Background: an optimization exercise with open tools, aiming at small area. Do not read the settings as production practice.
In this exercise RTL edits were held to simulation tests only and were not proved equivalent to the original.
Some runs may be left out. An edit can pass the tests and still lose a function that they never use.
Power figures rest on the tool's default switching activity, not on a simulated workload.

$ cat flow/design.v
`timescale 1ns / 1ps
module mult_add(
input CLK,
input CE,
input SCLR,
input [15 : 0] A,
input [15 : 0] B,
input [27 : 0] C,
output reg [32 : 0] P
    );
reg [15 : 0] a_r;
reg [15 : 0] b_r;
always @ (posedge CLK)
begin
    if (SCLR) begin
        a_r <= 0;
        b_r <= 0;
    end
    else if (CE) begin
        a_r <= A;
        b_r <= B;
    end
end
always @ (posedge CLK)
begin
    if (SCLR)
        P <= 0;
    else if (CE)
        P <= $signed(a_r) * $signed(b_r) + $signed(C);
end
endmodule
`timescale 1ns / 1ps
module MAC(
input clk,
input rst,
input [16 - 1 : 0] mac_en, 
input [16 * 16 - 1 : 0] img,
input [16 / 8 * 16 - 1 : 0] ker,
input [16 * 28 - 1 : 0] partial_output, 
output [16 * 33 - 1 : 0] result, 
output reg result_vld,
output partial_output_prepare
    );
integer j;
genvar i;
reg [1 : 0] mac_en_d [0:16-1];
always @ (posedge clk)
begin
    if (rst)
    for (j=0;j<16;j=j+1)
        mac_en_d[j] <= 0;
    else
    for (j=0;j<16;j=j+1)
        mac_en_d[j] <= {mac_en_d[j][0],mac_en[j]};
end 
assign partial_output_prepare = mac_en_d[0][1];
always @ (posedge clk)
begin
    result_vld <= mac_en_d[0][1];
end
generate for (i = 0; i < 16; i=i+1) begin :mult_add
    mult_add u_mult_add (
      .CLK(clk),     
      .CE(mac_en[i]||mac_en_d[i][1]),       
      .SCLR(rst),   
      .A(img[i * 16 +: 16]),         
      .B(ker[(i/8) *16 +: 16]),         
      .C({partial_output[i*28 +: 28]}),         
      .P(result[i*33 +: 33])         
    );
end
endgenerate 
endmodule
$ cat flow/run.sh
#!/bin/bash
# synth_recipe.tcl (not shown) runs the flow's synth.tcl, then flattens the netlist and writes it again
# the make line also repeats each setting of config.mk as NAME=value (left out here)
make -C /OpenROAD-flow-scripts/flow DESIGN_CONFIG=/design/flow/config.mk WORK_HOME=/design/flow/orfs CLKGATE_MAP_FILE= SYNTH_SCRIPT=/design/flow/synth_recipe.tcl finish
$ cat flow/config.mk
export PLATFORM = sky130hd
export DESIGN_NAME = MAC
export DESIGN_NICKNAME = MAC
export VERILOG_FILES = /design/flow/design.v
export SDC_FILE = /design/flow/constraint.sdc
export NUM_CORES = 4
export LEC_CHECK = 0
export CAP_MARGIN = 20
export CORE_MARGIN = 2
export CORE_UTILIZATION = 40
export PLACE_DENSITY = 0.6
export SLEW_MARGIN = 20
$ cat flow/constraint.sdc
create_clock -name core_clock -period 8.5 [get_ports {clk}]
set_input_delay 1.7000 -clock core_clock [delete_from_list [all_inputs] [get_ports {clk}]]
set_output_delay 1.7000 -clock core_clock [all_outputs]
set_load 0.01 [all_outputs]
==> run summary, run 1 <==
WS Path Type flop to flop; met3 GRT Util 6.036%; Reg area 21480 µm²; Slowest Stage Delay on Critical Path 850 ps; Top FF cell, synth dfxtp_1; comb_multi_in 15790; synthesized flop and latch total 1073; count of flip-flops and latches 1073; Well Taps 6942; max-slew violations 0; fin worst setup slack 1102 ps; clock root buffer clkbuf_16; status finished clean; R2R depth 24; fin crit period 7398 ps; Seq pwr share 19.3%; largest class multi-input combinational cells; Tcrit/Tclk final 87.04%; Top Ports 1284; die width 727.1 µm; vias after detailed routing 156100; simple-gate portion of the synthesized area 15.35%; Netlist cell types 97; count leader, synth inv_1; most frequent cells in the layout 5601 x inv_1, 4720 x fa_1, 3832 x nand2_1, 1939 x and2_1, 1536 x ha_1; initial antenna violation count 107; WP buf/inv 5; critical path's top delay family adder cells; adder-cell area share of the yosys netlist 54.37%; mux contribution to synthesized area 0.03410%; dpl ws 595.3 ps; Reg with most FFs mult_add.u_mult_add.P; startpoint types flop; Clock-cell share 2.302%; Crit path top cell by count fa_1; critical-path cell list nand2_1 > fa_1 > inv_1 > fa_1 > inv_1 > fa_1 > inv_1 > fa_1 > fa_1 > inv_1 > fa_1 > inv_1 > ha_1 > and3_1 > o211ai_1 > and2_0 > a22o_1 > a311oi_1 > o2111ai_1 > a21oi_1 > a211oi_1 > xnor2_1 > nand2_1 > a21oi_1; RSZ-0062 raised after global routing no; syn_area_per_cell 8.917 µm²; post-synthesis async set-or-reset flop share 0%; NetSw 18.11 mW; Syn Inst Count 23450; pin count of the biggest net entering global routing 144; met3 WL post-DR 55.05 mm; Leakage 118.2 nW; GRT busiest layer met2; worst-margin pin slew 1096 ps; die footprint 528600 µm²; max cap viols 0; slowest stage cell, crit path dfxtp_1; Non-clk bufs 1461; Hold Crit Start mac_en_d[15][0]$_SDFF_PP0_; Placed Cells 30870; number of buffers added for setup after CTS 0; GR Util met2 42.25%; Data arrival, critical path 8190 ps; initial core utilization 40.15%; P_clk 7.20 mW; synth cell count leaders 5602 x inv_1, 4720 x fa_1, 3832 x nand2_1; multi-input logic portion of the cell area 69.66%; DR top layer met5; routed vias/inst 4.993; worst path required time 9300 ps; area delta synth->final 11.85%; Internal 20.18 mW; core area 520900 µm²; Final Hold Fails 0; # fillers 50920; sequential-to-total area share from yosys stat 10.27%; vias in the first global route 167100; Critical path origin mult_add[1].u_mult_add.b_r[8]$_SDFFE_PP0P_; detailed placer's ending HPWL 545.2 mm; Hold Path End mac_en_d[15][1]$_SDFF_PP0_; met1 usage 32.79%; Worst-path clk slew 60 ps; post-synthesis compound-gate area fraction 6.018%; Sw Ratio 47.30%; multi-input combinational cell area 162900 µm²; critical path endpoint mult_add[1].u_mult_add.P[32]$_SDFFE_PP0P_; total track usage 25.85%; final std cells w/o fill 31260; WL final 671.8 mm; Synth top area share 45.18%
Run 1, floorplan with the power grid:
(0.5 px per µm) Pins as bars on the die edge.
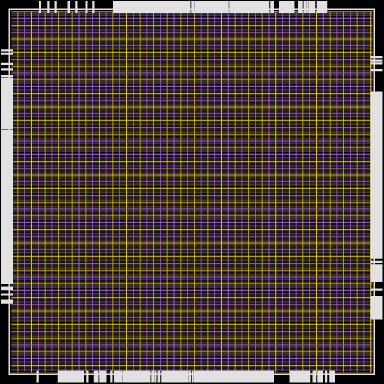
net	color
VDD	purple
VSS	yellow
signal pins	1284
met1 rails	266

Run 1, clock nets:
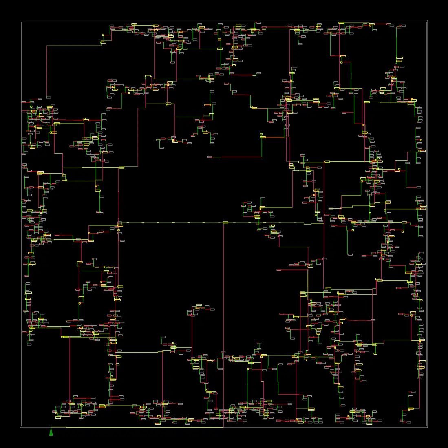
Layout Skew: 64.84 ps
Clock Buffer Count: 198

Run 1, placed cells, one color a class:
(1 px per µm)
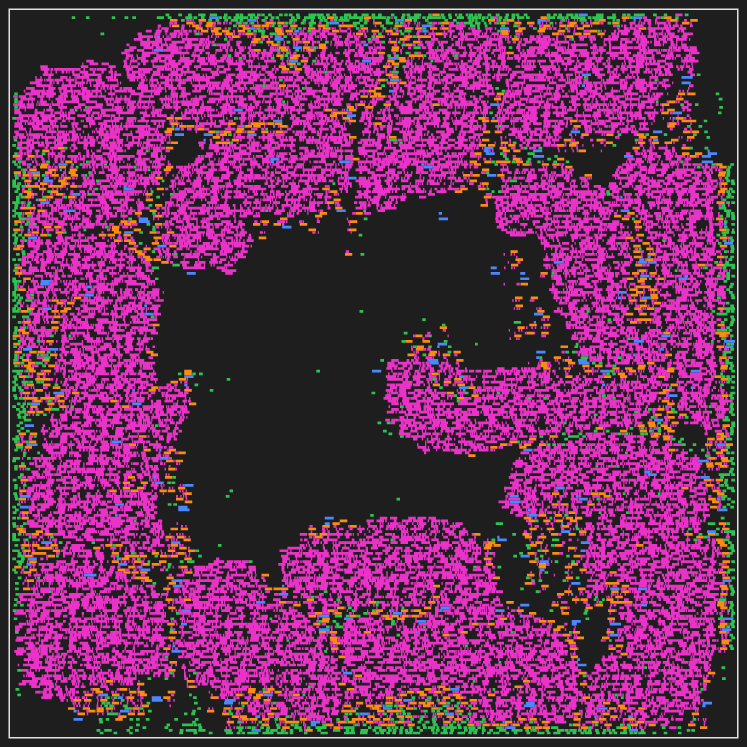
class	color	cells
clock drivers and dummy loads	blue	275
other buffers and delay cells	green	1461
flip-flops	orange	1073
all other logic	magenta	21389
row cnt: 265
Seq/total area: 9.183%
post-layout util: 44.90%

--- run 2 (changed files replaced; the others as in run 1) ---
==> flow/design.v <==
`timescale 1ns / 1ps
module mult_add(
input CLK,
input CE,
input SCLR,
input [15 : 0] A,
input [15 : 0] B,
input [27 : 0] C,
output reg [32 : 0] P
    );
reg [15 : 0] a_r;
reg [15 : 0] b_r;
always @ (posedge CLK)
begin
    if (SCLR)
        a_r <= 0;
    else if (CE)
        a_r <= A;
    if (CE)
        b_r <= B;
end
wire one0 = b_r[0] ^ 1'b0;
wire two0 = (b_r[1] & ~b_r[0] & ~1'b0) | (~b_r[1] & b_r[0] & 1'b0);
wire none0 = ~one0;
wire ntwo0 = ~two0;
wire ng0 = b_r[1] & ~(b_r[0] & 1'b0);
wire nx0_0; xn u_x0_0 (.a(a_r[0]), .b(ng0), .y(nx0_0));
wire nx0_1; xn u_x0_1 (.a(a_r[1]), .b(ng0), .y(nx0_1));
wire nx0_2; xn u_x0_2 (.a(a_r[2]), .b(ng0), .y(nx0_2));
wire nx0_3; xn u_x0_3 (.a(a_r[3]), .b(ng0), .y(nx0_3));
wire nx0_4; xn u_x0_4 (.a(a_r[4]), .b(ng0), .y(nx0_4));
wire nx0_5; xn u_x0_5 (.a(a_r[5]), .b(ng0), .y(nx0_5));
wire nx0_6; xn u_x0_6 (.a(a_r[6]), .b(ng0), .y(nx0_6));
wire nx0_7; xn u_x0_7 (.a(a_r[7]), .b(ng0), .y(nx0_7));
wire nx0_8; xn u_x0_8 (.a(a_r[8]), .b(ng0), .y(nx0_8));
wire nx0_9; xn u_x0_9 (.a(a_r[9]), .b(ng0), .y(nx0_9));
wire nx0_10; xn u_x0_10 (.a(a_r[10]), .b(ng0), .y(nx0_10));
wire nx0_11; xn u_x0_11 (.a(a_r[11]), .b(ng0), .y(nx0_11));
wire nx0_12; xn u_x0_12 (.a(a_r[12]), .b(ng0), .y(nx0_12));
wire nx0_13; xn u_x0_13 (.a(a_r[13]), .b(ng0), .y(nx0_13));
wire nx0_14; xn u_x0_14 (.a(a_r[14]), .b(ng0), .y(nx0_14));
wire nx0_15; xn u_x0_15 (.a(a_r[15]), .b(ng0), .y(nx0_15));
wire pp0_0 = (one0 & ~nx0_0) | (two0 & ng0);
wire pp0_1; bpp u_pp0_1 (.na(none0), .nb(ntwo0), .xa(nx0_1), .xb(nx0_0), .pp(pp0_1));
wire pp0_2; bpp u_pp0_2 (.na(none0), .nb(ntwo0), .xa(nx0_2), .xb(nx0_1), .pp(pp0_2));
wire pp0_3; bpp u_pp0_3 (.na(none0), .nb(ntwo0), .xa(nx0_3), .xb(nx0_2), .pp(pp0_3));
wire pp0_4; bpp u_pp0_4 (.na(none0), .nb(ntwo0), .xa(nx0_4), .xb(nx0_3), .pp(pp0_4));
wire pp0_5; bpp u_pp0_5 (.na(none0), .nb(ntwo0), .xa(nx0_5), .xb(nx0_4), .pp(pp0_5));
wire pp0_6; bpp u_pp0_6 (.na(none0), .nb(ntwo0), .xa(nx0_6), .xb(nx0_5), .pp(pp0_6));
wire pp0_7; bpp u_pp0_7 (.na(none0), .nb(ntwo0), .xa(nx0_7), .xb(nx0_6), .pp(pp0_7));
wire pp0_8; bpp u_pp0_8 (.na(none0), .nb(ntwo0), .xa(nx0_8), .xb(nx0_7), .pp(pp0_8));
wire pp0_9; bpp u_pp0_9 (.na(none0), .nb(ntwo0), .xa(nx0_9), .xb(nx0_8), .pp(pp0_9));
wire pp0_10; bpp u_pp0_10 (.na(none0), .nb(ntwo0), .xa(nx0_10), .xb(nx0_9), .pp(pp0_10));
wire pp0_11; bpp u_pp0_11 (.na(none0), .nb(ntwo0), .xa(nx0_11), .xb(nx0_10), .pp(pp0_11));
wire pp0_12; bpp u_pp0_12 (.na(none0), .nb(ntwo0), .xa(nx0_12), .xb(nx0_11), .pp(pp0_12));
wire pp0_13; bpp u_pp0_13 (.na(none0), .nb(ntwo0), .xa(nx0_13), .xb(nx0_12), .pp(pp0_13));
wire pp0_14; bpp u_pp0_14 (.na(none0), .nb(ntwo0), .xa(nx0_14), .xb(nx0_13), .pp(pp0_14));
wire pp0_15; bpp u_pp0_15 (.na(none0), .nb(ntwo0), .xa(nx0_15), .xb(nx0_14), .pp(pp0_15));
wire pp0_16 = ~((one0 | two0) & ~nx0_15);
wire one1 = b_r[2] ^ b_r[1];
wire two1 = (b_r[3] & ~b_r[2] & ~b_r[1]) | (~b_r[3] & b_r[2] & b_r[1]);
wire none1 = ~one1;
wire ntwo1 = ~two1;
wire ng1 = b_r[3] & ~(b_r[2] & b_r[1]);
wire nx1_0; xn u_x1_0 (.a(a_r[0]), .b(ng1), .y(nx1_0));
wire nx1_1; xn u_x1_1 (.a(a_r[1]), .b(ng1), .y(nx1_1));
wire nx1_2; xn u_x1_2 (.a(a_r[2]), .b(ng1), .y(nx1_2));
wire nx1_3; xn u_x1_3 (.a(a_r[3]), .b(ng1), .y(nx1_3));
wire nx1_4; xn u_x1_4 (.a(a_r[4]), .b(ng1), .y(nx1_4));
wire nx1_5; xn u_x1_5 (.a(a_r[5]), .b(ng1), .y(nx1_5));
wire nx1_6; xn u_x1_6 (.a(a_r[6]), .b(ng1), .y(nx1_6));
wire nx1_7; xn u_x1_7 (.a(a_r[7]), .b(ng1), .y(nx1_7));
wire nx1_8; xn u_x1_8 (.a(a_r[8]), .b(ng1), .y(nx1_8));
wire nx1_9; xn u_x1_9 (.a(a_r[9]), .b(ng1), .y(nx1_9));
wire nx1_10; xn u_x1_10 (.a(a_r[10]), .b(ng1), .y(nx1_10));
wire nx1_11; xn u_x1_11 (.a(a_r[11]), .b(ng1), .y(nx1_11));
wire nx1_12; xn u_x1_12 (.a(a_r[12]), .b(ng1), .y(nx1_12));
wire nx1_13; xn u_x1_13 (.a(a_r[13]), .b(ng1), .y(nx1_13));
wire nx1_14; xn u_x1_14 (.a(a_r[14]), .b(ng1), .y(nx1_14));
wire nx1_15; xn u_x1_15 (.a(a_r[15]), .b(ng1), .y(nx1_15));
wire pp1_0 = (one1 & ~nx1_0) | (two1 & ng1);
wire pp1_1; bpp u_pp1_1 (.na(none1), .nb(ntwo1), .xa(nx1_1), .xb(nx1_0), .pp(pp1_1));
wire pp1_2; bpp u_pp1_2 (.na(none1), .nb(ntwo1), .xa(nx1_2), .xb(nx1_1), .pp(pp1_2));
wire pp1_3; bpp u_pp1_3 (.na(none1), .nb(ntwo1), .xa(nx1_3), .xb(nx1_2), .pp(pp1_3));
wire pp1_4; bpp u_pp1_4 (.na(none1), .nb(ntwo1), .xa(nx1_4), .xb(nx1_3), .pp(pp1_4));
wire pp1_5; bpp u_pp1_5 (.na(none1), .nb(ntwo1), .xa(nx1_5), .xb(nx1_4), .pp(pp1_5));
wire pp1_6; bpp u_pp1_6 (.na(none1), .nb(ntwo1), .xa(nx1_6), .xb(nx1_5), .pp(pp1_6));
wire pp1_7; bpp u_pp1_7 (.na(none1), .nb(ntwo1), .xa(nx1_7), .xb(nx1_6), .pp(pp1_7));
wire pp1_8; bpp u_pp1_8 (.na(none1), .nb(ntwo1), .xa(nx1_8), .xb(nx1_7), .pp(pp1_8));
wire pp1_9; bpp u_pp1_9 (.na(none1), .nb(ntwo1), .xa(nx1_9), .xb(nx1_8), .pp(pp1_9));
wire pp1_10; bpp u_pp1_10 (.na(none1), .nb(ntwo1), .xa(nx1_10), .xb(nx1_9), .pp(pp1_10));
wire pp1_11; bpp u_pp1_11 (.na(none1), .nb(ntwo1), .xa(nx1_11), .xb(nx1_10), .pp(pp1_11));
wire pp1_12; bpp u_pp1_12 (.na(none1), .nb(ntwo1), .xa(nx1_12), .xb(nx1_11), .pp(pp1_12));
wire pp1_13; bpp u_pp1_13 (.na(none1), .nb(ntwo1), .xa(nx1_13), .xb(nx1_12), .pp(pp1_13));
wire pp1_14; bpp u_pp1_14 (.na(none1), .nb(ntwo1), .xa(nx1_14), .xb(nx1_13), .pp(pp1_14));
wire pp1_15; bpp u_pp1_15 (.na(none1), .nb(ntwo1), .xa(nx1_15), .xb(nx1_14), .pp(pp1_15));
wire pp1_16 = ~((one1 | two1) & ~nx1_15);
wire one2 = b_r[4] ^ b_r[3];
wire two2 = (b_r[5] & ~b_r[4] & ~b_r[3]) | (~b_r[5] & b_r[4] & b_r[3]);
wire none2 = ~one2;
wire ntwo2 = ~two2;
wire ng2 = b_r[5] & ~(b_r[4] & b_r[3]);
wire nx2_0; xn u_x2_0 (.a(a_r[0]), .b(ng2), .y(nx2_0));
wire nx2_1; xn u_x2_1 (.a(a_r[1]), .b(ng2), .y(nx2_1));
wire nx2_2; xn u_x2_2 (.a(a_r[2]), .b(ng2), .y(nx2_2));
wire nx2_3; xn u_x2_3 (.a(a_r[3]), .b(ng2), .y(nx2_3));
wire nx2_4; xn u_x2_4 (.a(a_r[4]), .b(ng2), .y(nx2_4));
wire nx2_5; xn u_x2_5 (.a(a_r[5]), .b(ng2), .y(nx2_5));
wire nx2_6; xn u_x2_6 (.a(a_r[6]), .b(ng2), .y(nx2_6));
wire nx2_7; xn u_x2_7 (.a(a_r[7]), .b(ng2), .y(nx2_7));
wire nx2_8; xn u_x2_8 (.a(a_r[8]), .b(ng2), .y(nx2_8));
wire nx2_9; xn u_x2_9 (.a(a_r[9]), .b(ng2), .y(nx2_9));
wire nx2_10; xn u_x2_10 (.a(a_r[10]), .b(ng2), .y(nx2_10));
wire nx2_11; xn u_x2_11 (.a(a_r[11]), .b(ng2), .y(nx2_11));
wire nx2_12; xn u_x2_12 (.a(a_r[12]), .b(ng2), .y(nx2_12));
wire nx2_13; xn u_x2_13 (.a(a_r[13]), .b(ng2), .y(nx2_13));
wire nx2_14; xn u_x2_14 (.a(a_r[14]), .b(ng2), .y(nx2_14));
wire nx2_15; xn u_x2_15 (.a(a_r[15]), .b(ng2), .y(nx2_15));
wire pp2_0 = (one2 & ~nx2_0) | (two2 & ng2);
wire pp2_1; bpp u_pp2_1 (.na(none2), .nb(ntwo2), .xa(nx2_1), .xb(nx2_0), .pp(pp2_1));
wire pp2_2; bpp u_pp2_2 (.na(none2), .nb(ntwo2), .xa(nx2_2), .xb(nx2_1), .pp(pp2_2));
wire pp2_3; bpp u_pp2_3 (.na(none2), .nb(ntwo2), .xa(nx2_3), .xb(nx2_2), .pp(pp2_3));
wire pp2_4; bpp u_pp2_4 (.na(none2), .nb(ntwo2), .xa(nx2_4), .xb(nx2_3), .pp(pp2_4));
wire pp2_5; bpp u_pp2_5 (.na(none2), .nb(ntwo2), .xa(nx2_5), .xb(nx2_4), .pp(pp2_5));
wire pp2_6; bpp u_pp2_6 (.na(none2), .nb(ntwo2), .xa(nx2_6), .xb(nx2_5), .pp(pp2_6));
wire pp2_7; bpp u_pp2_7 (.na(none2), .nb(ntwo2), .xa(nx2_7), .xb(nx2_6), .pp(pp2_7));
wire pp2_8; bpp u_pp2_8 (.na(none2), .nb(ntwo2), .xa(nx2_8), .xb(nx2_7), .pp(pp2_8));
wire pp2_9; bpp u_pp2_9 (.na(none2), .nb(ntwo2), .xa(nx2_9), .xb(nx2_8), .pp(pp2_9));
wire pp2_10; bpp u_pp2_10 (.na(none2), .nb(ntwo2), .xa(nx2_10), .xb(nx2_9), .pp(pp2_10));
wire pp2_11; bpp u_pp2_11 (.na(none2), .nb(ntwo2), .xa(nx2_11), .xb(nx2_10), .pp(pp2_11));
wire pp2_12; bpp u_pp2_12 (.na(none2), .nb(ntwo2), .xa(nx2_12), .xb(nx2_11), .pp(pp2_12));
wire pp2_13; bpp u_pp2_13 (.na(none2), .nb(ntwo2), .xa(nx2_13), .xb(nx2_12), .pp(pp2_13));
wire pp2_14; bpp u_pp2_14 (.na(none2), .nb(ntwo2), .xa(nx2_14), .xb(nx2_13), .pp(pp2_14));
wire pp2_15; bpp u_pp2_15 (.na(none2), .nb(ntwo2), .xa(nx2_15), .xb(nx2_14), .pp(pp2_15));
wire pp2_16 = ~((one2 | two2) & ~nx2_15);
wire one3 = b_r[6] ^ b_r[5];
wire two3 = (b_r[7] & ~b_r[6] & ~b_r[5]) | (~b_r[7] & b_r[6] & b_r[5]);
wire none3 = ~one3;
wire ntwo3 = ~two3;
wire ng3 = b_r[7] & ~(b_r[6] & b_r[5]);
wire nx3_0; xn u_x3_0 (.a(a_r[0]), .b(ng3), .y(nx3_0));
wire nx3_1; xn u_x3_1 (.a(a_r[1]), .b(ng3), .y(nx3_1));
wire nx3_2; xn u_x3_2 (.a(a_r[2]), .b(ng3), .y(nx3_2));
wire nx3_3; xn u_x3_3 (.a(a_r[3]), .b(ng3), .y(nx3_3));
wire nx3_4; xn u_x3_4 (.a(a_r[4]), .b(ng3), .y(nx3_4));
wire nx3_5; xn u_x3_5 (.a(a_r[5]), .b(ng3), .y(nx3_5));
wire nx3_6; xn u_x3_6 (.a(a_r[6]), .b(ng3), .y(nx3_6));
wire nx3_7; xn u_x3_7 (.a(a_r[7]), .b(ng3), .y(nx3_7));
wire nx3_8; xn u_x3_8 (.a(a_r[8]), .b(ng3), .y(nx3_8));
wire nx3_9; xn u_x3_9 (.a(a_r[9]), .b(ng3), .y(nx3_9));
wire nx3_10; xn u_x3_10 (.a(a_r[10]), .b(ng3), .y(nx3_10));
wire nx3_11; xn u_x3_11 (.a(a_r[11]), .b(ng3), .y(nx3_11));
wire nx3_12; xn u_x3_12 (.a(a_r[12]), .b(ng3), .y(nx3_12));
wire nx3_13; xn u_x3_13 (.a(a_r[13]), .b(ng3), .y(nx3_13));
wire nx3_14; xn u_x3_14 (.a(a_r[14]), .b(ng3), .y(nx3_14));
wire nx3_15; xn u_x3_15 (.a(a_r[15]), .b(ng3), .y(nx3_15));
wire pp3_0 = (one3 & ~nx3_0) | (two3 & ng3);
wire pp3_1; bpp u_pp3_1 (.na(none3), .nb(ntwo3), .xa(nx3_1), .xb(nx3_0), .pp(pp3_1));
wire pp3_2; bpp u_pp3_2 (.na(none3), .nb(ntwo3), .xa(nx3_2), .xb(nx3_1), .pp(pp3_2));
wire pp3_3; bpp u_pp3_3 (.na(none3), .nb(ntwo3), .xa(nx3_3), .xb(nx3_2), .pp(pp3_3));
wire pp3_4; bpp u_pp3_4 (.na(none3), .nb(ntwo3), .xa(nx3_4), .xb(nx3_3), .pp(pp3_4));
wire pp3_5; bpp u_pp3_5 (.na(none3), .nb(ntwo3), .xa(nx3_5), .xb(nx3_4), .pp(pp3_5));
wire pp3_6; bpp u_pp3_6 (.na(none3), .nb(ntwo3), .xa(nx3_6), .xb(nx3_5), .pp(pp3_6));
wire pp3_7; bpp u_pp3_7 (.na(none3), .nb(ntwo3), .xa(nx3_7), .xb(nx3_6), .pp(pp3_7));
wire pp3_8; bpp u_pp3_8 (.na(none3), .nb(ntwo3), .xa(nx3_8), .xb(nx3_7), .pp(pp3_8));
wire pp3_9; bpp u_pp3_9 (.na(none3), .nb(ntwo3), .xa(nx3_9), .xb(nx3_8), .pp(pp3_9));
wire pp3_10; bpp u_pp3_10 (.na(none3), .nb(ntwo3), .xa(nx3_10), .xb(nx3_9), .pp(pp3_10));
wire pp3_11; bpp u_pp3_11 (.na(none3), .nb(ntwo3), .xa(nx3_11), .xb(nx3_10), .pp(pp3_11));
wire pp3_12; bpp u_pp3_12 (.na(none3), .nb(ntwo3), .xa(nx3_12), .xb(nx3_11), .pp(pp3_12));
wire pp3_13; bpp u_pp3_13 (.na(none3), .nb(ntwo3), .xa(nx3_13), .xb(nx3_12), .pp(pp3_13));
wire pp3_14; bpp u_pp3_14 (.na(none3), .nb(ntwo3), .xa(nx3_14), .xb(nx3_13), .pp(pp3_14));
wire pp3_15; bpp u_pp3_15 (.na(none3), .nb(ntwo3), .xa(nx3_15), .xb(nx3_14), .pp(pp3_15));
wire pp3_16 = ~((one3 | two3) & ~nx3_15);
wire one4 = b_r[8] ^ b_r[7];
wire two4 = (b_r[9] & ~b_r[8] & ~b_r[7]) | (~b_r[9] & b_r[8] & b_r[7]);
wire none4 = ~one4;
wire ntwo4 = ~two4;
wire ng4 = b_r[9] & ~(b_r[8] & b_r[7]);
wire nx4_0; xn u_x4_0 (.a(a_r[0]), .b(ng4), .y(nx4_0));
wire nx4_1; xn u_x4_1 (.a(a_r[1]), .b(ng4), .y(nx4_1));
wire nx4_2; xn u_x4_2 (.a(a_r[2]), .b(ng4), .y(nx4_2));
wire nx4_3; xn u_x4_3 (.a(a_r[3]), .b(ng4), .y(nx4_3));
wire nx4_4; xn u_x4_4 (.a(a_r[4]), .b(ng4), .y(nx4_4));
wire nx4_5; xn u_x4_5 (.a(a_r[5]), .b(ng4), .y(nx4_5));
wire nx4_6; xn u_x4_6 (.a(a_r[6]), .b(ng4), .y(nx4_6));
wire nx4_7; xn u_x4_7 (.a(a_r[7]), .b(ng4), .y(nx4_7));
wire nx4_8; xn u_x4_8 (.a(a_r[8]), .b(ng4), .y(nx4_8));
wire nx4_9; xn u_x4_9 (.a(a_r[9]), .b(ng4), .y(nx4_9));
wire nx4_10; xn u_x4_10 (.a(a_r[10]), .b(ng4), .y(nx4_10));
wire nx4_11; xn u_x4_11 (.a(a_r[11]), .b(ng4), .y(nx4_11));
wire nx4_12; xn u_x4_12 (.a(a_r[12]), .b(ng4), .y(nx4_12));
wire nx4_13; xn u_x4_13 (.a(a_r[13]), .b(ng4), .y(nx4_13));
wire nx4_14; xn u_x4_14 (.a(a_r[14]), .b(ng4), .y(nx4_14));
wire nx4_15; xn u_x4_15 (.a(a_r[15]), .b(ng4), .y(nx4_15));
wire pp4_0 = (one4 & ~nx4_0) | (two4 & ng4);
wire pp4_1; bpp u_pp4_1 (.na(none4), .nb(ntwo4), .xa(nx4_1), .xb(nx4_0), .pp(pp4_1));
wire pp4_2; bpp u_pp4_2 (.na(none4), .nb(ntwo4), .xa(nx4_2), .xb(nx4_1), .pp(pp4_2));
wire pp4_3; bpp u_pp4_3 (.na(none4), .nb(ntwo4), .xa(nx4_3), .xb(nx4_2), .pp(pp4_3));
wire pp4_4; bpp u_pp4_4 (.na(none4), .nb(ntwo4), .xa(nx4_4), .xb(nx4_3), .pp(pp4_4));
wire pp4_5; bpp u_pp4_5 (.na(none4), .nb(ntwo4), .xa(nx4_5), .xb(nx4_4), .pp(pp4_5));
wire pp4_6; bpp u_pp4_6 (.na(none4), .nb(ntwo4), .xa(nx4_6), .xb(nx4_5), .pp(pp4_6));
wire pp4_7; bpp u_pp4_7 (.na(none4), .nb(ntwo4), .xa(nx4_7), .xb(nx4_6), .pp(pp4_7));
wire pp4_8; bpp u_pp4_8 (.na(none4), .nb(ntwo4), .xa(nx4_8), .xb(nx4_7), .pp(pp4_8));
wire pp4_9; bpp u_pp4_9 (.na(none4), .nb(ntwo4), .xa(nx4_9), .xb(nx4_8), .pp(pp4_9));
wire pp4_10; bpp u_pp4_10 (.na(none4), .nb(ntwo4), .xa(nx4_10), .xb(nx4_9), .pp(pp4_10));
wire pp4_11; bpp u_pp4_11 (.na(none4), .nb(ntwo4), .xa(nx4_11), .xb(nx4_10), .pp(pp4_11));
wire pp4_12; bpp u_pp4_12 (.na(none4), .nb(ntwo4), .xa(nx4_12), .xb(nx4_11), .pp(pp4_12));
wire pp4_13; bpp u_pp4_13 (.na(none4), .nb(ntwo4), .xa(nx4_13), .xb(nx4_12), .pp(pp4_13));
wire pp4_14; bpp u_pp4_14 (.na(none4), .nb(ntwo4), .xa(nx4_14), .xb(nx4_13), .pp(pp4_14));
wire pp4_15; bpp u_pp4_15 (.na(none4), .nb(ntwo4), .xa(nx4_15), .xb(nx4_14), .pp(pp4_15));
wire pp4_16 = ~((one4 | two4) & ~nx4_15);
wire one5 = b_r[10] ^ b_r[9];
wire two5 = (b_r[11] & ~b_r[10] & ~b_r[9]) | (~b_r[11] & b_r[10] & b_r[9]);
wire none5 = ~one5;
wire ntwo5 = ~two5;
wire ng5 = b_r[11] & ~(b_r[10] & b_r[9]);
wire nx5_0; xn u_x5_0 (.a(a_r[0]), .b(ng5), .y(nx5_0));
wire nx5_1; xn u_x5_1 (.a(a_r[1]), .b(ng5), .y(nx5_1));
wire nx5_2; xn u_x5_2 (.a(a_r[2]), .b(ng5), .y(nx5_2));
wire nx5_3; xn u_x5_3 (.a(a_r[3]), .b(ng5), .y(nx5_3));
wire nx5_4; xn u_x5_4 (.a(a_r[4]), .b(ng5), .y(nx5_4));
wire nx5_5; xn u_x5_5 (.a(a_r[5]), .b(ng5), .y(nx5_5));
wire nx5_6; xn u_x5_6 (.a(a_r[6]), .b(ng5), .y(nx5_6));
wire nx5_7; xn u_x5_7 (.a(a_r[7]), .b(ng5), .y(nx5_7));
wire nx5_8; xn u_x5_8 (.a(a_r[8]), .b(ng5), .y(nx5_8));
wire nx5_9; xn u_x5_9 (.a(a_r[9]), .b(ng5), .y(nx5_9));
wire nx5_10; xn u_x5_10 (.a(a_r[10]), .b(ng5), .y(nx5_10));
wire nx5_11; xn u_x5_11 (.a(a_r[11]), .b(ng5), .y(nx5_11));
wire nx5_12; xn u_x5_12 (.a(a_r[12]), .b(ng5), .y(nx5_12));
wire nx5_13; xn u_x5_13 (.a(a_r[13]), .b(ng5), .y(nx5_13));
wire nx5_14; xn u_x5_14 (.a(a_r[14]), .b(ng5), .y(nx5_14));
wire nx5_15; xn u_x5_15 (.a(a_r[15]), .b(ng5), .y(nx5_15));
wire pp5_0 = (one5 & ~nx5_0) | (two5 & ng5);
wire pp5_1; bpp u_pp5_1 (.na(none5), .nb(ntwo5), .xa(nx5_1), .xb(nx5_0), .pp(pp5_1));
wire pp5_2; bpp u_pp5_2 (.na(none5), .nb(ntwo5), .xa(nx5_2), .xb(nx5_1), .pp(pp5_2));
wire pp5_3; bpp u_pp5_3 (.na(none5), .nb(ntwo5), .xa(nx5_3), .xb(nx5_2), .pp(pp5_3));
wire pp5_4; bpp u_pp5_4 (.na(none5), .nb(ntwo5), .xa(nx5_4), .xb(nx5_3), .pp(pp5_4));
wire pp5_5; bpp u_pp5_5 (.na(none5), .nb(ntwo5), .xa(nx5_5), .xb(nx5_4), .pp(pp5_5));
wire pp5_6; bpp u_pp5_6 (.na(none5), .nb(ntwo5), .xa(nx5_6), .xb(nx5_5), .pp(pp5_6));
wire pp5_7; bpp u_pp5_7 (.na(none5), .nb(ntwo5), .xa(nx5_7), .xb(nx5_6), .pp(pp5_7));
wire pp5_8; bpp u_pp5_8 (.na(none5), .nb(ntwo5), .xa(nx5_8), .xb(nx5_7), .pp(pp5_8));
wire pp5_9; bpp u_pp5_9 (.na(none5), .nb(ntwo5), .xa(nx5_9), .xb(nx5_8), .pp(pp5_9));
wire pp5_10; bpp u_pp5_10 (.na(none5), .nb(ntwo5), .xa(nx5_10), .xb(nx5_9), .pp(pp5_10));
wire pp5_11; bpp u_pp5_11 (.na(none5), .nb(ntwo5), .xa(nx5_11), .xb(nx5_10), .pp(pp5_11));
wire pp5_12; bpp u_pp5_12 (.na(none5), .nb(ntwo5), .xa(nx5_12), .xb(nx5_11), .pp(pp5_12));
wire pp5_13; bpp u_pp5_13 (.na(none5), .nb(ntwo5), .xa(nx5_13), .xb(nx5_12), .pp(pp5_13));
wire pp5_14; bpp u_pp5_14 (.na(none5), .nb(ntwo5), .xa(nx5_14), .xb(nx5_13), .pp(pp5_14));
wire pp5_15; bpp u_pp5_15 (.na(none5), .nb(ntwo5), .xa(nx5_15), .xb(nx5_14), .pp(pp5_15));
wire pp5_16 = ~((one5 | two5) & ~nx5_15);
wire one6 = b_r[12] ^ b_r[11];
wire two6 = (b_r[13] & ~b_r[12] & ~b_r[11]) | (~b_r[13] & b_r[12] & b_r[11]);
wire none6 = ~one6;
wire ntwo6 = ~two6;
wire ng6 = b_r[13] & ~(b_r[12] & b_r[11]);
wire nx6_0; xn u_x6_0 (.a(a_r[0]), .b(ng6), .y(nx6_0));
wire nx6_1; xn u_x6_1 (.a(a_r[1]), .b(ng6), .y(nx6_1));
wire nx6_2; xn u_x6_2 (.a(a_r[2]), .b(ng6), .y(nx6_2));
wire nx6_3; xn u_x6_3 (.a(a_r[3]), .b(ng6), .y(nx6_3));
wire nx6_4; xn u_x6_4 (.a(a_r[4]), .b(ng6), .y(nx6_4));
wire nx6_5; xn u_x6_5 (.a(a_r[5]), .b(ng6), .y(nx6_5));
wire nx6_6; xn u_x6_6 (.a(a_r[6]), .b(ng6), .y(nx6_6));
wire nx6_7; xn u_x6_7 (.a(a_r[7]), .b(ng6), .y(nx6_7));
wire nx6_8; xn u_x6_8 (.a(a_r[8]), .b(ng6), .y(nx6_8));
wire nx6_9; xn u_x6_9 (.a(a_r[9]), .b(ng6), .y(nx6_9));
wire nx6_10; xn u_x6_10 (.a(a_r[10]), .b(ng6), .y(nx6_10));
wire nx6_11; xn u_x6_11 (.a(a_r[11]), .b(ng6), .y(nx6_11));
wire nx6_12; xn u_x6_12 (.a(a_r[12]), .b(ng6), .y(nx6_12));
wire nx6_13; xn u_x6_13 (.a(a_r[13]), .b(ng6), .y(nx6_13));
wire nx6_14; xn u_x6_14 (.a(a_r[14]), .b(ng6), .y(nx6_14));
wire nx6_15; xn u_x6_15 (.a(a_r[15]), .b(ng6), .y(nx6_15));
wire pp6_0 = (one6 & ~nx6_0) | (two6 & ng6);
wire pp6_1; bpp u_pp6_1 (.na(none6), .nb(ntwo6), .xa(nx6_1), .xb(nx6_0), .pp(pp6_1));
wire pp6_2; bpp u_pp6_2 (.na(none6), .nb(ntwo6), .xa(nx6_2), .xb(nx6_1), .pp(pp6_2));
wire pp6_3; bpp u_pp6_3 (.na(none6), .nb(ntwo6), .xa(nx6_3), .xb(nx6_2), .pp(pp6_3));
wire pp6_4; bpp u_pp6_4 (.na(none6), .nb(ntwo6), .xa(nx6_4), .xb(nx6_3), .pp(pp6_4));
wire pp6_5; bpp u_pp6_5 (.na(none6), .nb(ntwo6), .xa(nx6_5), .xb(nx6_4), .pp(pp6_5));
wire pp6_6; bpp u_pp6_6 (.na(none6), .nb(ntwo6), .xa(nx6_6), .xb(nx6_5), .pp(pp6_6));
wire pp6_7; bpp u_pp6_7 (.na(none6), .nb(ntwo6), .xa(nx6_7), .xb(nx6_6), .pp(pp6_7));
wire pp6_8; bpp u_pp6_8 (.na(none6), .nb(ntwo6), .xa(nx6_8), .xb(nx6_7), .pp(pp6_8));
wire pp6_9; bpp u_pp6_9 (.na(none6), .nb(ntwo6), .xa(nx6_9), .xb(nx6_8), .pp(pp6_9));
wire pp6_10; bpp u_pp6_10 (.na(none6), .nb(ntwo6), .xa(nx6_10), .xb(nx6_9), .pp(pp6_10));
wire pp6_11; bpp u_pp6_11 (.na(none6), .nb(ntwo6), .xa(nx6_11), .xb(nx6_10), .pp(pp6_11));
wire pp6_12; bpp u_pp6_12 (.na(none6), .nb(ntwo6), .xa(nx6_12), .xb(nx6_11), .pp(pp6_12));
wire pp6_13; bpp u_pp6_13 (.na(none6), .nb(ntwo6), .xa(nx6_13), .xb(nx6_12), .pp(pp6_13));
wire pp6_14; bpp u_pp6_14 (.na(none6), .nb(ntwo6), .xa(nx6_14), .xb(nx6_13), .pp(pp6_14));
wire pp6_15; bpp u_pp6_15 (.na(none6), .nb(ntwo6), .xa(nx6_15), .xb(nx6_14), .pp(pp6_15));
wire pp6_16 = ~((one6 | two6) & ~nx6_15);
wire one7 = b_r[14] ^ b_r[13];
wire two7 = (b_r[15] & ~b_r[14] & ~b_r[13]) | (~b_r[15] & b_r[14] & b_r[13]);
wire none7 = ~one7;
wire ntwo7 = ~two7;
wire ng7 = b_r[15] & ~(b_r[14] & b_r[13]);
wire nx7_0; xn u_x7_0 (.a(a_r[0]), .b(ng7), .y(nx7_0));
wire nx7_1; xn u_x7_1 (.a(a_r[1]), .b(ng7), .y(nx7_1));
wire nx7_2; xn u_x7_2 (.a(a_r[2]), .b(ng7), .y(nx7_2));
wire nx7_3; xn u_x7_3 (.a(a_r[3]), .b(ng7), .y(nx7_3));
wire nx7_4; xn u_x7_4 (.a(a_r[4]), .b(ng7), .y(nx7_4));
wire nx7_5; xn u_x7_5 (.a(a_r[5]), .b(ng7), .y(nx7_5));
wire nx7_6; xn u_x7_6 (.a(a_r[6]), .b(ng7), .y(nx7_6));
wire nx7_7; xn u_x7_7 (.a(a_r[7]), .b(ng7), .y(nx7_7));
wire nx7_8; xn u_x7_8 (.a(a_r[8]), .b(ng7), .y(nx7_8));
wire nx7_9; xn u_x7_9 (.a(a_r[9]), .b(ng7), .y(nx7_9));
wire nx7_10; xn u_x7_10 (.a(a_r[10]), .b(ng7), .y(nx7_10));
wire nx7_11; xn u_x7_11 (.a(a_r[11]), .b(ng7), .y(nx7_11));
wire nx7_12; xn u_x7_12 (.a(a_r[12]), .b(ng7), .y(nx7_12));
wire nx7_13; xn u_x7_13 (.a(a_r[13]), .b(ng7), .y(nx7_13));
wire nx7_14; xn u_x7_14 (.a(a_r[14]), .b(ng7), .y(nx7_14));
wire nx7_15; xn u_x7_15 (.a(a_r[15]), .b(ng7), .y(nx7_15));
wire pp7_0 = (one7 & ~nx7_0) | (two7 & ng7);
wire pp7_1; bpp u_pp7_1 (.na(none7), .nb(ntwo7), .xa(nx7_1), .xb(nx7_0), .pp(pp7_1));
wire pp7_2; bpp u_pp7_2 (.na(none7), .nb(ntwo7), .xa(nx7_2), .xb(nx7_1), .pp(pp7_2));
wire pp7_3; bpp u_pp7_3 (.na(none7), .nb(ntwo7), .xa(nx7_3), .xb(nx7_2), .pp(pp7_3));
wire pp7_4; bpp u_pp7_4 (.na(none7), .nb(ntwo7), .xa(nx7_4), .xb(nx7_3), .pp(pp7_4));
wire pp7_5; bpp u_pp7_5 (.na(none7), .nb(ntwo7), .xa(nx7_5), .xb(nx7_4), .pp(pp7_5));
wire pp7_6; bpp u_pp7_6 (.na(none7), .nb(ntwo7), .xa(nx7_6), .xb(nx7_5), .pp(pp7_6));
wire pp7_7; bpp u_pp7_7 (.na(none7), .nb(ntwo7), .xa(nx7_7), .xb(nx7_6), .pp(pp7_7));
wire pp7_8; bpp u_pp7_8 (.na(none7), .nb(ntwo7), .xa(nx7_8), .xb(nx7_7), .pp(pp7_8));
wire pp7_9; bpp u_pp7_9 (.na(none7), .nb(ntwo7), .xa(nx7_9), .xb(nx7_8), .pp(pp7_9));
wire pp7_10; bpp u_pp7_10 (.na(none7), .nb(ntwo7), .xa(nx7_10), .xb(nx7_9), .pp(pp7_10));
wire pp7_11; bpp u_pp7_11 (.na(none7), .nb(ntwo7), .xa(nx7_11), .xb(nx7_10), .pp(pp7_11));
wire pp7_12; bpp u_pp7_12 (.na(none7), .nb(ntwo7), .xa(nx7_12), .xb(nx7_11), .pp(pp7_12));
wire pp7_13; bpp u_pp7_13 (.na(none7), .nb(ntwo7), .xa(nx7_13), .xb(nx7_12), .pp(pp7_13));
wire pp7_14; bpp u_pp7_14 (.na(none7), .nb(ntwo7), .xa(nx7_14), .xb(nx7_13), .pp(pp7_14));
wire pp7_15; bpp u_pp7_15 (.na(none7), .nb(ntwo7), .xa(nx7_15), .xb(nx7_14), .pp(pp7_15));
wire pp7_16 = ~((one7 | two7) & ~nx7_15);
wire c27n = ~C[27];
wire s1, c2; fa u_s1 (.a(C[0]), .b(ng0), .ci(pp0_0), .s(s1), .co(c2));
wire s3, c4; fa u_s3 (.a(C[1]), .b(pp0_1), .ci(c2), .s(s3), .co(c4));
wire s5, c6; fa u_s5 (.a(C[2]), .b(ng1), .ci(pp0_2), .s(s5), .co(c6));
wire s7, c8; fa u_s7 (.a(pp1_0), .b(s5), .ci(c4), .s(s7), .co(c8));
wire s9, c10; fa u_s9 (.a(C[3]), .b(pp0_3), .ci(pp1_1), .s(s9), .co(c10));
wire s11, c12; fa u_s11 (.a(c6), .b(s9), .ci(c8), .s(s11), .co(c12));
wire s13, c14; fa u_s13 (.a(C[4]), .b(ng2), .ci(pp0_4), .s(s13), .co(c14));
wire s15, c16; fa u_s15 (.a(pp1_2), .b(pp2_0), .ci(c10), .s(s15), .co(c16));
wire s17, c18; fa u_s17 (.a(s13), .b(s15), .ci(c12), .s(s17), .co(c18));
wire s19, c20; fa u_s19 (.a(C[5]), .b(pp0_5), .ci(pp1_3), .s(s19), .co(c20));
wire s21, c22; fa u_s21 (.a(pp2_1), .b(c14), .ci(s19), .s(s21), .co(c22));
wire s23, c24; fa u_s23 (.a(c16), .b(s21), .ci(c18), .s(s23), .co(c24));
wire s25, c26; fa u_s25 (.a(C[6]), .b(ng3), .ci(pp0_6), .s(s25), .co(c26));
wire s27, c28; fa u_s27 (.a(pp1_4), .b(pp2_2), .ci(pp3_0), .s(s27), .co(c28));
wire s29, c30; fa u_s29 (.a(c20), .b(s25), .ci(s27), .s(s29), .co(c30));
wire s31, c32; ha u_s31 (.a(c22), .b(s29), .s(s31), .co(c32));
wire s33, c34; fa u_s33 (.a(C[7]), .b(pp0_7), .ci(pp1_5), .s(s33), .co(c34));
wire s35, c36; fa u_s35 (.a(pp2_3), .b(pp3_1), .ci(c26), .s(s35), .co(c36));
wire s37, c38; fa u_s37 (.a(c28), .b(s33), .ci(c30), .s(s37), .co(c38));
wire s39, c40; ha u_s39 (.a(s35), .b(c32), .s(s39), .co(c40));
wire s41, c42; fa u_s41 (.a(C[8]), .b(ng4), .ci(pp0_8), .s(s41), .co(c42));
wire s43, c44; fa u_s43 (.a(pp1_6), .b(pp2_4), .ci(pp3_2), .s(s43), .co(c44));
wire s45, c46; fa u_s45 (.a(pp4_0), .b(c34), .ci(s41), .s(s45), .co(c46));
wire s47, c48; fa u_s47 (.a(s43), .b(c36), .ci(s45), .s(s47), .co(c48));
wire s49, c50; ha u_s49 (.a(c38), .b(c40), .s(s49), .co(c50));
wire s51, c52; fa u_s51 (.a(C[9]), .b(pp0_9), .ci(pp1_7), .s(s51), .co(c52));
wire s53, c54; fa u_s53 (.a(pp2_5), .b(pp3_3), .ci(pp4_1), .s(s53), .co(c54));
wire s55, c56; fa u_s55 (.a(c42), .b(c44), .ci(s51), .s(s55), .co(c56));
wire s57, c58; fa u_s57 (.a(s53), .b(c46), .ci(s55), .s(s57), .co(c58));
wire s59, c60; ha u_s59 (.a(c48), .b(s57), .s(s59), .co(c60));
wire s61, c62; fa u_s61 (.a(C[10]), .b(ng5), .ci(pp0_10), .s(s61), .co(c62));
wire s63, c64; fa u_s63 (.a(pp1_8), .b(pp2_6), .ci(pp3_4), .s(s63), .co(c64));
wire s65, c66; fa u_s65 (.a(pp4_2), .b(pp5_0), .ci(c52), .s(s65), .co(c66));
wire s67, c68; fa u_s67 (.a(c54), .b(s61), .ci(s63), .s(s67), .co(c68));
wire s69, c70; fa u_s69 (.a(c56), .b(s65), .ci(s67), .s(s69), .co(c70));
wire s71, c72; ha u_s71 (.a(c58), .b(s69), .s(s71), .co(c72));
wire s73, c74; fa u_s73 (.a(C[11]), .b(pp0_11), .ci(pp1_9), .s(s73), .co(c74));
wire s75, c76; fa u_s75 (.a(pp2_7), .b(pp3_5), .ci(pp4_3), .s(s75), .co(c76));
wire s77, c78; fa u_s77 (.a(pp5_1), .b(c62), .ci(c64), .s(s77), .co(c78));
wire s79, c80; fa u_s79 (.a(s73), .b(s75), .ci(c66), .s(s79), .co(c80));
wire s81, c82; fa u_s81 (.a(c68), .b(s77), .ci(s79), .s(s81), .co(c82));
wire s83, c84; ha u_s83 (.a(c70), .b(c72), .s(s83), .co(c84));
wire s85, c86; fa u_s85 (.a(C[12]), .b(ng6), .ci(pp0_12), .s(s85), .co(c86));
wire s87, c88; fa u_s87 (.a(pp1_10), .b(pp2_8), .ci(pp3_6), .s(s87), .co(c88));
wire s89, c90; fa u_s89 (.a(pp4_4), .b(pp5_2), .ci(pp6_0), .s(s89), .co(c90));
wire s91, c92; fa u_s91 (.a(c74), .b(c76), .ci(s85), .s(s91), .co(c92));
wire s93, c94; fa u_s93 (.a(s87), .b(s89), .ci(c78), .s(s93), .co(c94));
wire s95, c96; fa u_s95 (.a(s91), .b(c80), .ci(s93), .s(s95), .co(c96));
wire s97, c98; ha u_s97 (.a(c82), .b(s95), .s(s97), .co(c98));
wire s99, c100; fa u_s99 (.a(C[13]), .b(pp0_13), .ci(pp1_11), .s(s99), .co(c100));
wire s101, c102; fa u_s101 (.a(pp2_9), .b(pp3_7), .ci(pp4_5), .s(s101), .co(c102));
wire s103, c104; fa u_s103 (.a(pp5_3), .b(pp6_1), .ci(c86), .s(s103), .co(c104));
wire s105, c106; fa u_s105 (.a(c88), .b(c90), .ci(s101), .s(s105), .co(c106));
wire s107, c108; fa u_s107 (.a(s99), .b(c92), .ci(s103), .s(s107), .co(c108));
wire s109, c110; fa u_s109 (.a(s105), .b(c94), .ci(s107), .s(s109), .co(c110));
wire s111, c112; ha u_s111 (.a(c96), .b(s109), .s(s111), .co(c112));
wire s113, c114; fa u_s113 (.a(C[14]), .b(ng7), .ci(pp0_14), .s(s113), .co(c114));
wire s115, c116; fa u_s115 (.a(pp1_12), .b(pp2_10), .ci(pp3_8), .s(s115), .co(c116));
wire s117, c118; fa u_s117 (.a(pp4_6), .b(pp5_4), .ci(pp6_2), .s(s117), .co(c118));
wire s119, c120; fa u_s119 (.a(pp7_0), .b(c100), .ci(c102), .s(s119), .co(c120));
wire s121, c122; fa u_s121 (.a(s113), .b(s115), .ci(s117), .s(s121), .co(c122));
wire s123, c124; fa u_s123 (.a(c104), .b(c106), .ci(s119), .s(s123), .co(c124));
wire s125, c126; fa u_s125 (.a(s121), .b(c108), .ci(s123), .s(s125), .co(c126));
wire s127, c128; ha u_s127 (.a(c110), .b(s125), .s(s127), .co(c128));
wire s129, c130; fa u_s129 (.a(C[15]), .b(pp0_15), .ci(pp1_13), .s(s129), .co(c130));
wire s131, c132; fa u_s131 (.a(pp2_11), .b(pp3_9), .ci(pp4_7), .s(s131), .co(c132));
wire s133, c134; fa u_s133 (.a(pp5_5), .b(pp6_3), .ci(pp7_1), .s(s133), .co(c134));
wire s135, c136; fa u_s135 (.a(c114), .b(c116), .ci(c118), .s(s135), .co(c136));
wire s137, c138; fa u_s137 (.a(s129), .b(s131), .ci(s133), .s(s137), .co(c138));
wire s139, c140; fa u_s139 (.a(c120), .b(c122), .ci(s135), .s(s139), .co(c140));
wire s141, c142; fa u_s141 (.a(s137), .b(c124), .ci(s139), .s(s141), .co(c142));
wire s143, c144; ha u_s143 (.a(c126), .b(s141), .s(s143), .co(c144));
wire s145, c146; fa u_s145 (.a(1'b1), .b(C[16]), .ci(pp0_16), .s(s145), .co(c146));
wire s147, c148; fa u_s147 (.a(pp1_14), .b(pp2_12), .ci(pp3_10), .s(s147), .co(c148));
wire s149, c150; fa u_s149 (.a(pp4_8), .b(pp5_6), .ci(pp6_4), .s(s149), .co(c150));
wire s151, c152; fa u_s151 (.a(pp7_2), .b(c130), .ci(c132), .s(s151), .co(c152));
wire s153, c154; fa u_s153 (.a(c134), .b(s145), .ci(s147), .s(s153), .co(c154));
wire s155, c156; fa u_s155 (.a(s149), .b(c136), .ci(c138), .s(s155), .co(c156));
wire s157, c158; fa u_s157 (.a(s151), .b(s153), .ci(c140), .s(s157), .co(c158));
wire s159, c160; fa u_s159 (.a(s155), .b(c142), .ci(s157), .s(s159), .co(c160));
wire s161, c162; fa u_s161 (.a(1'b1), .b(C[17]), .ci(pp1_15), .s(s161), .co(c162));
wire s163, c164; fa u_s163 (.a(pp2_13), .b(pp3_11), .ci(pp4_9), .s(s163), .co(c164));
wire s165, c166; fa u_s165 (.a(pp5_7), .b(pp6_5), .ci(pp7_3), .s(s165), .co(c166));
wire s167, c168; fa u_s167 (.a(c146), .b(c148), .ci(c150), .s(s167), .co(c168));
wire s169, c170; fa u_s169 (.a(s161), .b(s163), .ci(s165), .s(s169), .co(c170));
wire s171, c172; fa u_s171 (.a(c152), .b(c154), .ci(s167), .s(s171), .co(c172));
wire s173, c174; fa u_s173 (.a(s169), .b(c156), .ci(s171), .s(s173), .co(c174));
wire s175, c176; ha u_s175 (.a(c158), .b(s173), .s(s175), .co(c176));
wire s177, c178; fa u_s177 (.a(C[18]), .b(pp1_16), .ci(pp2_14), .s(s177), .co(c178));
wire s179, c180; fa u_s179 (.a(pp3_12), .b(pp4_10), .ci(pp5_8), .s(s179), .co(c180));
wire s181, c182; fa u_s181 (.a(pp6_6), .b(pp7_4), .ci(c162), .s(s181), .co(c182));
wire s183, c184; fa u_s183 (.a(c164), .b(c166), .ci(s177), .s(s183), .co(c184));
wire s185, c186; fa u_s185 (.a(s179), .b(c168), .ci(c170), .s(s185), .co(c186));
wire s187, c188; fa u_s187 (.a(s181), .b(s183), .ci(c172), .s(s187), .co(c188));
wire s189, c190; fa u_s189 (.a(s185), .b(c174), .ci(s187), .s(s189), .co(c190));
wire s191, c192; fa u_s191 (.a(1'b1), .b(C[19]), .ci(pp2_15), .s(s191), .co(c192));
wire s193, c194; fa u_s193 (.a(pp3_13), .b(pp4_11), .ci(pp5_9), .s(s193), .co(c194));
wire s195, c196; fa u_s195 (.a(pp6_7), .b(pp7_5), .ci(c178), .s(s195), .co(c196));
wire s197, c198; fa u_s197 (.a(c180), .b(s191), .ci(s193), .s(s197), .co(c198));
wire s199, c200; fa u_s199 (.a(c182), .b(c184), .ci(s195), .s(s199), .co(c200));
wire s201, c202; fa u_s201 (.a(s197), .b(c186), .ci(s199), .s(s201), .co(c202));
wire s203, c204; ha u_s203 (.a(c188), .b(s201), .s(s203), .co(c204));
wire s205, c206; fa u_s205 (.a(C[20]), .b(pp2_16), .ci(pp3_14), .s(s205), .co(c206));
wire s207, c208; fa u_s207 (.a(pp4_12), .b(pp5_10), .ci(pp6_8), .s(s207), .co(c208));
wire s209, c210; fa u_s209 (.a(pp7_6), .b(c192), .ci(c194), .s(s209), .co(c210));
wire s211, c212; fa u_s211 (.a(s205), .b(s207), .ci(c196), .s(s211), .co(c212));
wire s213, c214; fa u_s213 (.a(c198), .b(s209), .ci(c200), .s(s213), .co(c214));
wire s215, c216; fa u_s215 (.a(s211), .b(c202), .ci(s213), .s(s215), .co(c216));
wire s217, c218; fa u_s217 (.a(1'b1), .b(C[21]), .ci(pp3_15), .s(s217), .co(c218));
wire s219, c220; fa u_s219 (.a(pp4_13), .b(pp5_11), .ci(pp6_9), .s(s219), .co(c220));
wire s221, c222; fa u_s221 (.a(pp7_7), .b(c206), .ci(c208), .s(s221), .co(c222));
wire s223, c224; fa u_s223 (.a(s217), .b(s219), .ci(c210), .s(s223), .co(c224));
wire s225, c226; fa u_s225 (.a(s221), .b(c212), .ci(s223), .s(s225), .co(c226));
wire s227, c228; ha u_s227 (.a(c214), .b(s225), .s(s227), .co(c228));
wire s229, c230; fa u_s229 (.a(C[22]), .b(pp3_16), .ci(pp4_14), .s(s229), .co(c230));
wire s231, c232; fa u_s231 (.a(pp5_12), .b(pp6_10), .ci(pp7_8), .s(s231), .co(c232));
wire s233, c234; fa u_s233 (.a(c218), .b(c220), .ci(s229), .s(s233), .co(c234));
wire s235, c236; fa u_s235 (.a(s231), .b(c222), .ci(s233), .s(s235), .co(c236));
wire s237, c238; fa u_s237 (.a(c224), .b(s235), .ci(c226), .s(s237), .co(c238));
wire s239, c240; fa u_s239 (.a(1'b1), .b(C[23]), .ci(pp4_15), .s(s239), .co(c240));
wire s241, c242; fa u_s241 (.a(pp5_13), .b(pp6_11), .ci(pp7_9), .s(s241), .co(c242));
wire s243, c244; fa u_s243 (.a(c230), .b(c232), .ci(s239), .s(s243), .co(c244));
wire s245, c246; fa u_s245 (.a(s241), .b(c234), .ci(s243), .s(s245), .co(c246));
wire s247, c248; ha u_s247 (.a(c236), .b(s245), .s(s247), .co(c248));
wire s249, c250; fa u_s249 (.a(C[24]), .b(pp4_16), .ci(pp5_14), .s(s249), .co(c250));
wire s251, c252; fa u_s251 (.a(pp6_12), .b(pp7_10), .ci(c240), .s(s251), .co(c252));
wire s253, c254; fa u_s253 (.a(c242), .b(s249), .ci(c244), .s(s253), .co(c254));
wire s255, c256; fa u_s255 (.a(s251), .b(c246), .ci(s253), .s(s255), .co(c256));
wire s257, c258; fa u_s257 (.a(1'b1), .b(C[25]), .ci(pp5_15), .s(s257), .co(c258));
wire s259, c260; fa u_s259 (.a(pp6_13), .b(pp7_11), .ci(c250), .s(s259), .co(c260));
wire s261, c262; fa u_s261 (.a(s257), .b(c252), .ci(s259), .s(s261), .co(c262));
wire s263, c264; ha u_s263 (.a(c254), .b(s261), .s(s263), .co(c264));
wire s265, c266; fa u_s265 (.a(C[26]), .b(pp5_16), .ci(pp6_14), .s(s265), .co(c266));
wire s267, c268; fa u_s267 (.a(pp7_12), .b(c258), .ci(s265), .s(s267), .co(c268));
wire s269, c270; fa u_s269 (.a(c260), .b(s267), .ci(c262), .s(s269), .co(c270));
wire s271, c272; fa u_s271 (.a(c27n), .b(pp6_15), .ci(pp7_13), .s(s271), .co(c272));
wire s273, c274; fa u_s273 (.a(c266), .b(s271), .ci(c268), .s(s273), .co(c274));
wire s275, c276; fa u_s275 (.a(pp6_16), .b(pp7_14), .ci(c272), .s(s275), .co(c276));
wire s277, c278; ha u_s277 (.a(1'b1), .b(pp7_15), .s(s277), .co(c278));
wire g6 = s31 & c24;
wire p6 = s31 ^ c24;
wire g7 = s37 & s39;
wire p7 = s37 ^ s39;
wire g8 = s47 & s49;
wire p8 = s47 ^ s49;
wire g9 = c50 & s59;
wire p9 = c50 ^ s59;
wire g10 = c60 & s71;
wire p10 = c60 ^ s71;
wire g11 = s81 & s83;
wire p11 = s81 ^ s83;
wire g12 = c84 & s97;
wire p12 = c84 ^ s97;
wire g13 = c98 & s111;
wire p13 = c98 ^ s111;
wire g14 = c112 & s127;
wire p14 = c112 ^ s127;
wire g15 = c128 & s143;
wire p15 = c128 ^ s143;
wire g16 = c144 & s159;
wire p16 = c144 ^ s159;
wire g17 = s175 & c160;
wire p17 = s175 ^ c160;
wire g18 = c176 & s189;
wire p18 = c176 ^ s189;
wire g19 = s203 & c190;
wire p19 = s203 ^ c190;
wire g20 = c204 & s215;
wire p20 = c204 ^ s215;
wire g21 = s227 & c216;
wire p21 = s227 ^ c216;
wire g22 = c228 & s237;
wire p22 = c228 ^ s237;
wire g23 = s247 & c238;
wire p23 = s247 ^ c238;
wire g24 = c248 & s255;
wire p24 = c248 ^ s255;
wire g25 = s263 & c256;
wire p25 = s263 ^ c256;
wire g26 = c264 & s269;
wire p26 = c264 ^ s269;
wire g27 = s273 & c270;
wire p27 = s273 ^ c270;
wire g28 = s275 & c274;
wire p28 = s275 ^ c274;
wire g29 = s277 & c276;
wire p29 = s277 ^ c276;
wire g30 = pp7_16 & c278;
wire p30 = pp7_16 ^ c278;
wire g31 = 1'b0 & 1'b1;
wire p31 = 1'b0 ^ 1'b1;
wire g32 = 1'b0 & 1'b1;
wire p32 = 1'b0 ^ 1'b1;
wire G279 = g7 | (p7 & g6);
wire P280 = p7 & p6;
wire G281 = g9 | (p9 & g8);
wire P282 = p9 & p8;
wire G283 = g11 | (p11 & g10);
wire P284 = p11 & p10;
wire G285 = g13 | (p13 & g12);
wire P286 = p13 & p12;
wire G287 = g15 | (p15 & g14);
wire P288 = p15 & p14;
wire G289 = g17 | (p17 & g16);
wire P290 = p17 & p16;
wire G291 = g19 | (p19 & g18);
wire P292 = p19 & p18;
wire G293 = g21 | (p21 & g20);
wire P294 = p21 & p20;
wire G295 = g23 | (p23 & g22);
wire P296 = p23 & p22;
wire G297 = g25 | (p25 & g24);
wire P298 = p25 & p24;
wire G299 = g27 | (p27 & g26);
wire P300 = p27 & p26;
wire G301 = g29 | (p29 & g28);
wire P302 = p29 & p28;
wire G303 = g31 | (p31 & g30);
wire P304 = p31 & p30;
wire G305 = G281 | (P282 & G279);
wire P306 = P282 & P280;
wire G307 = G285 | (P286 & G283);
wire P308 = P286 & P284;
wire G309 = G289 | (P290 & G287);
wire P310 = P290 & P288;
wire G311 = G293 | (P294 & G291);
wire P312 = P294 & P292;
wire G313 = G297 | (P298 & G295);
wire P314 = P298 & P296;
wire G315 = G301 | (P302 & G299);
wire P316 = P302 & P300;
wire G317 = G307 | (P308 & G305);
wire P318 = P308 & P306;
wire G319 = G311 | (P312 & G309);
wire P320 = P312 & P310;
wire G321 = G315 | (P316 & G313);
wire P322 = P316 & P314;
wire G323 = G319 | (P320 & G317);
wire P324 = P320 & P318;
wire G325 = G321 | (P322 & G323);
wire P326 = P322 & P324;
wire G327 = G309 | (P310 & G317);
wire P328 = P310 & P318;
wire G329 = G313 | (P314 & G323);
wire P330 = P314 & P324;
wire G331 = G283 | (P284 & G305);
wire P332 = P284 & P306;
wire G333 = G287 | (P288 & G317);
wire P334 = P288 & P318;
wire G335 = G291 | (P292 & G327);
wire P336 = P292 & P328;
wire G337 = G295 | (P296 & G323);
wire P338 = P296 & P324;
wire G339 = G299 | (P300 & G329);
wire P340 = P300 & P330;
wire G341 = G303 | (P304 & G325);
wire P342 = P304 & P326;
wire G343 = g8 | (p8 & G279);
wire P344 = p8 & P280;
wire G345 = g10 | (p10 & G305);
wire P346 = p10 & P306;
wire G347 = g12 | (p12 & G331);
wire P348 = p12 & P332;
wire G349 = g14 | (p14 & G317);
wire P350 = p14 & P318;
wire G351 = g16 | (p16 & G333);
wire P352 = p16 & P334;
wire G353 = g18 | (p18 & G327);
wire P354 = p18 & P328;
wire G355 = g20 | (p20 & G335);
wire P356 = p20 & P336;
wire G357 = g22 | (p22 & G323);
wire P358 = p22 & P324;
wire G359 = g24 | (p24 & G337);
wire P360 = p24 & P338;
wire G361 = g26 | (p26 & G329);
wire P362 = p26 & P330;
wire G363 = g28 | (p28 & G339);
wire P364 = p28 & P340;
wire G365 = g30 | (p30 & G325);
wire P366 = p30 & P326;
wire G367 = g32 | (p32 & G341);
wire P368 = p32 & P342;
wire o369 = p7 ^ g6;
wire o370 = p8 ^ G279;
wire o371 = p9 ^ G343;
wire o372 = p10 ^ G305;
wire o373 = p11 ^ G345;
wire o374 = p12 ^ G331;
wire o375 = p13 ^ G347;
wire o376 = p14 ^ G317;
wire o377 = p15 ^ G349;
wire o378 = p16 ^ G333;
wire o379 = p17 ^ G351;
wire o380 = p18 ^ G327;
wire o381 = p19 ^ G353;
wire o382 = p20 ^ G335;
wire o383 = p21 ^ G355;
wire o384 = p22 ^ G323;
wire o385 = p23 ^ G357;
wire o386 = p24 ^ G337;
wire o387 = p25 ^ G359;
wire o388 = p26 ^ G329;
wire o389 = p27 ^ G361;
wire o390 = p28 ^ G339;
wire o391 = p29 ^ G363;
wire o392 = p30 ^ G325;
wire o393 = p31 ^ G365;
wire o394 = p32 ^ G341;
wire [32:0] sum = {o394, o393, o392, o391, o390, o389, o388, o387, o386, o385, o384, o383, o382, o381, o380, o379, o378, o377, o376, o375, o374, o373, o372, o371, o370, o369, p6, s23, s17, s11, s7, s3, s1};
always @ (posedge CLK)
begin
    if (SCLR)
        P <= 0;
    else if (CE)
        P <= sum;
end
endmodule
module bpp(input na, input nb, input xa, input xb, output pp);
assign pp = ~((na | xa) & (nb | xb));
endmodule
module fa(input a, input b, input ci, output s, output co);
assign s = a ^ b ^ ci;
assign co = (a & b) | (a & ci) | (b & ci);
endmodule
module ha(input a, input b, output s, output co);
assign s = a ^ b;
assign co = a & b;
endmodule
module xn(input a, input b, output y);
assign y = ~(a ^ b);
endmodule
`timescale 1ns / 1ps
module MAC(
input clk,
input rst,
input [16 - 1 : 0] mac_en, 
input [16 * 16 - 1 : 0] img,
input [16 / 8 * 16 - 1 : 0] ker,
input [16 * 28 - 1 : 0] partial_output, 
output [16 * 33 - 1 : 0] result, 
output reg result_vld,
output partial_output_prepare
    );
integer j;
genvar i;
reg [1 : 0] mac_en_d [0:16-1];
always @ (posedge clk)
begin
    if (rst)
    for (j=0;j<16;j=j+1)
        mac_en_d[j] <= 0;
    else
    for (j=0;j<16;j=j+1)
        mac_en_d[j] <= {mac_en_d[j][0],mac_en[j]};
end 
assign partial_output_prepare = mac_en_d[0][1];
always @ (posedge clk)
begin
    result_vld <= mac_en_d[0][1];
end
generate for (i = 0; i < 16; i=i+1) begin :mult_add
    mult_add u_mult_add (
      .CLK(clk),     
      .CE(mac_en[i]||mac_en_d[i][1]),       
      .SCLR(rst),   
      .A(img[i * 16 +: 16]),         
      .B(ker[(i/8) *16 +: 16]),         
      .C({partial_output[i*28 +: 28]}),         
      .P(result[i*33 +: 33])         
    );
end
endgenerate 
endmodule
==> flow/config.mk <==
export PLATFORM = sky130hd
export DESIGN_NAME = MAC
export DESIGN_NICKNAME = MAC
export VERILOG_FILES = /design/flow/design.v
export SDC_FILE = /design/flow/constraint.sdc
export NUM_CORES = 4
export LEC_CHECK = 0
export ABC_CLOCK_PERIOD_IN_PS = 8500
export CAP_MARGIN = 20
export CORE_MARGIN = 2
export CORE_UTILIZATION = 40
export PLACE_DENSITY = 0.6
export SLEW_MARGIN = 20
export SYNTH_HIERARCHICAL = 1
export SYNTH_MINIMUM_KEEP_SIZE = 0
Run 2, clock nets:
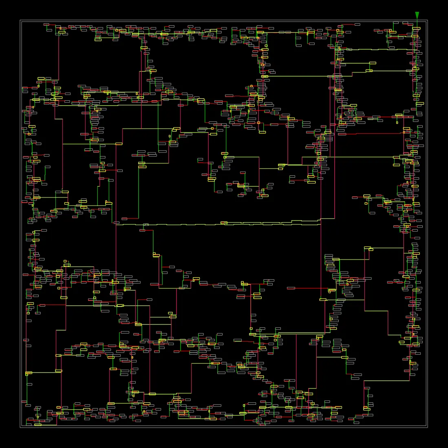
Clock Buffer Count: 184
CTS Buf Count: 144
count of flip-flops and latches: 1057
later-pin clock latency in the skew report: 870 ps
P_clk: 6.49 mW

Run 2, M3 wires:
(1 px per µm)
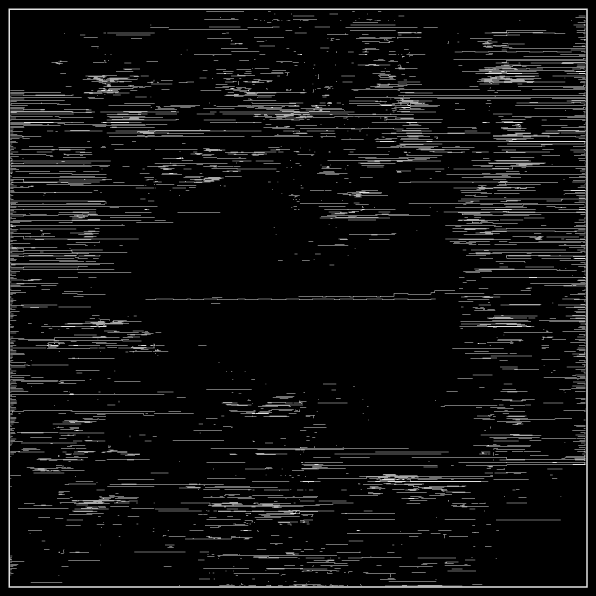
wire length on this layer	42.5 mm
longest straight run	230 µm
vias after detailed routing: 104200
WL final: 460.0 mm
met3 GRT Util: 6.475%

==> run summary, run 2 <==
RSZ-0062 raised after global routing no (unchanged); detailed placer's ending HPWL 375.6 mm (was 545.2 mm); syn_area_per_cell 10.90 µm² (was 8.917 µm²); Reg with most FFs mult_add.u_mult_add.P (unchanged); Netlist cell types 42 (was 97); # fillers 30320 (was 50920); multi-input combinational cell area 105300 µm² (was 162900 µm²); Sw Ratio 49.74% (was 47.30%); total track usage 27.33% (was 25.85%); mux contribution to synthesized area 4.402% (was 0.03410%); pin count of the biggest net entering global routing 163 (was 144); WP buf/inv 1 (was 5); comb_multi_in 10340 (was 15790); fin crit period 6809 ps (was 7398 ps); synth cell count leaders 2224 x xnor2_1, 2176 x fa_1, 1920 x o22ai_1 (was 5602 x inv_1, 4720 x fa_1, 3832 x nand2_1); Data arrival, critical path 7540 ps (was 8190 ps); fin worst setup slack 1691 ps (was 1102 ps); post-synthesis compound-gate area fraction 14.76% (was 6.018%); Tcrit/Tclk final 80.11% (was 87.04%); max-slew violations 0 (unchanged); Non-clk bufs 1483 (was 1461); most frequent cells in the layout 2224 x xnor2_1, 2176 x fa_1, 1920 x o22ai_1, 1282 x clkdlybuf4s50_1, 849 x nor2_1 (was 5601 x inv_1, 4720 x fa_1, 3832 x nand2_1, 1939 x and2_1, 1536 x ha_1); Worst-path clk slew 60 ps (about the same); critical path's top delay family adder cells (unchanged); worst path required time 9230 ps (was 9300 ps); worst-margin pin slew 1168 ps (was 1096 ps); final std cells w/o fill 18120 (was 31260); post-synthesis async set-or-reset flop share 0% (unchanged); status finished clean (unchanged); initial core utilization 40.11% (was 40.15%); max cap viols 0 (unchanged); Slowest Stage Delay on Critical Path 840 ps (was 850 ps); Layout Skew 53.09 ps (was 64.84 ps); Syn Inst Count 12020 (was 23450); Reg area 23720 µm² (was 21480 µm²); Top FF cell, synth dfxtp_1 (unchanged); WS Path Type flop to flop (unchanged); post-layout util 47.79% (was 44.90%); die width 576.3 µm (was 727.1 µm); initial antenna violation count 147 (was 107); critical path endpoint mult_add[10].u_mult_add.P[29]$_SDFFE_PP0P_ (was mult_add[1].u_mult_add.P[32]$_SDFFE_PP0P_); Top Ports 1284 (unchanged); area delta synth->final 19.15% (was 11.85%); Synth top area share 33.26% (was 45.18%); critical-path cell list buf_4 > ha_1 > nor2_2 > xnor2_1 > o22ai_1 > fa_1 > fa_1 > fa_1 > fa_1 > ha_1 > ha_1 > a21oi_1 > o21ai_0 > nand3_1 > o2111ai_2 > a31o_1 > fa_1 > xnor2_1 > a211oi_1 (was nand2_1 > fa_1 > inv_1 > fa_1 > inv_1 > fa_1 > inv_1 > fa_1 > fa_1 > inv_1 > fa_1 > inv_1 > ha_1 > and3_1 > o211ai_1 > and2_0 > a22o_1 > a311oi_1 > o2111ai_1 > a21oi_1 > a211oi_1 > xnor2_1 > nand2_1 > a21oi_1); R2R depth 19 (was 24); Internal 40.04 mW (was 20.18 mW); Clock-cell share 3.159% (was 2.302%); clock root buffer clkbuf_16 (unchanged); GRT busiest layer met2 (unchanged); Hold Path End result_vld$_DFF_P_ (was mac_en_d[15][1]$_SDFF_PP0_); vias in the first global route 104900 (was 167100); met1 usage 36.35% (was 32.79%); GR Util met2 41.18% (was 42.25%); slowest stage cell, crit path nor2_2 (was dfxtp_1); Leakage 58.93 nW (was 118.2 nW); NetSw 39.63 mW (was 18.11 mW); row cnt 210 (was 265); number of buffers added for setup after CTS 0 (unchanged); die footprint 332100 µm² (was 528600 µm²); simple-gate portion of the synthesized area 5.334% (was 15.35%); adder-cell area share of the yosys netlist 40.29% (was 54.37%)
--- run 3 (diff from run 2) ---
--- a/flow/design.v
+++ b/flow/design.v
@@ -12,11 +12,6 @@
 reg [15 : 0] b_r;
-always @ (posedge CLK)
-begin
-    if (SCLR)
-        a_r <= 0;
-    else if (CE)
-        a_r <= A;
-    if (CE)
-        b_r <= B;
-end
+wire e1 = CE & ~SCLR;
+wire e0 = ~(CE | SCLR);
+wire [15 : 0] a_d, b_d;
+wire [32 : 0] p_d;
 wire one0 = b_r[0] ^ 1'b0;
@@ -398,3 +393,3 @@
 wire s143, c144; ha u_s143 (.a(c126), .b(s141), .s(s143), .co(c144));
-wire s145, c146; fa u_s145 (.a(1'b1), .b(C[16]), .ci(pp0_16), .s(s145), .co(c146));
+wire s145, c146; fa1 u_s145 (.a(C[16]), .b(pp0_16), .s(s145), .co(c146));
 wire s147, c148; fa u_s147 (.a(pp1_14), .b(pp2_12), .ci(pp3_10), .s(s147), .co(c148));
@@ -406,3 +401,3 @@
 wire s159, c160; fa u_s159 (.a(s155), .b(c142), .ci(s157), .s(s159), .co(c160));
-wire s161, c162; fa u_s161 (.a(1'b1), .b(C[17]), .ci(pp1_15), .s(s161), .co(c162));
+wire s161, c162; fa1 u_s161 (.a(C[17]), .b(pp1_15), .s(s161), .co(c162));
 wire s163, c164; fa u_s163 (.a(pp2_13), .b(pp3_11), .ci(pp4_9), .s(s163), .co(c164));
@@ -421,3 +416,3 @@
 wire s189, c190; fa u_s189 (.a(s185), .b(c174), .ci(s187), .s(s189), .co(c190));
-wire s191, c192; fa u_s191 (.a(1'b1), .b(C[19]), .ci(pp2_15), .s(s191), .co(c192));
+wire s191, c192; fa1 u_s191 (.a(C[19]), .b(pp2_15), .s(s191), .co(c192));
 wire s193, c194; fa u_s193 (.a(pp3_13), .b(pp4_11), .ci(pp5_9), .s(s193), .co(c194));
@@ -434,3 +429,3 @@
 wire s215, c216; fa u_s215 (.a(s211), .b(c202), .ci(s213), .s(s215), .co(c216));
-wire s217, c218; fa u_s217 (.a(1'b1), .b(C[21]), .ci(pp3_15), .s(s217), .co(c218));
+wire s217, c218; fa1 u_s217 (.a(C[21]), .b(pp3_15), .s(s217), .co(c218));
 wire s219, c220; fa u_s219 (.a(pp4_13), .b(pp5_11), .ci(pp6_9), .s(s219), .co(c220));
@@ -445,3 +440,3 @@
 wire s237, c238; fa u_s237 (.a(c224), .b(s235), .ci(c226), .s(s237), .co(c238));
-wire s239, c240; fa u_s239 (.a(1'b1), .b(C[23]), .ci(pp4_15), .s(s239), .co(c240));
+wire s239, c240; fa1 u_s239 (.a(C[23]), .b(pp4_15), .s(s239), .co(c240));
 wire s241, c242; fa u_s241 (.a(pp5_13), .b(pp6_11), .ci(pp7_9), .s(s241), .co(c242));
@@ -454,3 +449,3 @@
 wire s255, c256; fa u_s255 (.a(s251), .b(c246), .ci(s253), .s(s255), .co(c256));
-wire s257, c258; fa u_s257 (.a(1'b1), .b(C[25]), .ci(pp5_15), .s(s257), .co(c258));
+wire s257, c258; fa1 u_s257 (.a(C[25]), .b(pp5_15), .s(s257), .co(c258));
 wire s259, c260; fa u_s259 (.a(pp6_13), .b(pp7_11), .ci(c250), .s(s259), .co(c260));
@@ -464,3 +459,4 @@
 wire s275, c276; fa u_s275 (.a(pp6_16), .b(pp7_14), .ci(c272), .s(s275), .co(c276));
-wire s277, c278; ha u_s277 (.a(1'b1), .b(pp7_15), .s(s277), .co(c278));
+wire s277 = ~pp7_15;
+wire c278 = pp7_15;
 wire g6 = s31 & c24;
@@ -513,4 +509,4 @@
 wire p29 = s277 ^ c276;
-wire g30 = pp7_16 & c278;
-wire p30 = pp7_16 ^ c278;
+wire g30 = c278 & pp7_16;
+wire p30 = c278 ^ pp7_16;
 wire g31 = 1'b0 & 1'b1;
@@ -636,10 +632,21 @@
 wire [32:0] sum = {o394, o393, o392, o391, o390, o389, o388, o387, o386, o385, o384, o383, o382, o381, o380, o379, o378, o377, o376, o375, o374, o373, o372, o371, o370, o369, p6, s23, s17, s11, s7, s3, s1};
+genvar i;
+generate for (i = 0; i < 16; i = i + 1) begin : ab_in
+    rmux u_a (.e1(e1), .d(A[i]), .e0(e0), .q(a_r[i]), .y(a_d[i]));
+    rmux u_b (.e1(e1), .d(B[i]), .e0(e0), .q(b_r[i]), .y(b_d[i]));
+end
+for (i = 0; i < 33; i = i + 1) begin : p_in
+    rmux u_p (.e1(e1), .d(sum[i]), .e0(e0), .q(P[i]), .y(p_d[i]));
+end
+endgenerate
 always @ (posedge CLK)
 begin
-    if (SCLR)
-        P <= 0;
-    else if (CE)
-        P <= sum;
+    a_r <= a_d;
+    b_r <= b_d;
+    P <= p_d;
 end
 endmodule
+module rmux(input e1, input d, input e0, input q, output y);
+assign y = (e1 & d) | (e0 & q);
+endmodule
 module bpp(input na, input nb, input xa, input xb, output pp);
@@ -651,2 +658,9 @@
 endmodule
+module fa1(input a, input b, output s, output co);
+xn u_s (.a(a), .b(b), .y(s));
+or2 u_c (.a(a), .b(b), .y(co));
+endmodule
+module or2(input a, input b, output y);
+assign y = a | b;
+endmodule
 module ha(input a, input b, output s, output co);
Run 3, M3 wires:
(1 px per µm)
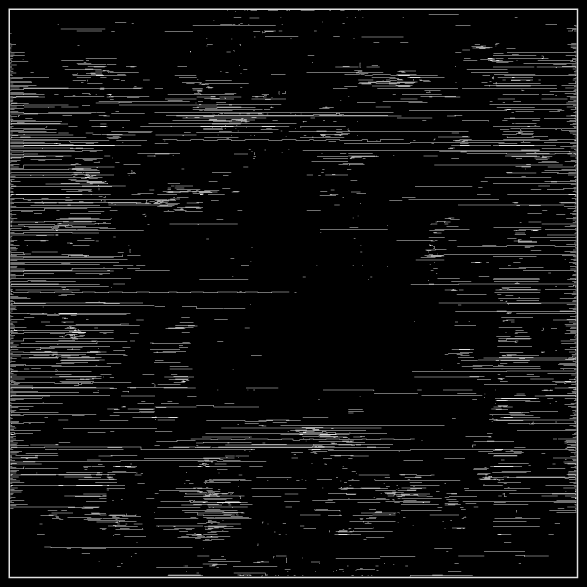
met3 GRT Util: 7.112%
WL final: 464.8 mm
vias after detailed routing: 103100

Run 3, placed cells, one color a class:
(1 px per µm)
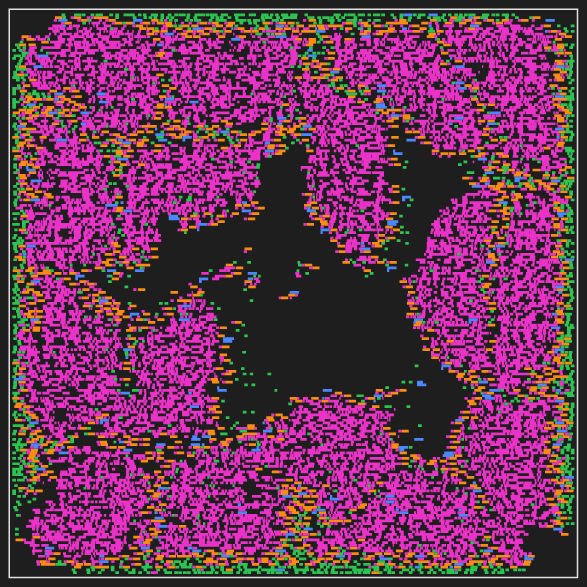
class	color	cells
clock drivers and dummy loads	blue	261
other buffers and delay cells	green	1464
flip-flops	orange	1073
all other logic	magenta	10432
core area: 315000 µm²
Seq/total area: 14.15%
post-layout util: 48.18%
row cnt: 206
post-route cell area: 151800 µm²

==> run summary, run 3 <==
status finished clean (unchanged); Top Ports 1284 (unchanged); Synth top area share 32.88% (was 33.26%); initial antenna violation count 125 (was 147); Internal 25.87 mW (was 40.04 mW); initial core utilization 40.20% (was 40.11%); area delta synth->final 19.85% (was 19.15%); number of buffers added for setup after CTS 0 (unchanged); # fillers 29090 (was 30320); slowest stage cell, crit path nor2_2 (unchanged); most frequent cells in the layout 2240 x xnor2_1, 2080 x fa_1, 1920 x o22ai_1, 1250 x clkdlybuf4s50_1, 1073 x dfxtp_1 (was 2224 x xnor2_1, 2176 x fa_1, 1920 x o22ai_1, 1282 x clkdlybuf4s50_1, 849 x nor2_1); met1 usage 37.26% (was 36.35%); Hold Path End result_vld$_DFF_P_ (unchanged); later-pin clock latency in the skew report 850 ps (was 870 ps); max-slew violations 0 (unchanged); sequential-to-total area share from yosys stat 16.96% (was 18.11%); Critical path origin mult_add[3].u_mult_add.b_r[1]$_DFF_P_ (was mult_add[10].u_mult_add.b_r[1]$_DFFE_PP_); post-synthesis async set-or-reset flop share 0% (unchanged); detailed placer's ending HPWL 380.4 mm (was 375.6 mm); Syn Inst Count 11510 (was 12020); Final Hold Fails 0 (unchanged); CTS Buf Count 145 (was 144); Worst-path clk slew 60 ps (about the same); Top FF cell, synth dfxtp_1 (unchanged); multi-input logic portion of the cell area 68.20% (was 67.48%); R2R depth 19 (unchanged); final std cells w/o fill 17450 (was 18120); routed vias/inst 5.908 (was 5.754); fin crit period 6749 ps (was 6809 ps); critical path endpoint mult_add[3].u_mult_add.P[29]$_DFF_P_ (was mult_add[10].u_mult_add.P[29]$_SDFFE_PP0P_); Clock-cell share 3.289% (was 3.159%); NetSw 22.59 mW (was 39.63 mW); Netlist cell types 40 (was 42); startpoint types flop (unchanged); worst path required time 9220 ps (was 9230 ps); met3 WL post-DR 41.45 mm (was 42.55 mm); DR top layer met5 (unchanged); mux contribution to synthesized area 0% (was 4.402%); post-synthesis compound-gate area fraction 21.33% (was 14.76%); WS Path Type flop to flop (unchanged); WP buf/inv 1 (unchanged); count of flip-flops and latches 1073 (was 1057); pin count of the biggest net entering global routing 66 (was 163); Sw Ratio 46.62% (was 49.74%); critical path's top delay family adder cells (unchanged); RSZ-0062 raised after global routing no (unchanged); Placed Cells 17120 (was 17730); multi-input combinational cell area 103500 µm² (was 105300 µm²); vias in the first global route 104600 (was 104900); Non-clk bufs 1464 (was 1483); GR Util met2 45.02% (was 41.18%); Tcrit/Tclk final 79.40% (was 80.11%); Reg with most FFs mult_add.u_mult_add.P (unchanged); syn_area_per_cell 11.00 µm² (was 10.90 µm²); Well Taps 4160 (was 4346); adder-cell area share of the yosys netlist 40.00% (was 40.29%); worst-margin pin slew 1157 ps (was 1168 ps); die width 566.6 µm (was 576.3 µm); comb_multi_in 9808 (was 10340); synth cell count leaders 2240 x xnor2_1, 2080 x fa_1, 1920 x o22ai_1 (was 2224 x xnor2_1, 2176 x fa_1, 1920 x o22ai_1); Reg area 21480 µm² (was 23720 µm²); Crit path top cell by count fa_1 (unchanged); Data arrival, critical path 7460 ps (was 7540 ps); total track usage 28.49% (was 27.33%); Slowest Stage Delay on Critical Path 630 ps (was 840 ps); dpl ws 913.9 ps (was 948.0 ps); max cap viols 0 (unchanged); largest class multi-input combinational cells (unchanged); count leader, synth xnor2_1 (unchanged); GRT busiest layer met2 (unchanged); Leakage 57.11 nW (was 58.93 nW); simple-gate portion of the synthesized area 3.794% (was 5.334%); Layout Skew 42.44 ps (was 53.09 ps); die footprint 321100 µm² (was 332100 µm²); clock root buffer clkbuf_16 (unchanged)
--- run 4 (diff from run 3) ---
--- a/flow/design.v
+++ b/flow/design.v
@@ -336,3 +336,3 @@
 wire s29, c30; fa u_s29 (.a(c20), .b(s25), .ci(s27), .s(s29), .co(c30));
-wire s31, c32; ha u_s31 (.a(c22), .b(s29), .s(s31), .co(c32));
+wire s31, c32; fa u_s31 (.a(c22), .b(s29), .ci(c24), .s(s31), .co(c32));
 wire s33, c34; fa u_s33 (.a(C[7]), .b(pp0_7), .ci(pp1_5), .s(s33), .co(c34));
@@ -340,3 +340,3 @@
 wire s37, c38; fa u_s37 (.a(c28), .b(s33), .ci(c30), .s(s37), .co(c38));
-wire s39, c40; ha u_s39 (.a(s35), .b(c32), .s(s39), .co(c40));
+wire s39, c40; fa u_s39 (.a(s35), .b(s37), .ci(c32), .s(s39), .co(c40));
 wire s41, c42; fa u_s41 (.a(C[8]), .b(ng4), .ci(pp0_8), .s(s41), .co(c42));
@@ -345,3 +345,3 @@
 wire s47, c48; fa u_s47 (.a(s43), .b(c36), .ci(s45), .s(s47), .co(c48));
-wire s49, c50; ha u_s49 (.a(c38), .b(c40), .s(s49), .co(c50));
+wire s49, c50; ha u_s49 (.a(c38), .b(s47), .s(s49), .co(c50));
 wire s51, c52; fa u_s51 (.a(C[9]), .b(pp0_9), .ci(pp1_7), .s(s51), .co(c52));
@@ -461,8 +461,4 @@
 wire c278 = pp7_15;
-wire g6 = s31 & c24;
-wire p6 = s31 ^ c24;
-wire g7 = s37 & s39;
-wire p7 = s37 ^ s39;
-wire g8 = s47 & s49;
-wire p8 = s47 ^ s49;
+wire g8 = s49 & c40;
+wire p8 = s49 ^ c40;
 wire g9 = c50 & s59;
@@ -515,119 +511,111 @@
 wire p32 = 1'b0 ^ 1'b1;
-wire G279 = g7 | (p7 & g6);
-wire P280 = p7 & p6;
-wire G281 = g9 | (p9 & g8);
-wire P282 = p9 & p8;
-wire G283 = g11 | (p11 & g10);
-wire P284 = p11 & p10;
-wire G285 = g13 | (p13 & g12);
-wire P286 = p13 & p12;
-wire G287 = g15 | (p15 & g14);
-wire P288 = p15 & p14;
-wire G289 = g17 | (p17 & g16);
-wire P290 = p17 & p16;
-wire G291 = g19 | (p19 & g18);
-wire P292 = p19 & p18;
-wire G293 = g21 | (p21 & g20);
-wire P294 = p21 & p20;
-wire G295 = g23 | (p23 & g22);
-wire P296 = p23 & p22;
-wire G297 = g25 | (p25 & g24);
-wire P298 = p25 & p24;
-wire G299 = g27 | (p27 & g26);
-wire P300 = p27 & p26;
-wire G301 = g29 | (p29 & g28);
-wire P302 = p29 & p28;
-wire G303 = g31 | (p31 & g30);
-wire P304 = p31 & p30;
-wire G305 = G281 | (P282 & G279);
-wire P306 = P282 & P280;
-wire G307 = G285 | (P286 & G283);
-wire P308 = P286 & P284;
-wire G309 = G289 | (P290 & G287);
-wire P310 = P290 & P288;
-wire G311 = G293 | (P294 & G291);
-wire P312 = P294 & P292;
-wire G313 = G297 | (P298 & G295);
-wire P314 = P298 & P296;
-wire G315 = G301 | (P302 & G299);
-wire P316 = P302 & P300;
-wire G317 = G307 | (P308 & G305);
-wire P318 = P308 & P306;
-wire G319 = G311 | (P312 & G309);
-wire P320 = P312 & P310;
-wire G321 = G315 | (P316 & G313);
-wire P322 = P316 & P314;
-wire G323 = G319 | (P320 & G317);
-wire P324 = P320 & P318;
-wire G325 = G321 | (P322 & G323);
-wire P326 = P322 & P324;
-wire G327 = G309 | (P310 & G317);
-wire P328 = P310 & P318;
-wire G329 = G313 | (P314 & G323);
-wire P330 = P314 & P324;
-wire G331 = G283 | (P284 & G305);
-wire P332 = P284 & P306;
-wire G333 = G287 | (P288 & G317);
-wire P334 = P288 & P318;
-wire G335 = G291 | (P292 & G327);
-wire P336 = P292 & P328;
-wire G337 = G295 | (P296 & G323);
-wire P338 = P296 & P324;
-wire G339 = G299 | (P300 & G329);
-wire P340 = P300 & P330;
-wire G341 = G303 | (P304 & G325);
-wire P342 = P304 & P326;
-wire G343 = g8 | (p8 & G279);
-wire P344 = p8 & P280;
-wire G345 = g10 | (p10 & G305);
-wire P346 = p10 & P306;
-wire G347 = g12 | (p12 & G331);
-wire P348 = p12 & P332;
-wire G349 = g14 | (p14 & G317);
-wire P350 = p14 & P318;
-wire G351 = g16 | (p16 & G333);
-wire P352 = p16 & P334;
-wire G353 = g18 | (p18 & G327);
-wire P354 = p18 & P328;
-wire G355 = g20 | (p20 & G335);
-wire P356 = p20 & P336;
-wire G357 = g22 | (p22 & G323);
-wire P358 = p22 & P324;
-wire G359 = g24 | (p24 & G337);
-wire P360 = p24 & P338;
-wire G361 = g26 | (p26 & G329);
-wire P362 = p26 & P330;
-wire G363 = g28 | (p28 & G339);
-wire P364 = p28 & P340;
-wire G365 = g30 | (p30 & G325);
-wire P366 = p30 & P326;
-wire G367 = g32 | (p32 & G341);
-wire P368 = p32 & P342;
-wire o369 = p7 ^ g6;
-wire o370 = p8 ^ G279;
-wire o371 = p9 ^ G343;
-wire o372 = p10 ^ G305;
-wire o373 = p11 ^ G345;
-wire o374 = p12 ^ G331;
-wire o375 = p13 ^ G347;
-wire o376 = p14 ^ G317;
-wire o377 = p15 ^ G349;
-wire o378 = p16 ^ G333;
-wire o379 = p17 ^ G351;
-wire o380 = p18 ^ G327;
-wire o381 = p19 ^ G353;
-wire o382 = p20 ^ G335;
-wire o383 = p21 ^ G355;
-wire o384 = p22 ^ G323;
-wire o385 = p23 ^ G357;
-wire o386 = p24 ^ G337;
-wire o387 = p25 ^ G359;
-wire o388 = p26 ^ G329;
-wire o389 = p27 ^ G361;
-wire o390 = p28 ^ G339;
-wire o391 = p29 ^ G363;
-wire o392 = p30 ^ G325;
-wire o393 = p31 ^ G365;
-wire o394 = p32 ^ G341;
-wire [32:0] sum = {o394, o393, o392, o391, o390, o389, o388, o387, o386, o385, o384, o383, o382, o381, o380, o379, o378, o377, o376, o375, o374, o373, o372, o371, o370, o369, p6, s23, s17, s11, s7, s3, s1};
+wire G279 = g9 | (p9 & g8);
+wire P280 = p9 & p8;
+wire G281 = g11 | (p11 & g10);
+wire P282 = p11 & p10;
+wire G283 = g13 | (p13 & g12);
+wire P284 = p13 & p12;
+wire G285 = g15 | (p15 & g14);
+wire P286 = p15 & p14;
+wire G287 = g17 | (p17 & g16);
+wire P288 = p17 & p16;
+wire G289 = g19 | (p19 & g18);
+wire P290 = p19 & p18;
+wire G291 = g21 | (p21 & g20);
+wire P292 = p21 & p20;
+wire G293 = g23 | (p23 & g22);
+wire P294 = p23 & p22;
+wire G295 = g25 | (p25 & g24);
+wire P296 = p25 & p24;
+wire G297 = g27 | (p27 & g26);
+wire P298 = p27 & p26;
+wire G299 = g29 | (p29 & g28);
+wire P300 = p29 & p28;
+wire G301 = g31 | (p31 & g30);
+wire P302 = p31 & p30;
+wire G303 = G281 | (P282 & G279);
+wire P304 = P282 & P280;
+wire G305 = G285 | (P286 & G283);
+wire P306 = P286 & P284;
+wire G307 = G289 | (P290 & G287);
+wire P308 = P290 & P288;
+wire G309 = G293 | (P294 & G291);
+wire P310 = P294 & P292;
+wire G311 = G297 | (P298 & G295);
+wire P312 = P298 & P296;
+wire G313 = G301 | (P302 & G299);
+wire P314 = P302 & P300;
+wire G315 = G305 | (P306 & G303);
+wire P316 = P306 & P304;
+wire G317 = G309 | (P310 & G307);
+wire P318 = P310 & P308;
+wire G319 = G313 | (P314 & G311);
+wire P320 = P314 & P312;
+wire G321 = G317 | (P318 & G315);
+wire P322 = P318 & P316;
+wire G323 = G319 | (P320 & G321);
+wire P324 = P320 & P322;
+wire G325 = G307 | (P308 & G315);
+wire P326 = P308 & P316;
+wire G327 = G311 | (P312 & G321);
+wire P328 = P312 & P322;
+wire G329 = G283 | (P284 & G303);
+wire P330 = P284 & P304;
+wire G331 = G287 | (P288 & G315);
+wire P332 = P288 & P316;
+wire G333 = G291 | (P292 & G325);
+wire P334 = P292 & P326;
+wire G335 = G295 | (P296 & G321);
+wire P336 = P296 & P322;
+wire G337 = G299 | (P300 & G327);
+wire P338 = P300 & P328;
+wire G339 = g10 | (p10 & G279);
+wire P340 = p10 & P280;
+wire G341 = g12 | (p12 & G303);
+wire P342 = p12 & P304;
+wire G343 = g14 | (p14 & G329);
+wire P344 = p14 & P330;
+wire G345 = g16 | (p16 & G315);
+wire P346 = p16 & P316;
+wire G347 = g18 | (p18 & G331);
+wire P348 = p18 & P332;
+wire G349 = g20 | (p20 & G325);
+wire P350 = p20 & P326;
+wire G351 = g22 | (p22 & G333);
+wire P352 = p22 & P334;
+wire G353 = g24 | (p24 & G321);
+wire P354 = p24 & P322;
+wire G355 = g26 | (p26 & G335);
+wire P356 = p26 & P336;
+wire G357 = g28 | (p28 & G327);
+wire P358 = p28 & P328;
+wire G359 = g30 | (p30 & G337);
+wire P360 = p30 & P338;
+wire G361 = g32 | (p32 & G323);
+wire P362 = p32 & P324;
+wire o363 = p9 ^ g8;
+wire o364 = p10 ^ G279;
+wire o365 = p11 ^ G339;
+wire o366 = p12 ^ G303;
+wire o367 = p13 ^ G341;
+wire o368 = p14 ^ G329;
+wire o369 = p15 ^ G343;
+wire o370 = p16 ^ G315;
+wire o371 = p17 ^ G345;
+wire o372 = p18 ^ G331;
+wire o373 = p19 ^ G347;
+wire o374 = p20 ^ G325;
+wire o375 = p21 ^ G349;
+wire o376 = p22 ^ G333;
+wire o377 = p23 ^ G351;
+wire o378 = p24 ^ G321;
+wire o379 = p25 ^ G353;
+wire o380 = p26 ^ G335;
+wire o381 = p27 ^ G355;
+wire o382 = p28 ^ G327;
+wire o383 = p29 ^ G357;
+wire o384 = p30 ^ G337;
+wire o385 = p31 ^ G359;
+wire o386 = p32 ^ G323;
+wire [32:0] sum = {o386, o385, o384, o383, o382, o381, o380, o379, o378, o377, o376, o375, o374, o373, o372, o371, o370, o369, o368, o367, o366, o365, o364, o363, p8, s39, s31, s23, s17, s11, s7, s3, s1};
 genvar i;
==> flow/flow/run.sh (new file) <==
#!/bin/bash
# The standard layout (standard.sh: standard synthesis, floorplan,
# placement, CTS, routing), with the ports buffered by the smallest buffer
# instead of the one buffer_ports picks on its own.
set -euo pipefail
export BUFFER_PORTS_ARGS="-buffer_cell sky130_fd_sc_hd__buf_1"
bash standard.sh synth > synth.log 2>&1
bash standard.sh finish > finish.log 2>&1
==> flow/standard.sh (new file) <==
#!/bin/bash
# synth_recipe.tcl (not shown) runs the flow's synth.tcl, then flattens the netlist and writes it again
# the make line also repeats each setting of config.mk as NAME=value (left out here)
make -C /OpenROAD-flow-scripts/flow DESIGN_CONFIG=/design/flow/config.mk WORK_HOME=/design/flow/orfs CLKGATE_MAP_FILE= SYNTH_SCRIPT=/design/flow/synth_recipe.tcl "${@:-finish}"
--- a/flow/config.mk
+++ b/flow/config.mk
@@ -11,2 +11,3 @@
 export CORE_UTILIZATION = 40
+export CTS_BUF_LIST = sky130_fd_sc_hd__clkbuf_8
 export PLACE_DENSITY = 0.6
removed: flow/run.sh
Run 4, clock nets:
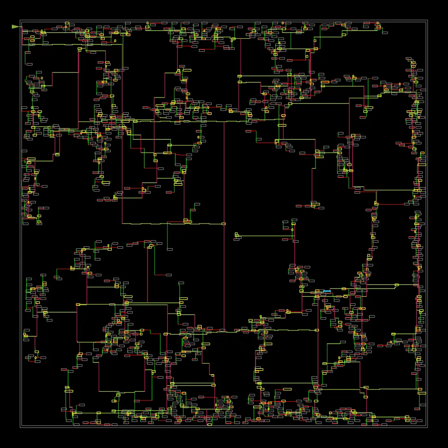
Sink Count: 1073
count of flip-flops and latches: 1073

Run 4, sequential cells colored by netlist name:
(1 px per µm) Other sequential cells in the stronger gray, the rest of the logic in the fainter gray.
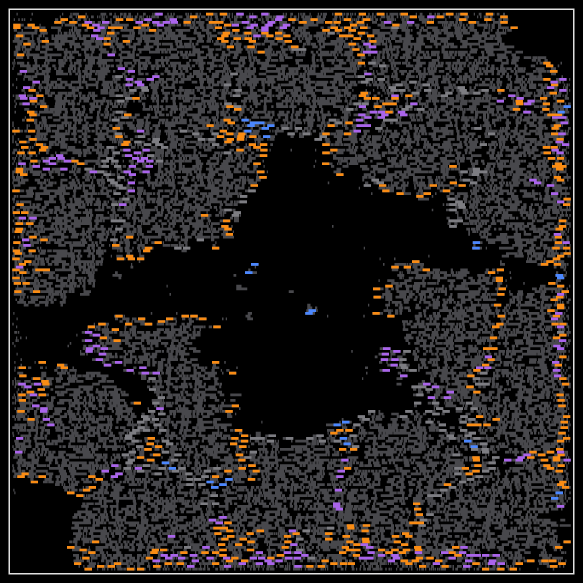
signal	color	placed flops	where
mult_add.u_mult_add.a_r	purple	256	all over the die
mac_en_d	blue	32	all over the die
mult_add.u_mult_add.P	orange	528	all over the die

==> run summary, run 4 <==
status finished clean (unchanged); vias after detailed routing 102300 (was 103100); critical-path cell list ha_1 > nor2_2 > fa_1 > fa_1 > fa_1 > fa_1 > fa_1 > fa_1 > fa_1 > ha_1 > fa_1 > a211oi_1 > o21ai_2 > o2111ai_1 > o21a_2 > o21ai_2 > a31oi_1 > fa_1 > inv_1 > a22o_1 (was buf_4 > ha_1 > nor2_2 > xnor2_1 > o22ai_1 > fa_1 > fa_1 > fa_1 > fa_1 > ha_1 > ha_1 > a21oi_1 > o21ai_0 > nand4_1 > o2111ai_2 > a31o_1 > fa_1 > xor2_1 > a22o_1); Internal 23.90 mW (was 25.87 mW); met3 WL post-DR 42.42 mm (was 41.45 mm); row cnt 205 (was 206); critical path endpoint mult_add[9].u_mult_add.P[30]$_DFF_P_ (was mult_add[3].u_mult_add.P[29]$_DFF_P_); slowest stage cell, crit path nor2_2 (unchanged); max cap viols 0 (unchanged); post-synthesis compound-gate area fraction 21.49% (was 21.33%); initial core utilization 40.16% (was 40.20%); synth cell count leaders 2240 x xnor2_1, 2096 x fa_1, 1920 x o22ai_1 (was 2240 x xnor2_1, 2080 x fa_1, 1920 x o22ai_1); syn_area_per_cell 11.13 µm² (was 11.00 µm²); Top Ports 1284 (unchanged); R2R depth 20 (was 19); startpoint types flop (unchanged); die width 563.1 µm (was 566.6 µm); mux contribution to synthesized area 0% (unchanged); dpl ws 554.1 ps (was 913.9 ps); P_clk 6.27 mW (was 6.56 mW); met3 GRT Util 7.466% (was 7.112%); DR top layer met5 (unchanged); Netlist cell types 37 (was 40); Clock-cell share 3.433% (was 3.289%); pin count of the biggest net entering global routing 66 (unchanged); Final Hold Fails 0 (unchanged); Data arrival, critical path 8480 ps (was 7460 ps); GRT busiest layer met2 (unchanged); Worst-path clk slew 80 ps (was 60 ps); simple-gate portion of the synthesized area 2.930% (was 3.794%); later-pin clock latency in the skew report 1090 ps (was 850 ps); Top FF cell, synth dfxtp_1 (unchanged); Leakage 53.57 nW (was 57.11 nW); most frequent cells in the layout 2240 x xnor2_1, 2096 x fa_1, 1920 x o22ai_1, 1280 x buf_1, 1073 x dfxtp_1 (was 2240 x xnor2_1, 2080 x fa_1, 1920 x o22ai_1, 1250 x clkdlybuf4s50_1, 1073 x dfxtp_1); total track usage 27.64% (was 28.49%); WS Path Type flop to flop (unchanged); worst path required time 9500 ps (was 9220 ps); post-synthesis async set-or-reset flop share 0% (unchanged); area delta synth->final 14.03% (was 19.85%); Hold Crit Start mac_en_d[9][0]$_SDFF_PP0_ (was mac_en_d[0][1]$_SDFF_PP0_); largest class multi-input combinational cells (unchanged); Placed Cells 16870 (was 17120); initial antenna violation count 136 (was 125); count leader, synth xnor2_1 (unchanged); sequential-to-total area share from yosys stat 17.18% (was 16.96%); worst-margin pin slew 1160 ps (was 1157 ps); RSZ-0062 raised after global routing no (unchanged); Syn Inst Count 11240 (was 11510); final std cells w/o fill 17350 (was 17450); Slowest Stage Delay on Critical Path 790 ps (was 630 ps); core area 311400 µm² (was 315000 µm²); Seq/total area 15.07% (was 14.15%); die footprint 317100 µm² (was 321100 µm²); CTS Buf Count 214 (was 145); Critical path origin mult_add[9].u_mult_add.b_r[1]$_DFF_P_ (was mult_add[3].u_mult_add.b_r[1]$_DFF_P_); Hold Path End mac_en_d[9][1]$_SDFF_PP0_ (was result_vld$_DFF_P_); met1 usage 36.94% (was 37.26%); detailed placer's ending HPWL 363.5 mm (was 380.4 mm); NetSw 21.23 mW (was 22.59 mW); Reg with most FFs mult_add.u_mult_add.P (unchanged); Layout Skew 102.6 ps (was 42.44 ps); Tcrit/Tclk final 87.94% (was 79.40%); Crit path top cell by count fa_1 (unchanged); fin crit period 7475 ps (was 6749 ps); routed vias/inst 5.897 (was 5.908); Reg area 21480 µm² (unchanged); comb_multi_in 9504 (was 9808); Sw Ratio 47.03% (was 46.62%); Well Taps 4140 (was 4160); # fillers 29850 (was 29090); Seq pwr share 16.0% (was 14.9%)
--- run 5 (diff from run 4) ---
--- a/flow/design.v
+++ b/flow/design.v
@@ -345,3 +345,3 @@
 wire s47, c48; fa u_s47 (.a(s43), .b(c36), .ci(s45), .s(s47), .co(c48));
-wire s49, c50; ha u_s49 (.a(c38), .b(s47), .s(s49), .co(c50));
+wire s49, c50; fa u_s49 (.a(c38), .b(s47), .ci(c40), .s(s49), .co(c50));
 wire s51, c52; fa u_s51 (.a(C[9]), .b(pp0_9), .ci(pp1_7), .s(s51), .co(c52));
@@ -350,3 +350,3 @@
 wire s57, c58; fa u_s57 (.a(s53), .b(c46), .ci(s55), .s(s57), .co(c58));
-wire s59, c60; ha u_s59 (.a(c48), .b(s57), .s(s59), .co(c60));
+wire s59, c60; fa u_s59 (.a(c48), .b(s57), .ci(c50), .s(s59), .co(c60));
 wire s61, c62; fa u_s61 (.a(C[10]), .b(ng5), .ci(pp0_10), .s(s61), .co(c62));
@@ -461,8 +461,4 @@
 wire c278 = pp7_15;
-wire g8 = s49 & c40;
-wire p8 = s49 ^ c40;
-wire g9 = c50 & s59;
-wire p9 = c50 ^ s59;
-wire g10 = c60 & s71;
-wire p10 = c60 ^ s71;
+wire g10 = s71 & c60;
+wire p10 = s71 ^ c60;
 wire g11 = s81 & s83;
@@ -511,111 +507,99 @@
 wire p32 = 1'b0 ^ 1'b1;
-wire G279 = g9 | (p9 & g8);
-wire P280 = p9 & p8;
-wire G281 = g11 | (p11 & g10);
-wire P282 = p11 & p10;
-wire G283 = g13 | (p13 & g12);
-wire P284 = p13 & p12;
-wire G285 = g15 | (p15 & g14);
-wire P286 = p15 & p14;
-wire G287 = g17 | (p17 & g16);
-wire P288 = p17 & p16;
-wire G289 = g19 | (p19 & g18);
-wire P290 = p19 & p18;
-wire G291 = g21 | (p21 & g20);
-wire P292 = p21 & p20;
-wire G293 = g23 | (p23 & g22);
-wire P294 = p23 & p22;
-wire G295 = g25 | (p25 & g24);
-wire P296 = p25 & p24;
-wire G297 = g27 | (p27 & g26);
-wire P298 = p27 & p26;
-wire G299 = g29 | (p29 & g28);
-wire P300 = p29 & p28;
-wire G301 = g31 | (p31 & g30);
-wire P302 = p31 & p30;
-wire G303 = G281 | (P282 & G279);
-wire P304 = P282 & P280;
-wire G305 = G285 | (P286 & G283);
-wire P306 = P286 & P284;
-wire G307 = G289 | (P290 & G287);
-wire P308 = P290 & P288;
-wire G309 = G293 | (P294 & G291);
-wire P310 = P294 & P292;
-wire G311 = G297 | (P298 & G295);
-wire P312 = P298 & P296;
-wire G313 = G301 | (P302 & G299);
-wire P314 = P302 & P300;
-wire G315 = G305 | (P306 & G303);
-wire P316 = P306 & P304;
-wire G317 = G309 | (P310 & G307);
-wire P318 = P310 & P308;
-wire G319 = G313 | (P314 & G311);
-wire P320 = P314 & P312;
-wire G321 = G317 | (P318 & G315);
-wire P322 = P318 & P316;
-wire G323 = G319 | (P320 & G321);
-wire P324 = P320 & P322;
-wire G325 = G307 | (P308 & G315);
-wire P326 = P308 & P316;
-wire G327 = G311 | (P312 & G321);
-wire P328 = P312 & P322;
-wire G329 = G283 | (P284 & G303);
-wire P330 = P284 & P304;
-wire G331 = G287 | (P288 & G315);
-wire P332 = P288 & P316;
-wire G333 = G291 | (P292 & G325);
-wire P334 = P292 & P326;
-wire G335 = G295 | (P296 & G321);
-wire P336 = P296 & P322;
-wire G337 = G299 | (P300 & G327);
-wire P338 = P300 & P328;
-wire G339 = g10 | (p10 & G279);
-wire P340 = p10 & P280;
-wire G341 = g12 | (p12 & G303);
-wire P342 = p12 & P304;
-wire G343 = g14 | (p14 & G329);
-wire P344 = p14 & P330;
-wire G345 = g16 | (p16 & G315);
-wire P346 = p16 & P316;
-wire G347 = g18 | (p18 & G331);
-wire P348 = p18 & P332;
-wire G349 = g20 | (p20 & G325);
-wire P350 = p20 & P326;
-wire G351 = g22 | (p22 & G333);
-wire P352 = p22 & P334;
-wire G353 = g24 | (p24 & G321);
-wire P354 = p24 & P322;
-wire G355 = g26 | (p26 & G335);
-wire P356 = p26 & P336;
-wire G357 = g28 | (p28 & G327);
-wire P358 = p28 & P328;
-wire G359 = g30 | (p30 & G337);
-wire P360 = p30 & P338;
-wire G361 = g32 | (p32 & G323);
-wire P362 = p32 & P324;
-wire o363 = p9 ^ g8;
-wire o364 = p10 ^ G279;
-wire o365 = p11 ^ G339;
-wire o366 = p12 ^ G303;
-wire o367 = p13 ^ G341;
-wire o368 = p14 ^ G329;
-wire o369 = p15 ^ G343;
-wire o370 = p16 ^ G315;
-wire o371 = p17 ^ G345;
-wire o372 = p18 ^ G331;
-wire o373 = p19 ^ G347;
-wire o374 = p20 ^ G325;
-wire o375 = p21 ^ G349;
-wire o376 = p22 ^ G333;
-wire o377 = p23 ^ G351;
-wire o378 = p24 ^ G321;
-wire o379 = p25 ^ G353;
-wire o380 = p26 ^ G335;
-wire o381 = p27 ^ G355;
-wire o382 = p28 ^ G327;
-wire o383 = p29 ^ G357;
-wire o384 = p30 ^ G337;
-wire o385 = p31 ^ G359;
-wire o386 = p32 ^ G323;
-wire [32:0] sum = {o386, o385, o384, o383, o382, o381, o380, o379, o378, o377, o376, o375, o374, o373, o372, o371, o370, o369, o368, o367, o366, o365, o364, o363, p8, s39, s31, s23, s17, s11, s7, s3, s1};
+wire G279 = g11 | (p11 & g10);
+wire P280 = p11 & p10;
+wire G281 = g13 | (p13 & g12);
+wire P282 = p13 & p12;
+wire G283 = g15 | (p15 & g14);
+wire P284 = p15 & p14;
+wire G285 = g17 | (p17 & g16);
+wire P286 = p17 & p16;
+wire G287 = g19 | (p19 & g18);
+wire P288 = p19 & p18;
+wire G289 = g21 | (p21 & g20);
+wire P290 = p21 & p20;
+wire G291 = g23 | (p23 & g22);
+wire P292 = p23 & p22;
+wire G293 = g25 | (p25 & g24);
+wire P294 = p25 & p24;
+wire G295 = g27 | (p27 & g26);
+wire P296 = p27 & p26;
+wire G297 = g29 | (p29 & g28);
+wire P298 = p29 & p28;
+wire G299 = g31 | (p31 & g30);
+wire P300 = p31 & p30;
+wire G301 = G281 | (P282 & G279);
+wire P302 = P282 & P280;
+wire G303 = G285 | (P286 & G283);
+wire P304 = P286 & P284;
+wire G305 = G289 | (P290 & G287);
+wire P306 = P290 & P288;
+wire G307 = G293 | (P294 & G291);
+wire P308 = P294 & P292;
+wire G309 = G297 | (P298 & G295);
+wire P310 = P298 & P296;
+wire G311 = G303 | (P304 & G301);
+wire P312 = P304 & P302;
+wire G313 = G307 | (P308 & G305);
+wire P314 = P308 & P306;
+wire G315 = G313 | (P314 & G311);
+wire P316 = P314 & P312;
+wire G317 = G305 | (P306 & G311);
+wire P318 = P306 & P312;
+wire G319 = G309 | (P310 & G315);
+wire P320 = P310 & P316;
+wire G321 = G283 | (P284 & G301);
+wire P322 = P284 & P302;
+wire G323 = G287 | (P288 & G311);
+wire P324 = P288 & P312;
+wire G325 = G291 | (P292 & G317);
+wire P326 = P292 & P318;
+wire G327 = G295 | (P296 & G315);
+wire P328 = P296 & P316;
+wire G329 = G299 | (P300 & G319);
+wire P330 = P300 & P320;
+wire G331 = g12 | (p12 & G279);
+wire P332 = p12 & P280;
+wire G333 = g14 | (p14 & G301);
+wire P334 = p14 & P302;
+wire G335 = g16 | (p16 & G321);
+wire P336 = p16 & P322;
+wire G337 = g18 | (p18 & G311);
+wire P338 = p18 & P312;
+wire G339 = g20 | (p20 & G323);
+wire P340 = p20 & P324;
+wire G341 = g22 | (p22 & G317);
+wire P342 = p22 & P318;
+wire G343 = g24 | (p24 & G325);
+wire P344 = p24 & P326;
+wire G345 = g26 | (p26 & G315);
+wire P346 = p26 & P316;
+wire G347 = g28 | (p28 & G327);
+wire P348 = p28 & P328;
+wire G349 = g30 | (p30 & G319);
+wire P350 = p30 & P320;
+wire G351 = g32 | (p32 & G329);
+wire P352 = p32 & P330;
+wire o353 = p11 ^ g10;
+wire o354 = p12 ^ G279;
+wire o355 = p13 ^ G331;
+wire o356 = p14 ^ G301;
+wire o357 = p15 ^ G333;
+wire o358 = p16 ^ G321;
+wire o359 = p17 ^ G335;
+wire o360 = p18 ^ G311;
+wire o361 = p19 ^ G337;
+wire o362 = p20 ^ G323;
+wire o363 = p21 ^ G339;
+wire o364 = p22 ^ G317;
+wire o365 = p23 ^ G341;
+wire o366 = p24 ^ G325;
+wire o367 = p25 ^ G343;
+wire o368 = p26 ^ G315;
+wire o369 = p27 ^ G345;
+wire o370 = p28 ^ G327;
+wire o371 = p29 ^ G347;
+wire o372 = p30 ^ G319;
+wire o373 = p31 ^ G349;
+wire o374 = p32 ^ G329;
+wire [32:0] sum = {o374, o373, o372, o371, o370, o369, o368, o367, o366, o365, o364, o363, o362, o361, o360, o359, o358, o357, o356, o355, o354, o353, p10, s59, s49, s39, s31, s23, s17, s11, s7, s3, s1};
 genvar i;
Run 5, sequential cells colored by netlist name:
(1 px per µm) Other sequential cells in the stronger gray, the rest of the logic in the fainter gray.
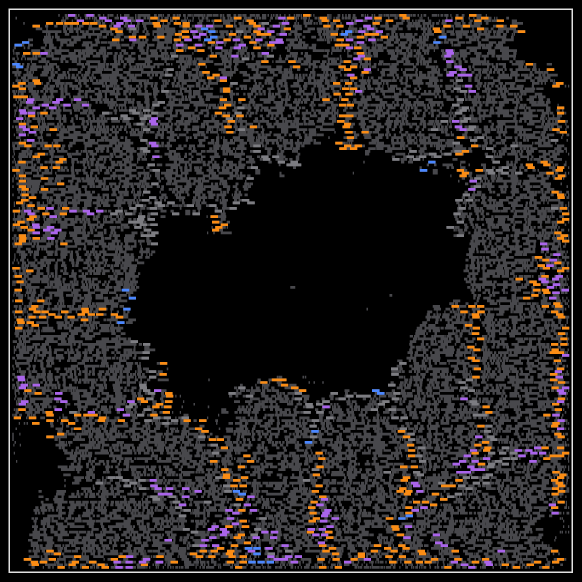
signal	color	placed flops	where
mult_add.u_mult_add.a_r	purple	256	all over the die
mac_en_d	blue	32	all over the die
mult_add.u_mult_add.P	orange	528	all over the die
not colored	257

Run 5, placed cells, one color a class:
(1 px per µm)
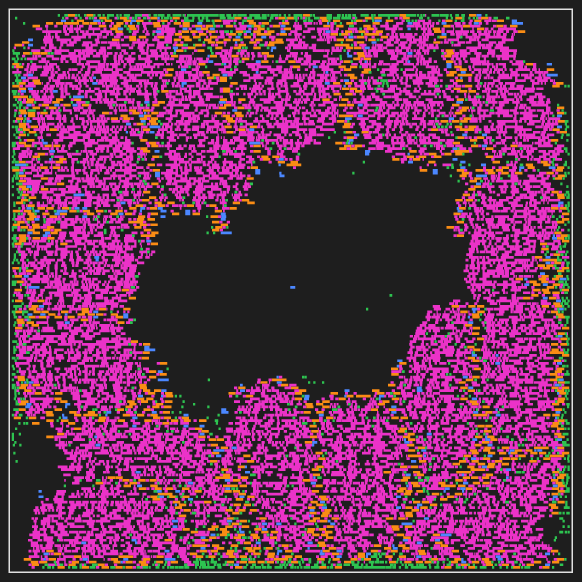
class	color	cells
other buffers and delay cells	green	1594
flip-flops	orange	1073
all other logic	magenta	10064
clock drivers and dummy loads	blue	376
row cnt: 204
Seq/total area: 15.11%

==> run summary, run 5 <==
RSZ-0062 raised after global routing no (unchanged); post-synthesis compound-gate area fraction 21.69% (was 21.49%); synth cell count leaders 2240 x xnor2_1, 2112 x fa_1, 1920 x o22ai_1 (was 2240 x xnor2_1, 2096 x fa_1, 1920 x o22ai_1); vias after detailed routing 102000 (was 102300); multi-input combinational cell area 101300 µm² (was 101800 µm²); Non-clk bufs 1594 (was 1504); slowest stage cell, crit path dfxtp_1 (was nor2_2); worst path required time 9380 ps (was 9500 ps); GR Util met2 42.80% (was 41.38%); DR top layer met5 (unchanged); later-pin clock latency in the skew report 1050 ps (was 1090 ps); R2R depth 22 (was 20); status finished clean (unchanged); vias in the first global route 102800 (was 103000); comb_multi_in 9456 (was 9504); critical-path cell list buf_4 > nand2_1 > buf_4 > o22ai_1 > fa_1 > fa_1 > fa_1 > fa_1 > fa_1 > fa_1 > fa_1 > fa_1 > fa_1 > ha_1 > fa_1 > a211o_1 > a211oi_2 > or4_4 > a31oi_1 > fa_1 > xor2_1 > a22o_1 (was ha_1 > nor2_2 > fa_1 > fa_1 > fa_1 > fa_1 > fa_1 > fa_1 > fa_1 > ha_1 > fa_1 > a211oi_1 > o21ai_2 > o2111ai_1 > o21a_2 > o21ai_2 > a31oi_1 > fa_1 > inv_1 > a22o_1); pin count of the biggest net entering global routing 66 (unchanged); post-layout util 45.98% (was 45.79%); GRT busiest layer met2 (unchanged); Sw Ratio 46.87% (was 47.03%); detailed placer's ending HPWL 364.3 mm (was 363.5 mm); WP buf/inv 2 (was 1); Worst-path clk slew 60 ps (was 80 ps); initial antenna violation count 72 (was 136); NetSw 21.53 mW (was 21.23 mW); Data arrival, critical path 8610 ps (was 8480 ps); adder-cell area share of the yosys netlist 39.96% (was 40.28%); gpl congestion 0.9706 (was 0.9756); clock root buffer clkbuf_8 (unchanged); startpoint types flop (unchanged); post-route cell area 142100 µm² (was 142600 µm²); Critical path origin mult_add[0].u_mult_add.b_r[1]$_DFF_P_ (was mult_add[9].u_mult_add.b_r[1]$_DFF_P_); WS Path Type flop to flop (unchanged); met3 WL post-DR 41.12 mm (was 42.42 mm); max-slew violations 0 (unchanged); Leakage 53.37 nW (was 53.57 nW); # fillers 29470 (was 29850); most frequent cells in the layout 2240 x xnor2_1, 2112 x fa_1, 1920 x o22ai_1, 1280 x buf_1, 1073 x dfxtp_1 (was 2240 x xnor2_1, 2096 x fa_1, 1920 x o22ai_1, 1280 x buf_1, 1073 x dfxtp_1); WL final 444.1 mm (was 445.9 mm); area delta synth->final 14.30% (was 14.03%); initial core utilization 40.23% (was 40.16%); Crit path top cell by count fa_1 (unchanged); Syn Inst Count 11140 (was 11240); fin crit period 7725 ps (was 7475 ps); Sink Count 1073 (unchanged); critical path's top delay family adder cells (unchanged); mux contribution to synthesized area 0% (unchanged); multi-input logic portion of the cell area 71.26% (was 71.42%); final std cells w/o fill 17270 (was 17350); Top Ports 1284 (unchanged); Slowest Stage Delay on Critical Path 610 ps (was 790 ps); Reg with most FFs mult_add.u_mult_add.P (unchanged); met1 usage 37.38% (was 36.94%); Layout Skew 80.68 ps (was 102.6 ps); total track usage 27.63% (was 27.64%); die width 561.5 µm (was 563.1 µm); critical path endpoint mult_add[0].u_mult_add.P[29]$_DFF_P_ (was mult_add[9].u_mult_add.P[30]$_DFF_P_); post-synthesis async set-or-reset flop share 0% (unchanged); worst-margin pin slew 1145 ps (was 1160 ps); largest class multi-input combinational cells (unchanged); Final Hold Fails 0 (unchanged); Tcrit/Tclk final 90.88% (was 87.94%); die footprint 315300 µm² (was 317100 µm²); Clock-cell share 3.267% (was 3.433%); syn_area_per_cell 11.16 µm² (was 11.13 µm²); sequential-to-total area share from yosys stat 17.28% (was 17.18%); number of buffers added for setup after CTS 0 (unchanged); P_clk 5.93 mW (was 6.27 mW); Hold Crit Start mac_en_d[0][1]$_SDFF_PP0_ (was mac_en_d[9][0]$_SDFF_PP0_); Seq pwr share 15.8% (was 16.0%); count leader, synth xnor2_1 (unchanged); count of flip-flops and latches 1073 (unchanged); Placed Cells 16850 (was 16870); max cap viols 0 (unchanged); fin worst setup slack 775.1 ps (was 1025 ps)
--- run 6 (diff from run 5) ---
--- a/flow/config.mk
+++ b/flow/config.mk
@@ -10,5 +10,6 @@
 export CORE_MARGIN = 2
-export CORE_UTILIZATION = 40
-export CTS_BUF_LIST = sky130_fd_sc_hd__clkbuf_8
-export PLACE_DENSITY = 0.6
+export CORE_UTILIZATION = 55
+export CTS_CLUSTER_DIAMETER = 100
+export CTS_CLUSTER_SIZE = 30
+export PLACE_DENSITY = 0.7
 export SLEW_MARGIN = 20
Run 6, M3 wires:
(1 px per µm)
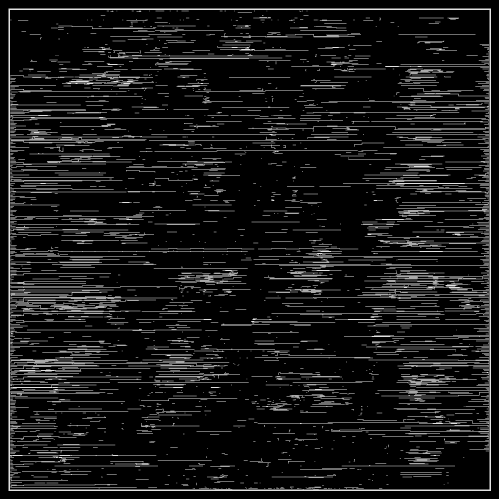
WL final: 451.1 mm
vias after detailed routing: 103300
met3 GRT Util: 9.874%

Run 6, placed cells, one color a class:
(1 px per µm)
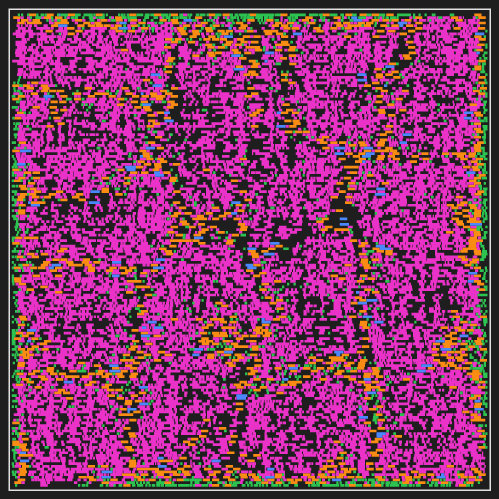
post-route cell area: 139100 µm²
row cnt: 174
post-layout util: 61.91%
Seq/total area: 15.44%
core area: 224700 µm²

==> run summary, run 6 <==
Sw Ratio 48.55% (was 46.87%); initial core utilization 55.34% (was 40.23%); # fillers 18950 (was 29470); Final Hold Fails 0 (unchanged); vias in the first global route 105900 (was 102800); Non-clk bufs 1588 (was 1594); Tcrit/Tclk final 92.44% (was 90.88%); Crit path top cell by count fa_1 (unchanged); critical path endpoint mult_add[9].u_mult_add.P[29]$_DFF_P_ (was mult_add[0].u_mult_add.P[29]$_DFF_P_); synth cell count leaders 2240 x xnor2_1, 2112 x fa_1, 1920 x o22ai_1 (unchanged); Seq pwr share 16.0% (was 15.8%); CTS Buf Count 72 (was 206); WP buf/inv 1 (was 2); dpl ws -89.86 ps (was 71.43 ps); GR Util met2 58.76% (was 42.80%); post-synthesis compound-gate area fraction 21.69% (unchanged); area delta synth->final 11.87% (was 14.30%); fin crit period 7858 ps (was 7725 ps); r2r setup slk 640 ps (was 780 ps); R2R depth 21 (was 22); slowest stage cell, crit path nor2_2 (was dfxtp_1); routed vias/inst 6.482 (was 5.909); detailed placer's ending HPWL 368.1 mm (was 364.3 mm); NetSw 21.83 mW (was 21.53 mW); gpl congestion 1.015 (was 0.9706); heaviest power group combinational logic (unchanged); total power 44.96 mW (was 45.94 mW); Top FF cell, synth dfxtp_1 (unchanged); GRT busiest layer met2 (unchanged); Post-synth EDFFs 0 (unchanged); P_clk 4.36 mW (was 5.93 mW); Reg area 21480 µm² (unchanged); DR top layer met5 (unchanged); clock root buffer clkbuf_16 (was clkbuf_8); commonest non-fill, non-tap cell in the layout xnor2_1 (unchanged); fraction of area in non-clock buffers 5.145% (was 5.059%); worst hold path type flop to flop (unchanged); Internal 23.13 mW (was 24.41 mW); status finished clean (unchanged); multi-input combinational cell area 101300 µm² (about the same); fraction of layout cells with a size suffix above 1 5.841% (was 7.240%); number of buffers added for setup after CTS 0 (unchanged); sequential-to-total area share from yosys stat 17.28% (unchanged); mux contribution to synthesized area 0% (unchanged); Slowest Stage Delay on Critical Path 790 ps (was 610 ps); Reg with most FFs mult_add.u_mult_add.P (unchanged); met1 usage 49.60% (was 37.38%); Layout Skew 65.78 ps (was 80.68 ps); Port Buffer Count 1283 (unchanged); Well Taps 2992 (was 4120); Clock-cell share 2.096% (was 3.267%); worst hold slack 373.7 ps (was 400.6 ps); synthesis warning total 9 (unchanged); adder-cell area share of the yosys netlist 39.96% (unchanged); Comb power 33.4 mW (was 32.8 mW); # nets final 16260 (was 16400); Hold Path End result_vld$_DFF_P_ (unchanged); most frequent cells in the layout 2240 x xnor2_1, 2112 x fa_1, 1920 x o22ai_1, 1274 x buf_1, 1073 x dfxtp_1 (was 2240 x xnor2_1, 2112 x fa_1, 1920 x o22ai_1, 1280 x buf_1, 1073 x dfxtp_1); Leakage 52.19 nW (was 53.37 nW); WS Path Type flop to flop (unchanged); comb_multi_in 9456 (unchanged); simple-gate portion of the synthesized area 3.107% (unchanged); Syn Inst Count 11140 (unchanged); Netlist cell types 36 (unchanged); final std cells w/o fill 15940 (was 17270); total track usage 38.74% (was 27.63%); RSZ-0062 raised after global routing no (unchanged); pin count of the biggest net entering global routing 66 (unchanged); Critical Path Stages 21 (was 22); M1 WL 174.2 mm (was 185.7 mm); Synth top area share 34.00% (unchanged); met2 wire length 199.2 mm (was 196.8 mm); Clock Buffer Count 78 (was 261); post-synthesis async set-or-reset flop share 0% (unchanged); die footprint 229900 µm² (was 315300 µm²); Critical path origin mult_add[9].u_mult_add.b_r[1]$_DFF_P_ (was mult_add[0].u_mult_add.b_r[1]$_DFF_P_); Placed Cells 15710 (was 16850); critical path's top delay family adder cells (unchanged); reg2reg end mult_add[9].u_mult_add.P[29]$_DFF_P_ (was mult_add[0].u_mult_add.P[29]$_DFF_P_); startpoint types flop (unchanged); later-pin clock latency in the skew report 790 ps (was 1050 ps); Iter 0 DRT Violations 9533 (was 9017); Worst-path clk slew 110 ps (was 60 ps); met3 WL post-DR 44.74 mm (was 41.12 mm); count leader, synth xnor2_1 (unchanged); Data arrival, critical path 8540 ps (was 8610 ps); synthesized flop and latch total 1073 (unchanged); DRC errors left 0 (unchanged); largest class multi-input combinational cells (unchanged); syn_area_per_cell 11.16 µm² (unchanged); Top Ports 1284 (unchanged); die width 479.5 µm (was 561.5 µm); Avg WL per Cell 28.30 µm (was 25.73 µm); max-slew violations 0 (unchanged); max cap viols 0 (unchanged); fin worst setup slack 642.4 ps (was 775.1 ps); Sink Count 1073 (unchanged); count of flip-flops and latches 1073 (unchanged); synthesized area 124300 µm² (unchanged); Comb pwr share 74.3% (was 71.3%); number of flip-flops under the largest register name 528 (unchanged); multi-input logic portion of the cell area 72.82% (was 71.26%); worst-margin pin slew 1125 ps (was 1145 ps); Worst VDD drop 0.3246 mV (was 0.2760 mV); worst path required time 9180 ps (was 9380 ps); initial antenna violation count 140 (was 72); Hold Crit Start mac_en_d[0][1]$_SDFF_PP0_ (unchanged); critical-path cell list ha_1 > nor2_2 > fa_1 > fa_1 > fa_1 > fa_1 > fa_1 > fa_1 > fa_1 > fa_1 > fa_1 > ha_1 > fa_1 > a211o_1 > a211oi_2 > buf_4 > or4_4 > a31oi_1 > fa_1 > xor2_1 > a22o_1 (was buf_4 > nand2_1 > buf_4 > o22ai_1 > fa_1 > fa_1 > fa_1 > fa_1 > fa_1 > fa_1 > fa_1 > fa_1 > fa_1 > ha_1 > fa_1 > a211o_1 > a211oi_2 > or4_4 > a31oi_1 > fa_1 > xor2_1 > a22o_1); Setup TNS Final 0 ps (unchanged)
--- run 7 (diff from run 6) ---
--- a/flow/design.v
+++ b/flow/design.v
@@ -461,48 +461,27 @@
 wire c278 = pp7_15;
-wire g10 = s71 & c60;
-wire p10 = s71 ^ c60;
-wire g11 = s81 & s83;
-wire p11 = s81 ^ s83;
-wire g12 = c84 & s97;
-wire p12 = c84 ^ s97;
-wire g13 = c98 & s111;
-wire p13 = c98 ^ s111;
-wire g14 = c112 & s127;
-wire p14 = c112 ^ s127;
-wire g15 = c128 & s143;
-wire p15 = c128 ^ s143;
-wire g16 = c144 & s159;
-wire p16 = c144 ^ s159;
-wire g17 = s175 & c160;
-wire p17 = s175 ^ c160;
-wire g18 = c176 & s189;
-wire p18 = c176 ^ s189;
-wire g19 = s203 & c190;
-wire p19 = s203 ^ c190;
-wire g20 = c204 & s215;
-wire p20 = c204 ^ s215;
-wire g21 = s227 & c216;
-wire p21 = s227 ^ c216;
-wire g22 = c228 & s237;
-wire p22 = c228 ^ s237;
-wire g23 = s247 & c238;
-wire p23 = s247 ^ c238;
-wire g24 = c248 & s255;
-wire p24 = c248 ^ s255;
-wire g25 = s263 & c256;
-wire p25 = s263 ^ c256;
-wire g26 = c264 & s269;
-wire p26 = c264 ^ s269;
-wire g27 = s273 & c270;
-wire p27 = s273 ^ c270;
-wire g28 = s275 & c274;
-wire p28 = s275 ^ c274;
-wire g29 = s277 & c276;
-wire p29 = s277 ^ c276;
-wire g30 = c278 & pp7_16;
-wire p30 = c278 ^ pp7_16;
-wire g31 = 1'b0 & 1'b1;
-wire p31 = 1'b0 ^ 1'b1;
-wire g32 = 1'b0 & 1'b1;
-wire p32 = 1'b0 ^ 1'b1;
+wire g10, p10; ha u_gp10 (.a(s71), .b(c60), .s(p10), .co(g10));
+wire g11, p11; ha u_gp11 (.a(s81), .b(s83), .s(p11), .co(g11));
+wire g12, p12; ha u_gp12 (.a(c84), .b(s97), .s(p12), .co(g12));
+wire g13, p13; ha u_gp13 (.a(c98), .b(s111), .s(p13), .co(g13));
+wire g14, p14; ha u_gp14 (.a(c112), .b(s127), .s(p14), .co(g14));
+wire g15, p15; ha u_gp15 (.a(c128), .b(s143), .s(p15), .co(g15));
+wire g16, p16; ha u_gp16 (.a(c144), .b(s159), .s(p16), .co(g16));
+wire g17, p17; ha u_gp17 (.a(s175), .b(c160), .s(p17), .co(g17));
+wire g18, p18; ha u_gp18 (.a(c176), .b(s189), .s(p18), .co(g18));
+wire g19, p19; ha u_gp19 (.a(s203), .b(c190), .s(p19), .co(g19));
+wire g20, p20; ha u_gp20 (.a(c204), .b(s215), .s(p20), .co(g20));
+wire g21, p21; ha u_gp21 (.a(s227), .b(c216), .s(p21), .co(g21));
+wire g22, p22; ha u_gp22 (.a(c228), .b(s237), .s(p22), .co(g22));
+wire g23, p23; ha u_gp23 (.a(s247), .b(c238), .s(p23), .co(g23));
+wire g24, p24; ha u_gp24 (.a(c248), .b(s255), .s(p24), .co(g24));
+wire g25, p25; ha u_gp25 (.a(s263), .b(c256), .s(p25), .co(g25));
+wire g26, p26; ha u_gp26 (.a(c264), .b(s269), .s(p26), .co(g26));
+wire g27, p27; ha u_gp27 (.a(s273), .b(c270), .s(p27), .co(g27));
+wire g28, p28; ha u_gp28 (.a(s275), .b(c274), .s(p28), .co(g28));
+wire g29, p29; ha u_gp29 (.a(s277), .b(c276), .s(p29), .co(g29));
+wire g30, p30; ha u_gp30 (.a(c278), .b(pp7_16), .s(p30), .co(g30));
+wire g31 = 1'b0;
+wire p31 = 1'b1;
+wire g32 = 1'b0;
+wire p32 = 1'b1;
 wire G279 = g11 | (p11 & g10);
@@ -581,22 +560,22 @@
 wire P352 = p32 & P330;
-wire o353 = p11 ^ g10;
-wire o354 = p12 ^ G279;
-wire o355 = p13 ^ G331;
-wire o356 = p14 ^ G301;
-wire o357 = p15 ^ G333;
-wire o358 = p16 ^ G321;
-wire o359 = p17 ^ G335;
-wire o360 = p18 ^ G311;
-wire o361 = p19 ^ G337;
-wire o362 = p20 ^ G323;
-wire o363 = p21 ^ G339;
-wire o364 = p22 ^ G317;
-wire o365 = p23 ^ G341;
-wire o366 = p24 ^ G325;
-wire o367 = p25 ^ G343;
-wire o368 = p26 ^ G315;
-wire o369 = p27 ^ G345;
-wire o370 = p28 ^ G327;
-wire o371 = p29 ^ G347;
-wire o372 = p30 ^ G319;
+wire o353; xo u_o353 (.a(p11), .b(g10), .y(o353));
+wire o354; xo u_o354 (.a(p12), .b(G279), .y(o354));
+wire o355; xo u_o355 (.a(p13), .b(G331), .y(o355));
+wire o356; xo u_o356 (.a(p14), .b(G301), .y(o356));
+wire o357; xo u_o357 (.a(p15), .b(G333), .y(o357));
+wire o358; xo u_o358 (.a(p16), .b(G321), .y(o358));
+wire o359; xo u_o359 (.a(p17), .b(G335), .y(o359));
+wire o360; xo u_o360 (.a(p18), .b(G311), .y(o360));
+wire o361; xo u_o361 (.a(p19), .b(G337), .y(o361));
+wire o362; xo u_o362 (.a(p20), .b(G323), .y(o362));
+wire o363; xo u_o363 (.a(p21), .b(G339), .y(o363));
+wire o364; xo u_o364 (.a(p22), .b(G317), .y(o364));
+wire o365; xo u_o365 (.a(p23), .b(G341), .y(o365));
+wire o366; xo u_o366 (.a(p24), .b(G325), .y(o366));
+wire o367; xo u_o367 (.a(p25), .b(G343), .y(o367));
+wire o368; xo u_o368 (.a(p26), .b(G315), .y(o368));
+wire o369; xo u_o369 (.a(p27), .b(G345), .y(o369));
+wire o370; xo u_o370 (.a(p28), .b(G327), .y(o370));
+wire o371; xo u_o371 (.a(p29), .b(G347), .y(o371));
+wire o372; xo u_o372 (.a(p30), .b(G319), .y(o372));
 wire o373 = p31 ^ G349;
@@ -641,2 +620,5 @@
 endmodule
+module xo(input a, input b, output y);
+assign y = a ^ b;
+endmodule
 module xn(input a, input b, output y);
==> flow/flow/run.sh (replaced) <==
#!/bin/bash
set -euo pipefail
export BUFFER_PORTS_ARGS="-buffer_cell sky130_fd_sc_hd__buf_1"
export RECOVER_POWER=100
bash standard.sh synth > synth.log 2>&1
bash standard.sh finish > finish.log 2>&1
Run 7, floorplan with the power grid:
(1 px per µm) Pins as bars on the die edge.
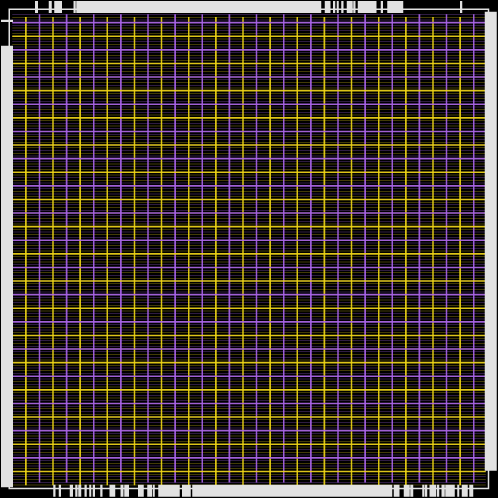
net	color
VDD	purple
VSS	yellow
rows	173
met1 rails	174
signal pins	1284

Run 7, placed cells, one color a class:
(1 px per µm)
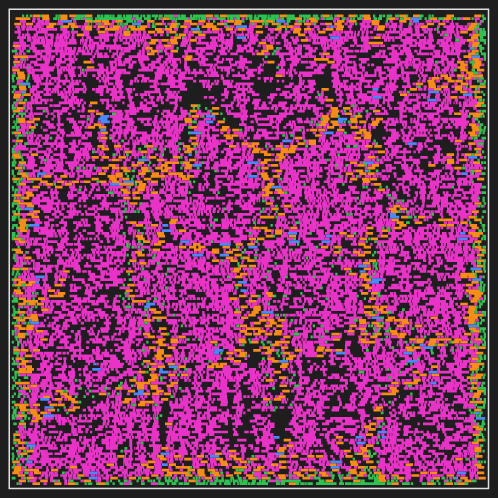
class	color	cells
other buffers and delay cells	green	1525
all other logic	magenta	10128
clock drivers and dummy loads	blue	121
flip-flops	orange	1073
post-route cell area: 137200 µm²
post-layout util: 61.62%

==> run summary, run 7 <==
worst hold path type flop to flop (unchanged); critical-path cell list buf_4 > ha_1 > nor2_1 > fa_1 > fa_1 > fa_1 > fa_1 > fa_1 > fa_1 > fa_1 > fa_1 > fa_1 > ha_1 > a21o_1 > a22oi_2 > o21a_2 > inv_1 > a21o_1 > a31o_1 > xor2_1 > a22o_1 (was ha_1 > nor2_2 > fa_1 > fa_1 > fa_1 > fa_1 > fa_1 > fa_1 > fa_1 > fa_1 > fa_1 > ha_1 > fa_1 > a211o_1 > a211oi_2 > buf_4 > or4_4 > a31oi_1 > fa_1 > xor2_1 > a22o_1); Hold Path End mac_en_d[1][1]$_SDFF_PP0_ (was result_vld$_DFF_P_); Leakage 52.48 nW (was 52.19 nW); slowest stage cell, crit path nor2_1 (was nor2_2); synthesis warning total 9 (unchanged); M1 WL 173.9 mm (was 174.2 mm); met3 WL post-DR 48.14 mm (was 44.74 mm); Comb power 32.7 mW (was 33.4 mW); dpl ws 527.3 ps (was -89.86 ps); comb_multi_in 9760 (was 9456); adder-cell area share of the yosys netlist 37.72% (was 39.96%); final std cells w/o fill 15900 (was 15940); met2 wire length 203.2 mm (was 199.2 mm); heaviest power group combinational logic (unchanged); Hold Crit Start mac_en_d[1][0]$_SDFF_PP0_ (was mac_en_d[0][1]$_SDFF_PP0_); Seq pwr share 16.6% (was 16.0%); GR Util met2 60.51% (was 58.76%); initial core utilization 55.42% (was 55.34%); Placed Cells 15700 (was 15710); Iter 0 DRT Violations 10330 (was 9533); met3 GRT Util 11.10% (was 9.874%); gpl congestion 1.008 (was 1.015); SO Faults max-capacitance violations, max-slew violations; Crit path top cell by count fa_1 (unchanged); fraction of layout cells with a size suffix above 1 4.795% (was 5.841%); vias after detailed routing 104700 (was 103300); CTS Buf Count 69 (was 72); Netlist cell types 37 (was 36); Final Hold Fails 0 (unchanged); routed vias/inst 6.585 (was 6.482); worst-margin pin slew 3825 ps (was 1125 ps); startpoint types flop (unchanged); Well Taps 2975 (was 2992); Setup TNS Final 0 ps (unchanged); number of flip-flops under the largest register name 528 (unchanged); worst path required time 9140 ps (was 9180 ps); multi-input combinational cell area 101200 µm² (was 101300 µm²); total track usage 39.62% (was 38.74%); Top Ports 1284 (unchanged); RSZ-0062 raised after global routing no (unchanged); max-slew violations 564 (was 0); status failed layout checks (was finished clean); die footprint 228200 µm² (was 229900 µm²); Slowest Stage Delay on Critical Path 1300 ps (was 790 ps); Reg with most FFs mult_add.u_mult_add.P (unchanged); critical path endpoint mult_add[1].u_mult_add.P[21]$_DFF_P_ (was mult_add[9].u_mult_add.P[29]$_DFF_P_); max cap viols 11 (was 0); Critical path origin mult_add[1].u_mult_add.b_r[1]$_DFF_P_ (was mult_add[9].u_mult_add.b_r[1]$_DFF_P_); clock root buffer clkbuf_16 (unchanged); P_clk 4.14 mW (was 4.36 mW); Worst-path clk slew 100 ps (was 110 ps); Syn Inst Count 11200 (was 11140); multi-input logic portion of the cell area 73.74% (was 72.82%); core area 222700 µm² (was 224700 µm²); Data arrival, critical path 8480 ps (was 8540 ps); die width 477.8 µm (was 479.5 µm); fin worst setup slack 665.4 ps (was 642.4 ps); synthesized area 123400 µm² (was 124300 µm²)

## port drivers added, routing unchanged
Ports are ideal in the flow. The routed layouts listed here were re-timed in OpenROAD.
Step 1 assumes that a clkbuf_16 drives the clock port and a buf_2 every other input.
Step 2 also shifts input and output timing later by t, the mid clock arrival at the registers, as if the neighbouring blocks saw the same clock.
a / b / c = ideal ports / drivers / drivers and shift; a / b = the first two.
run	t (ns)	setup WS [ns]	worst slew at a driven data input, ns
run 1	1.006	1.102 / 1.102 / 0.461	0.57
run 2	0.956	1.691 / 1.691 / 0.947	0.28
run 3	0.934	1.751 / 1.751 / 0.924	0.27
run 4	1.150	1.025 / 1.025 / 0.564	0.40
run 5	1.101	0.775 / 0.775 / 0.024	0.24
run 6	0.856	0.642 / 0.642 / -0.099	0.29
run 7	0.856	0.665 / 0.665 / -0.095	0.26
The setup slack of run 3, which loses most, moves by 0.000 ns with the drivers and by -0.827 ns with both steps.
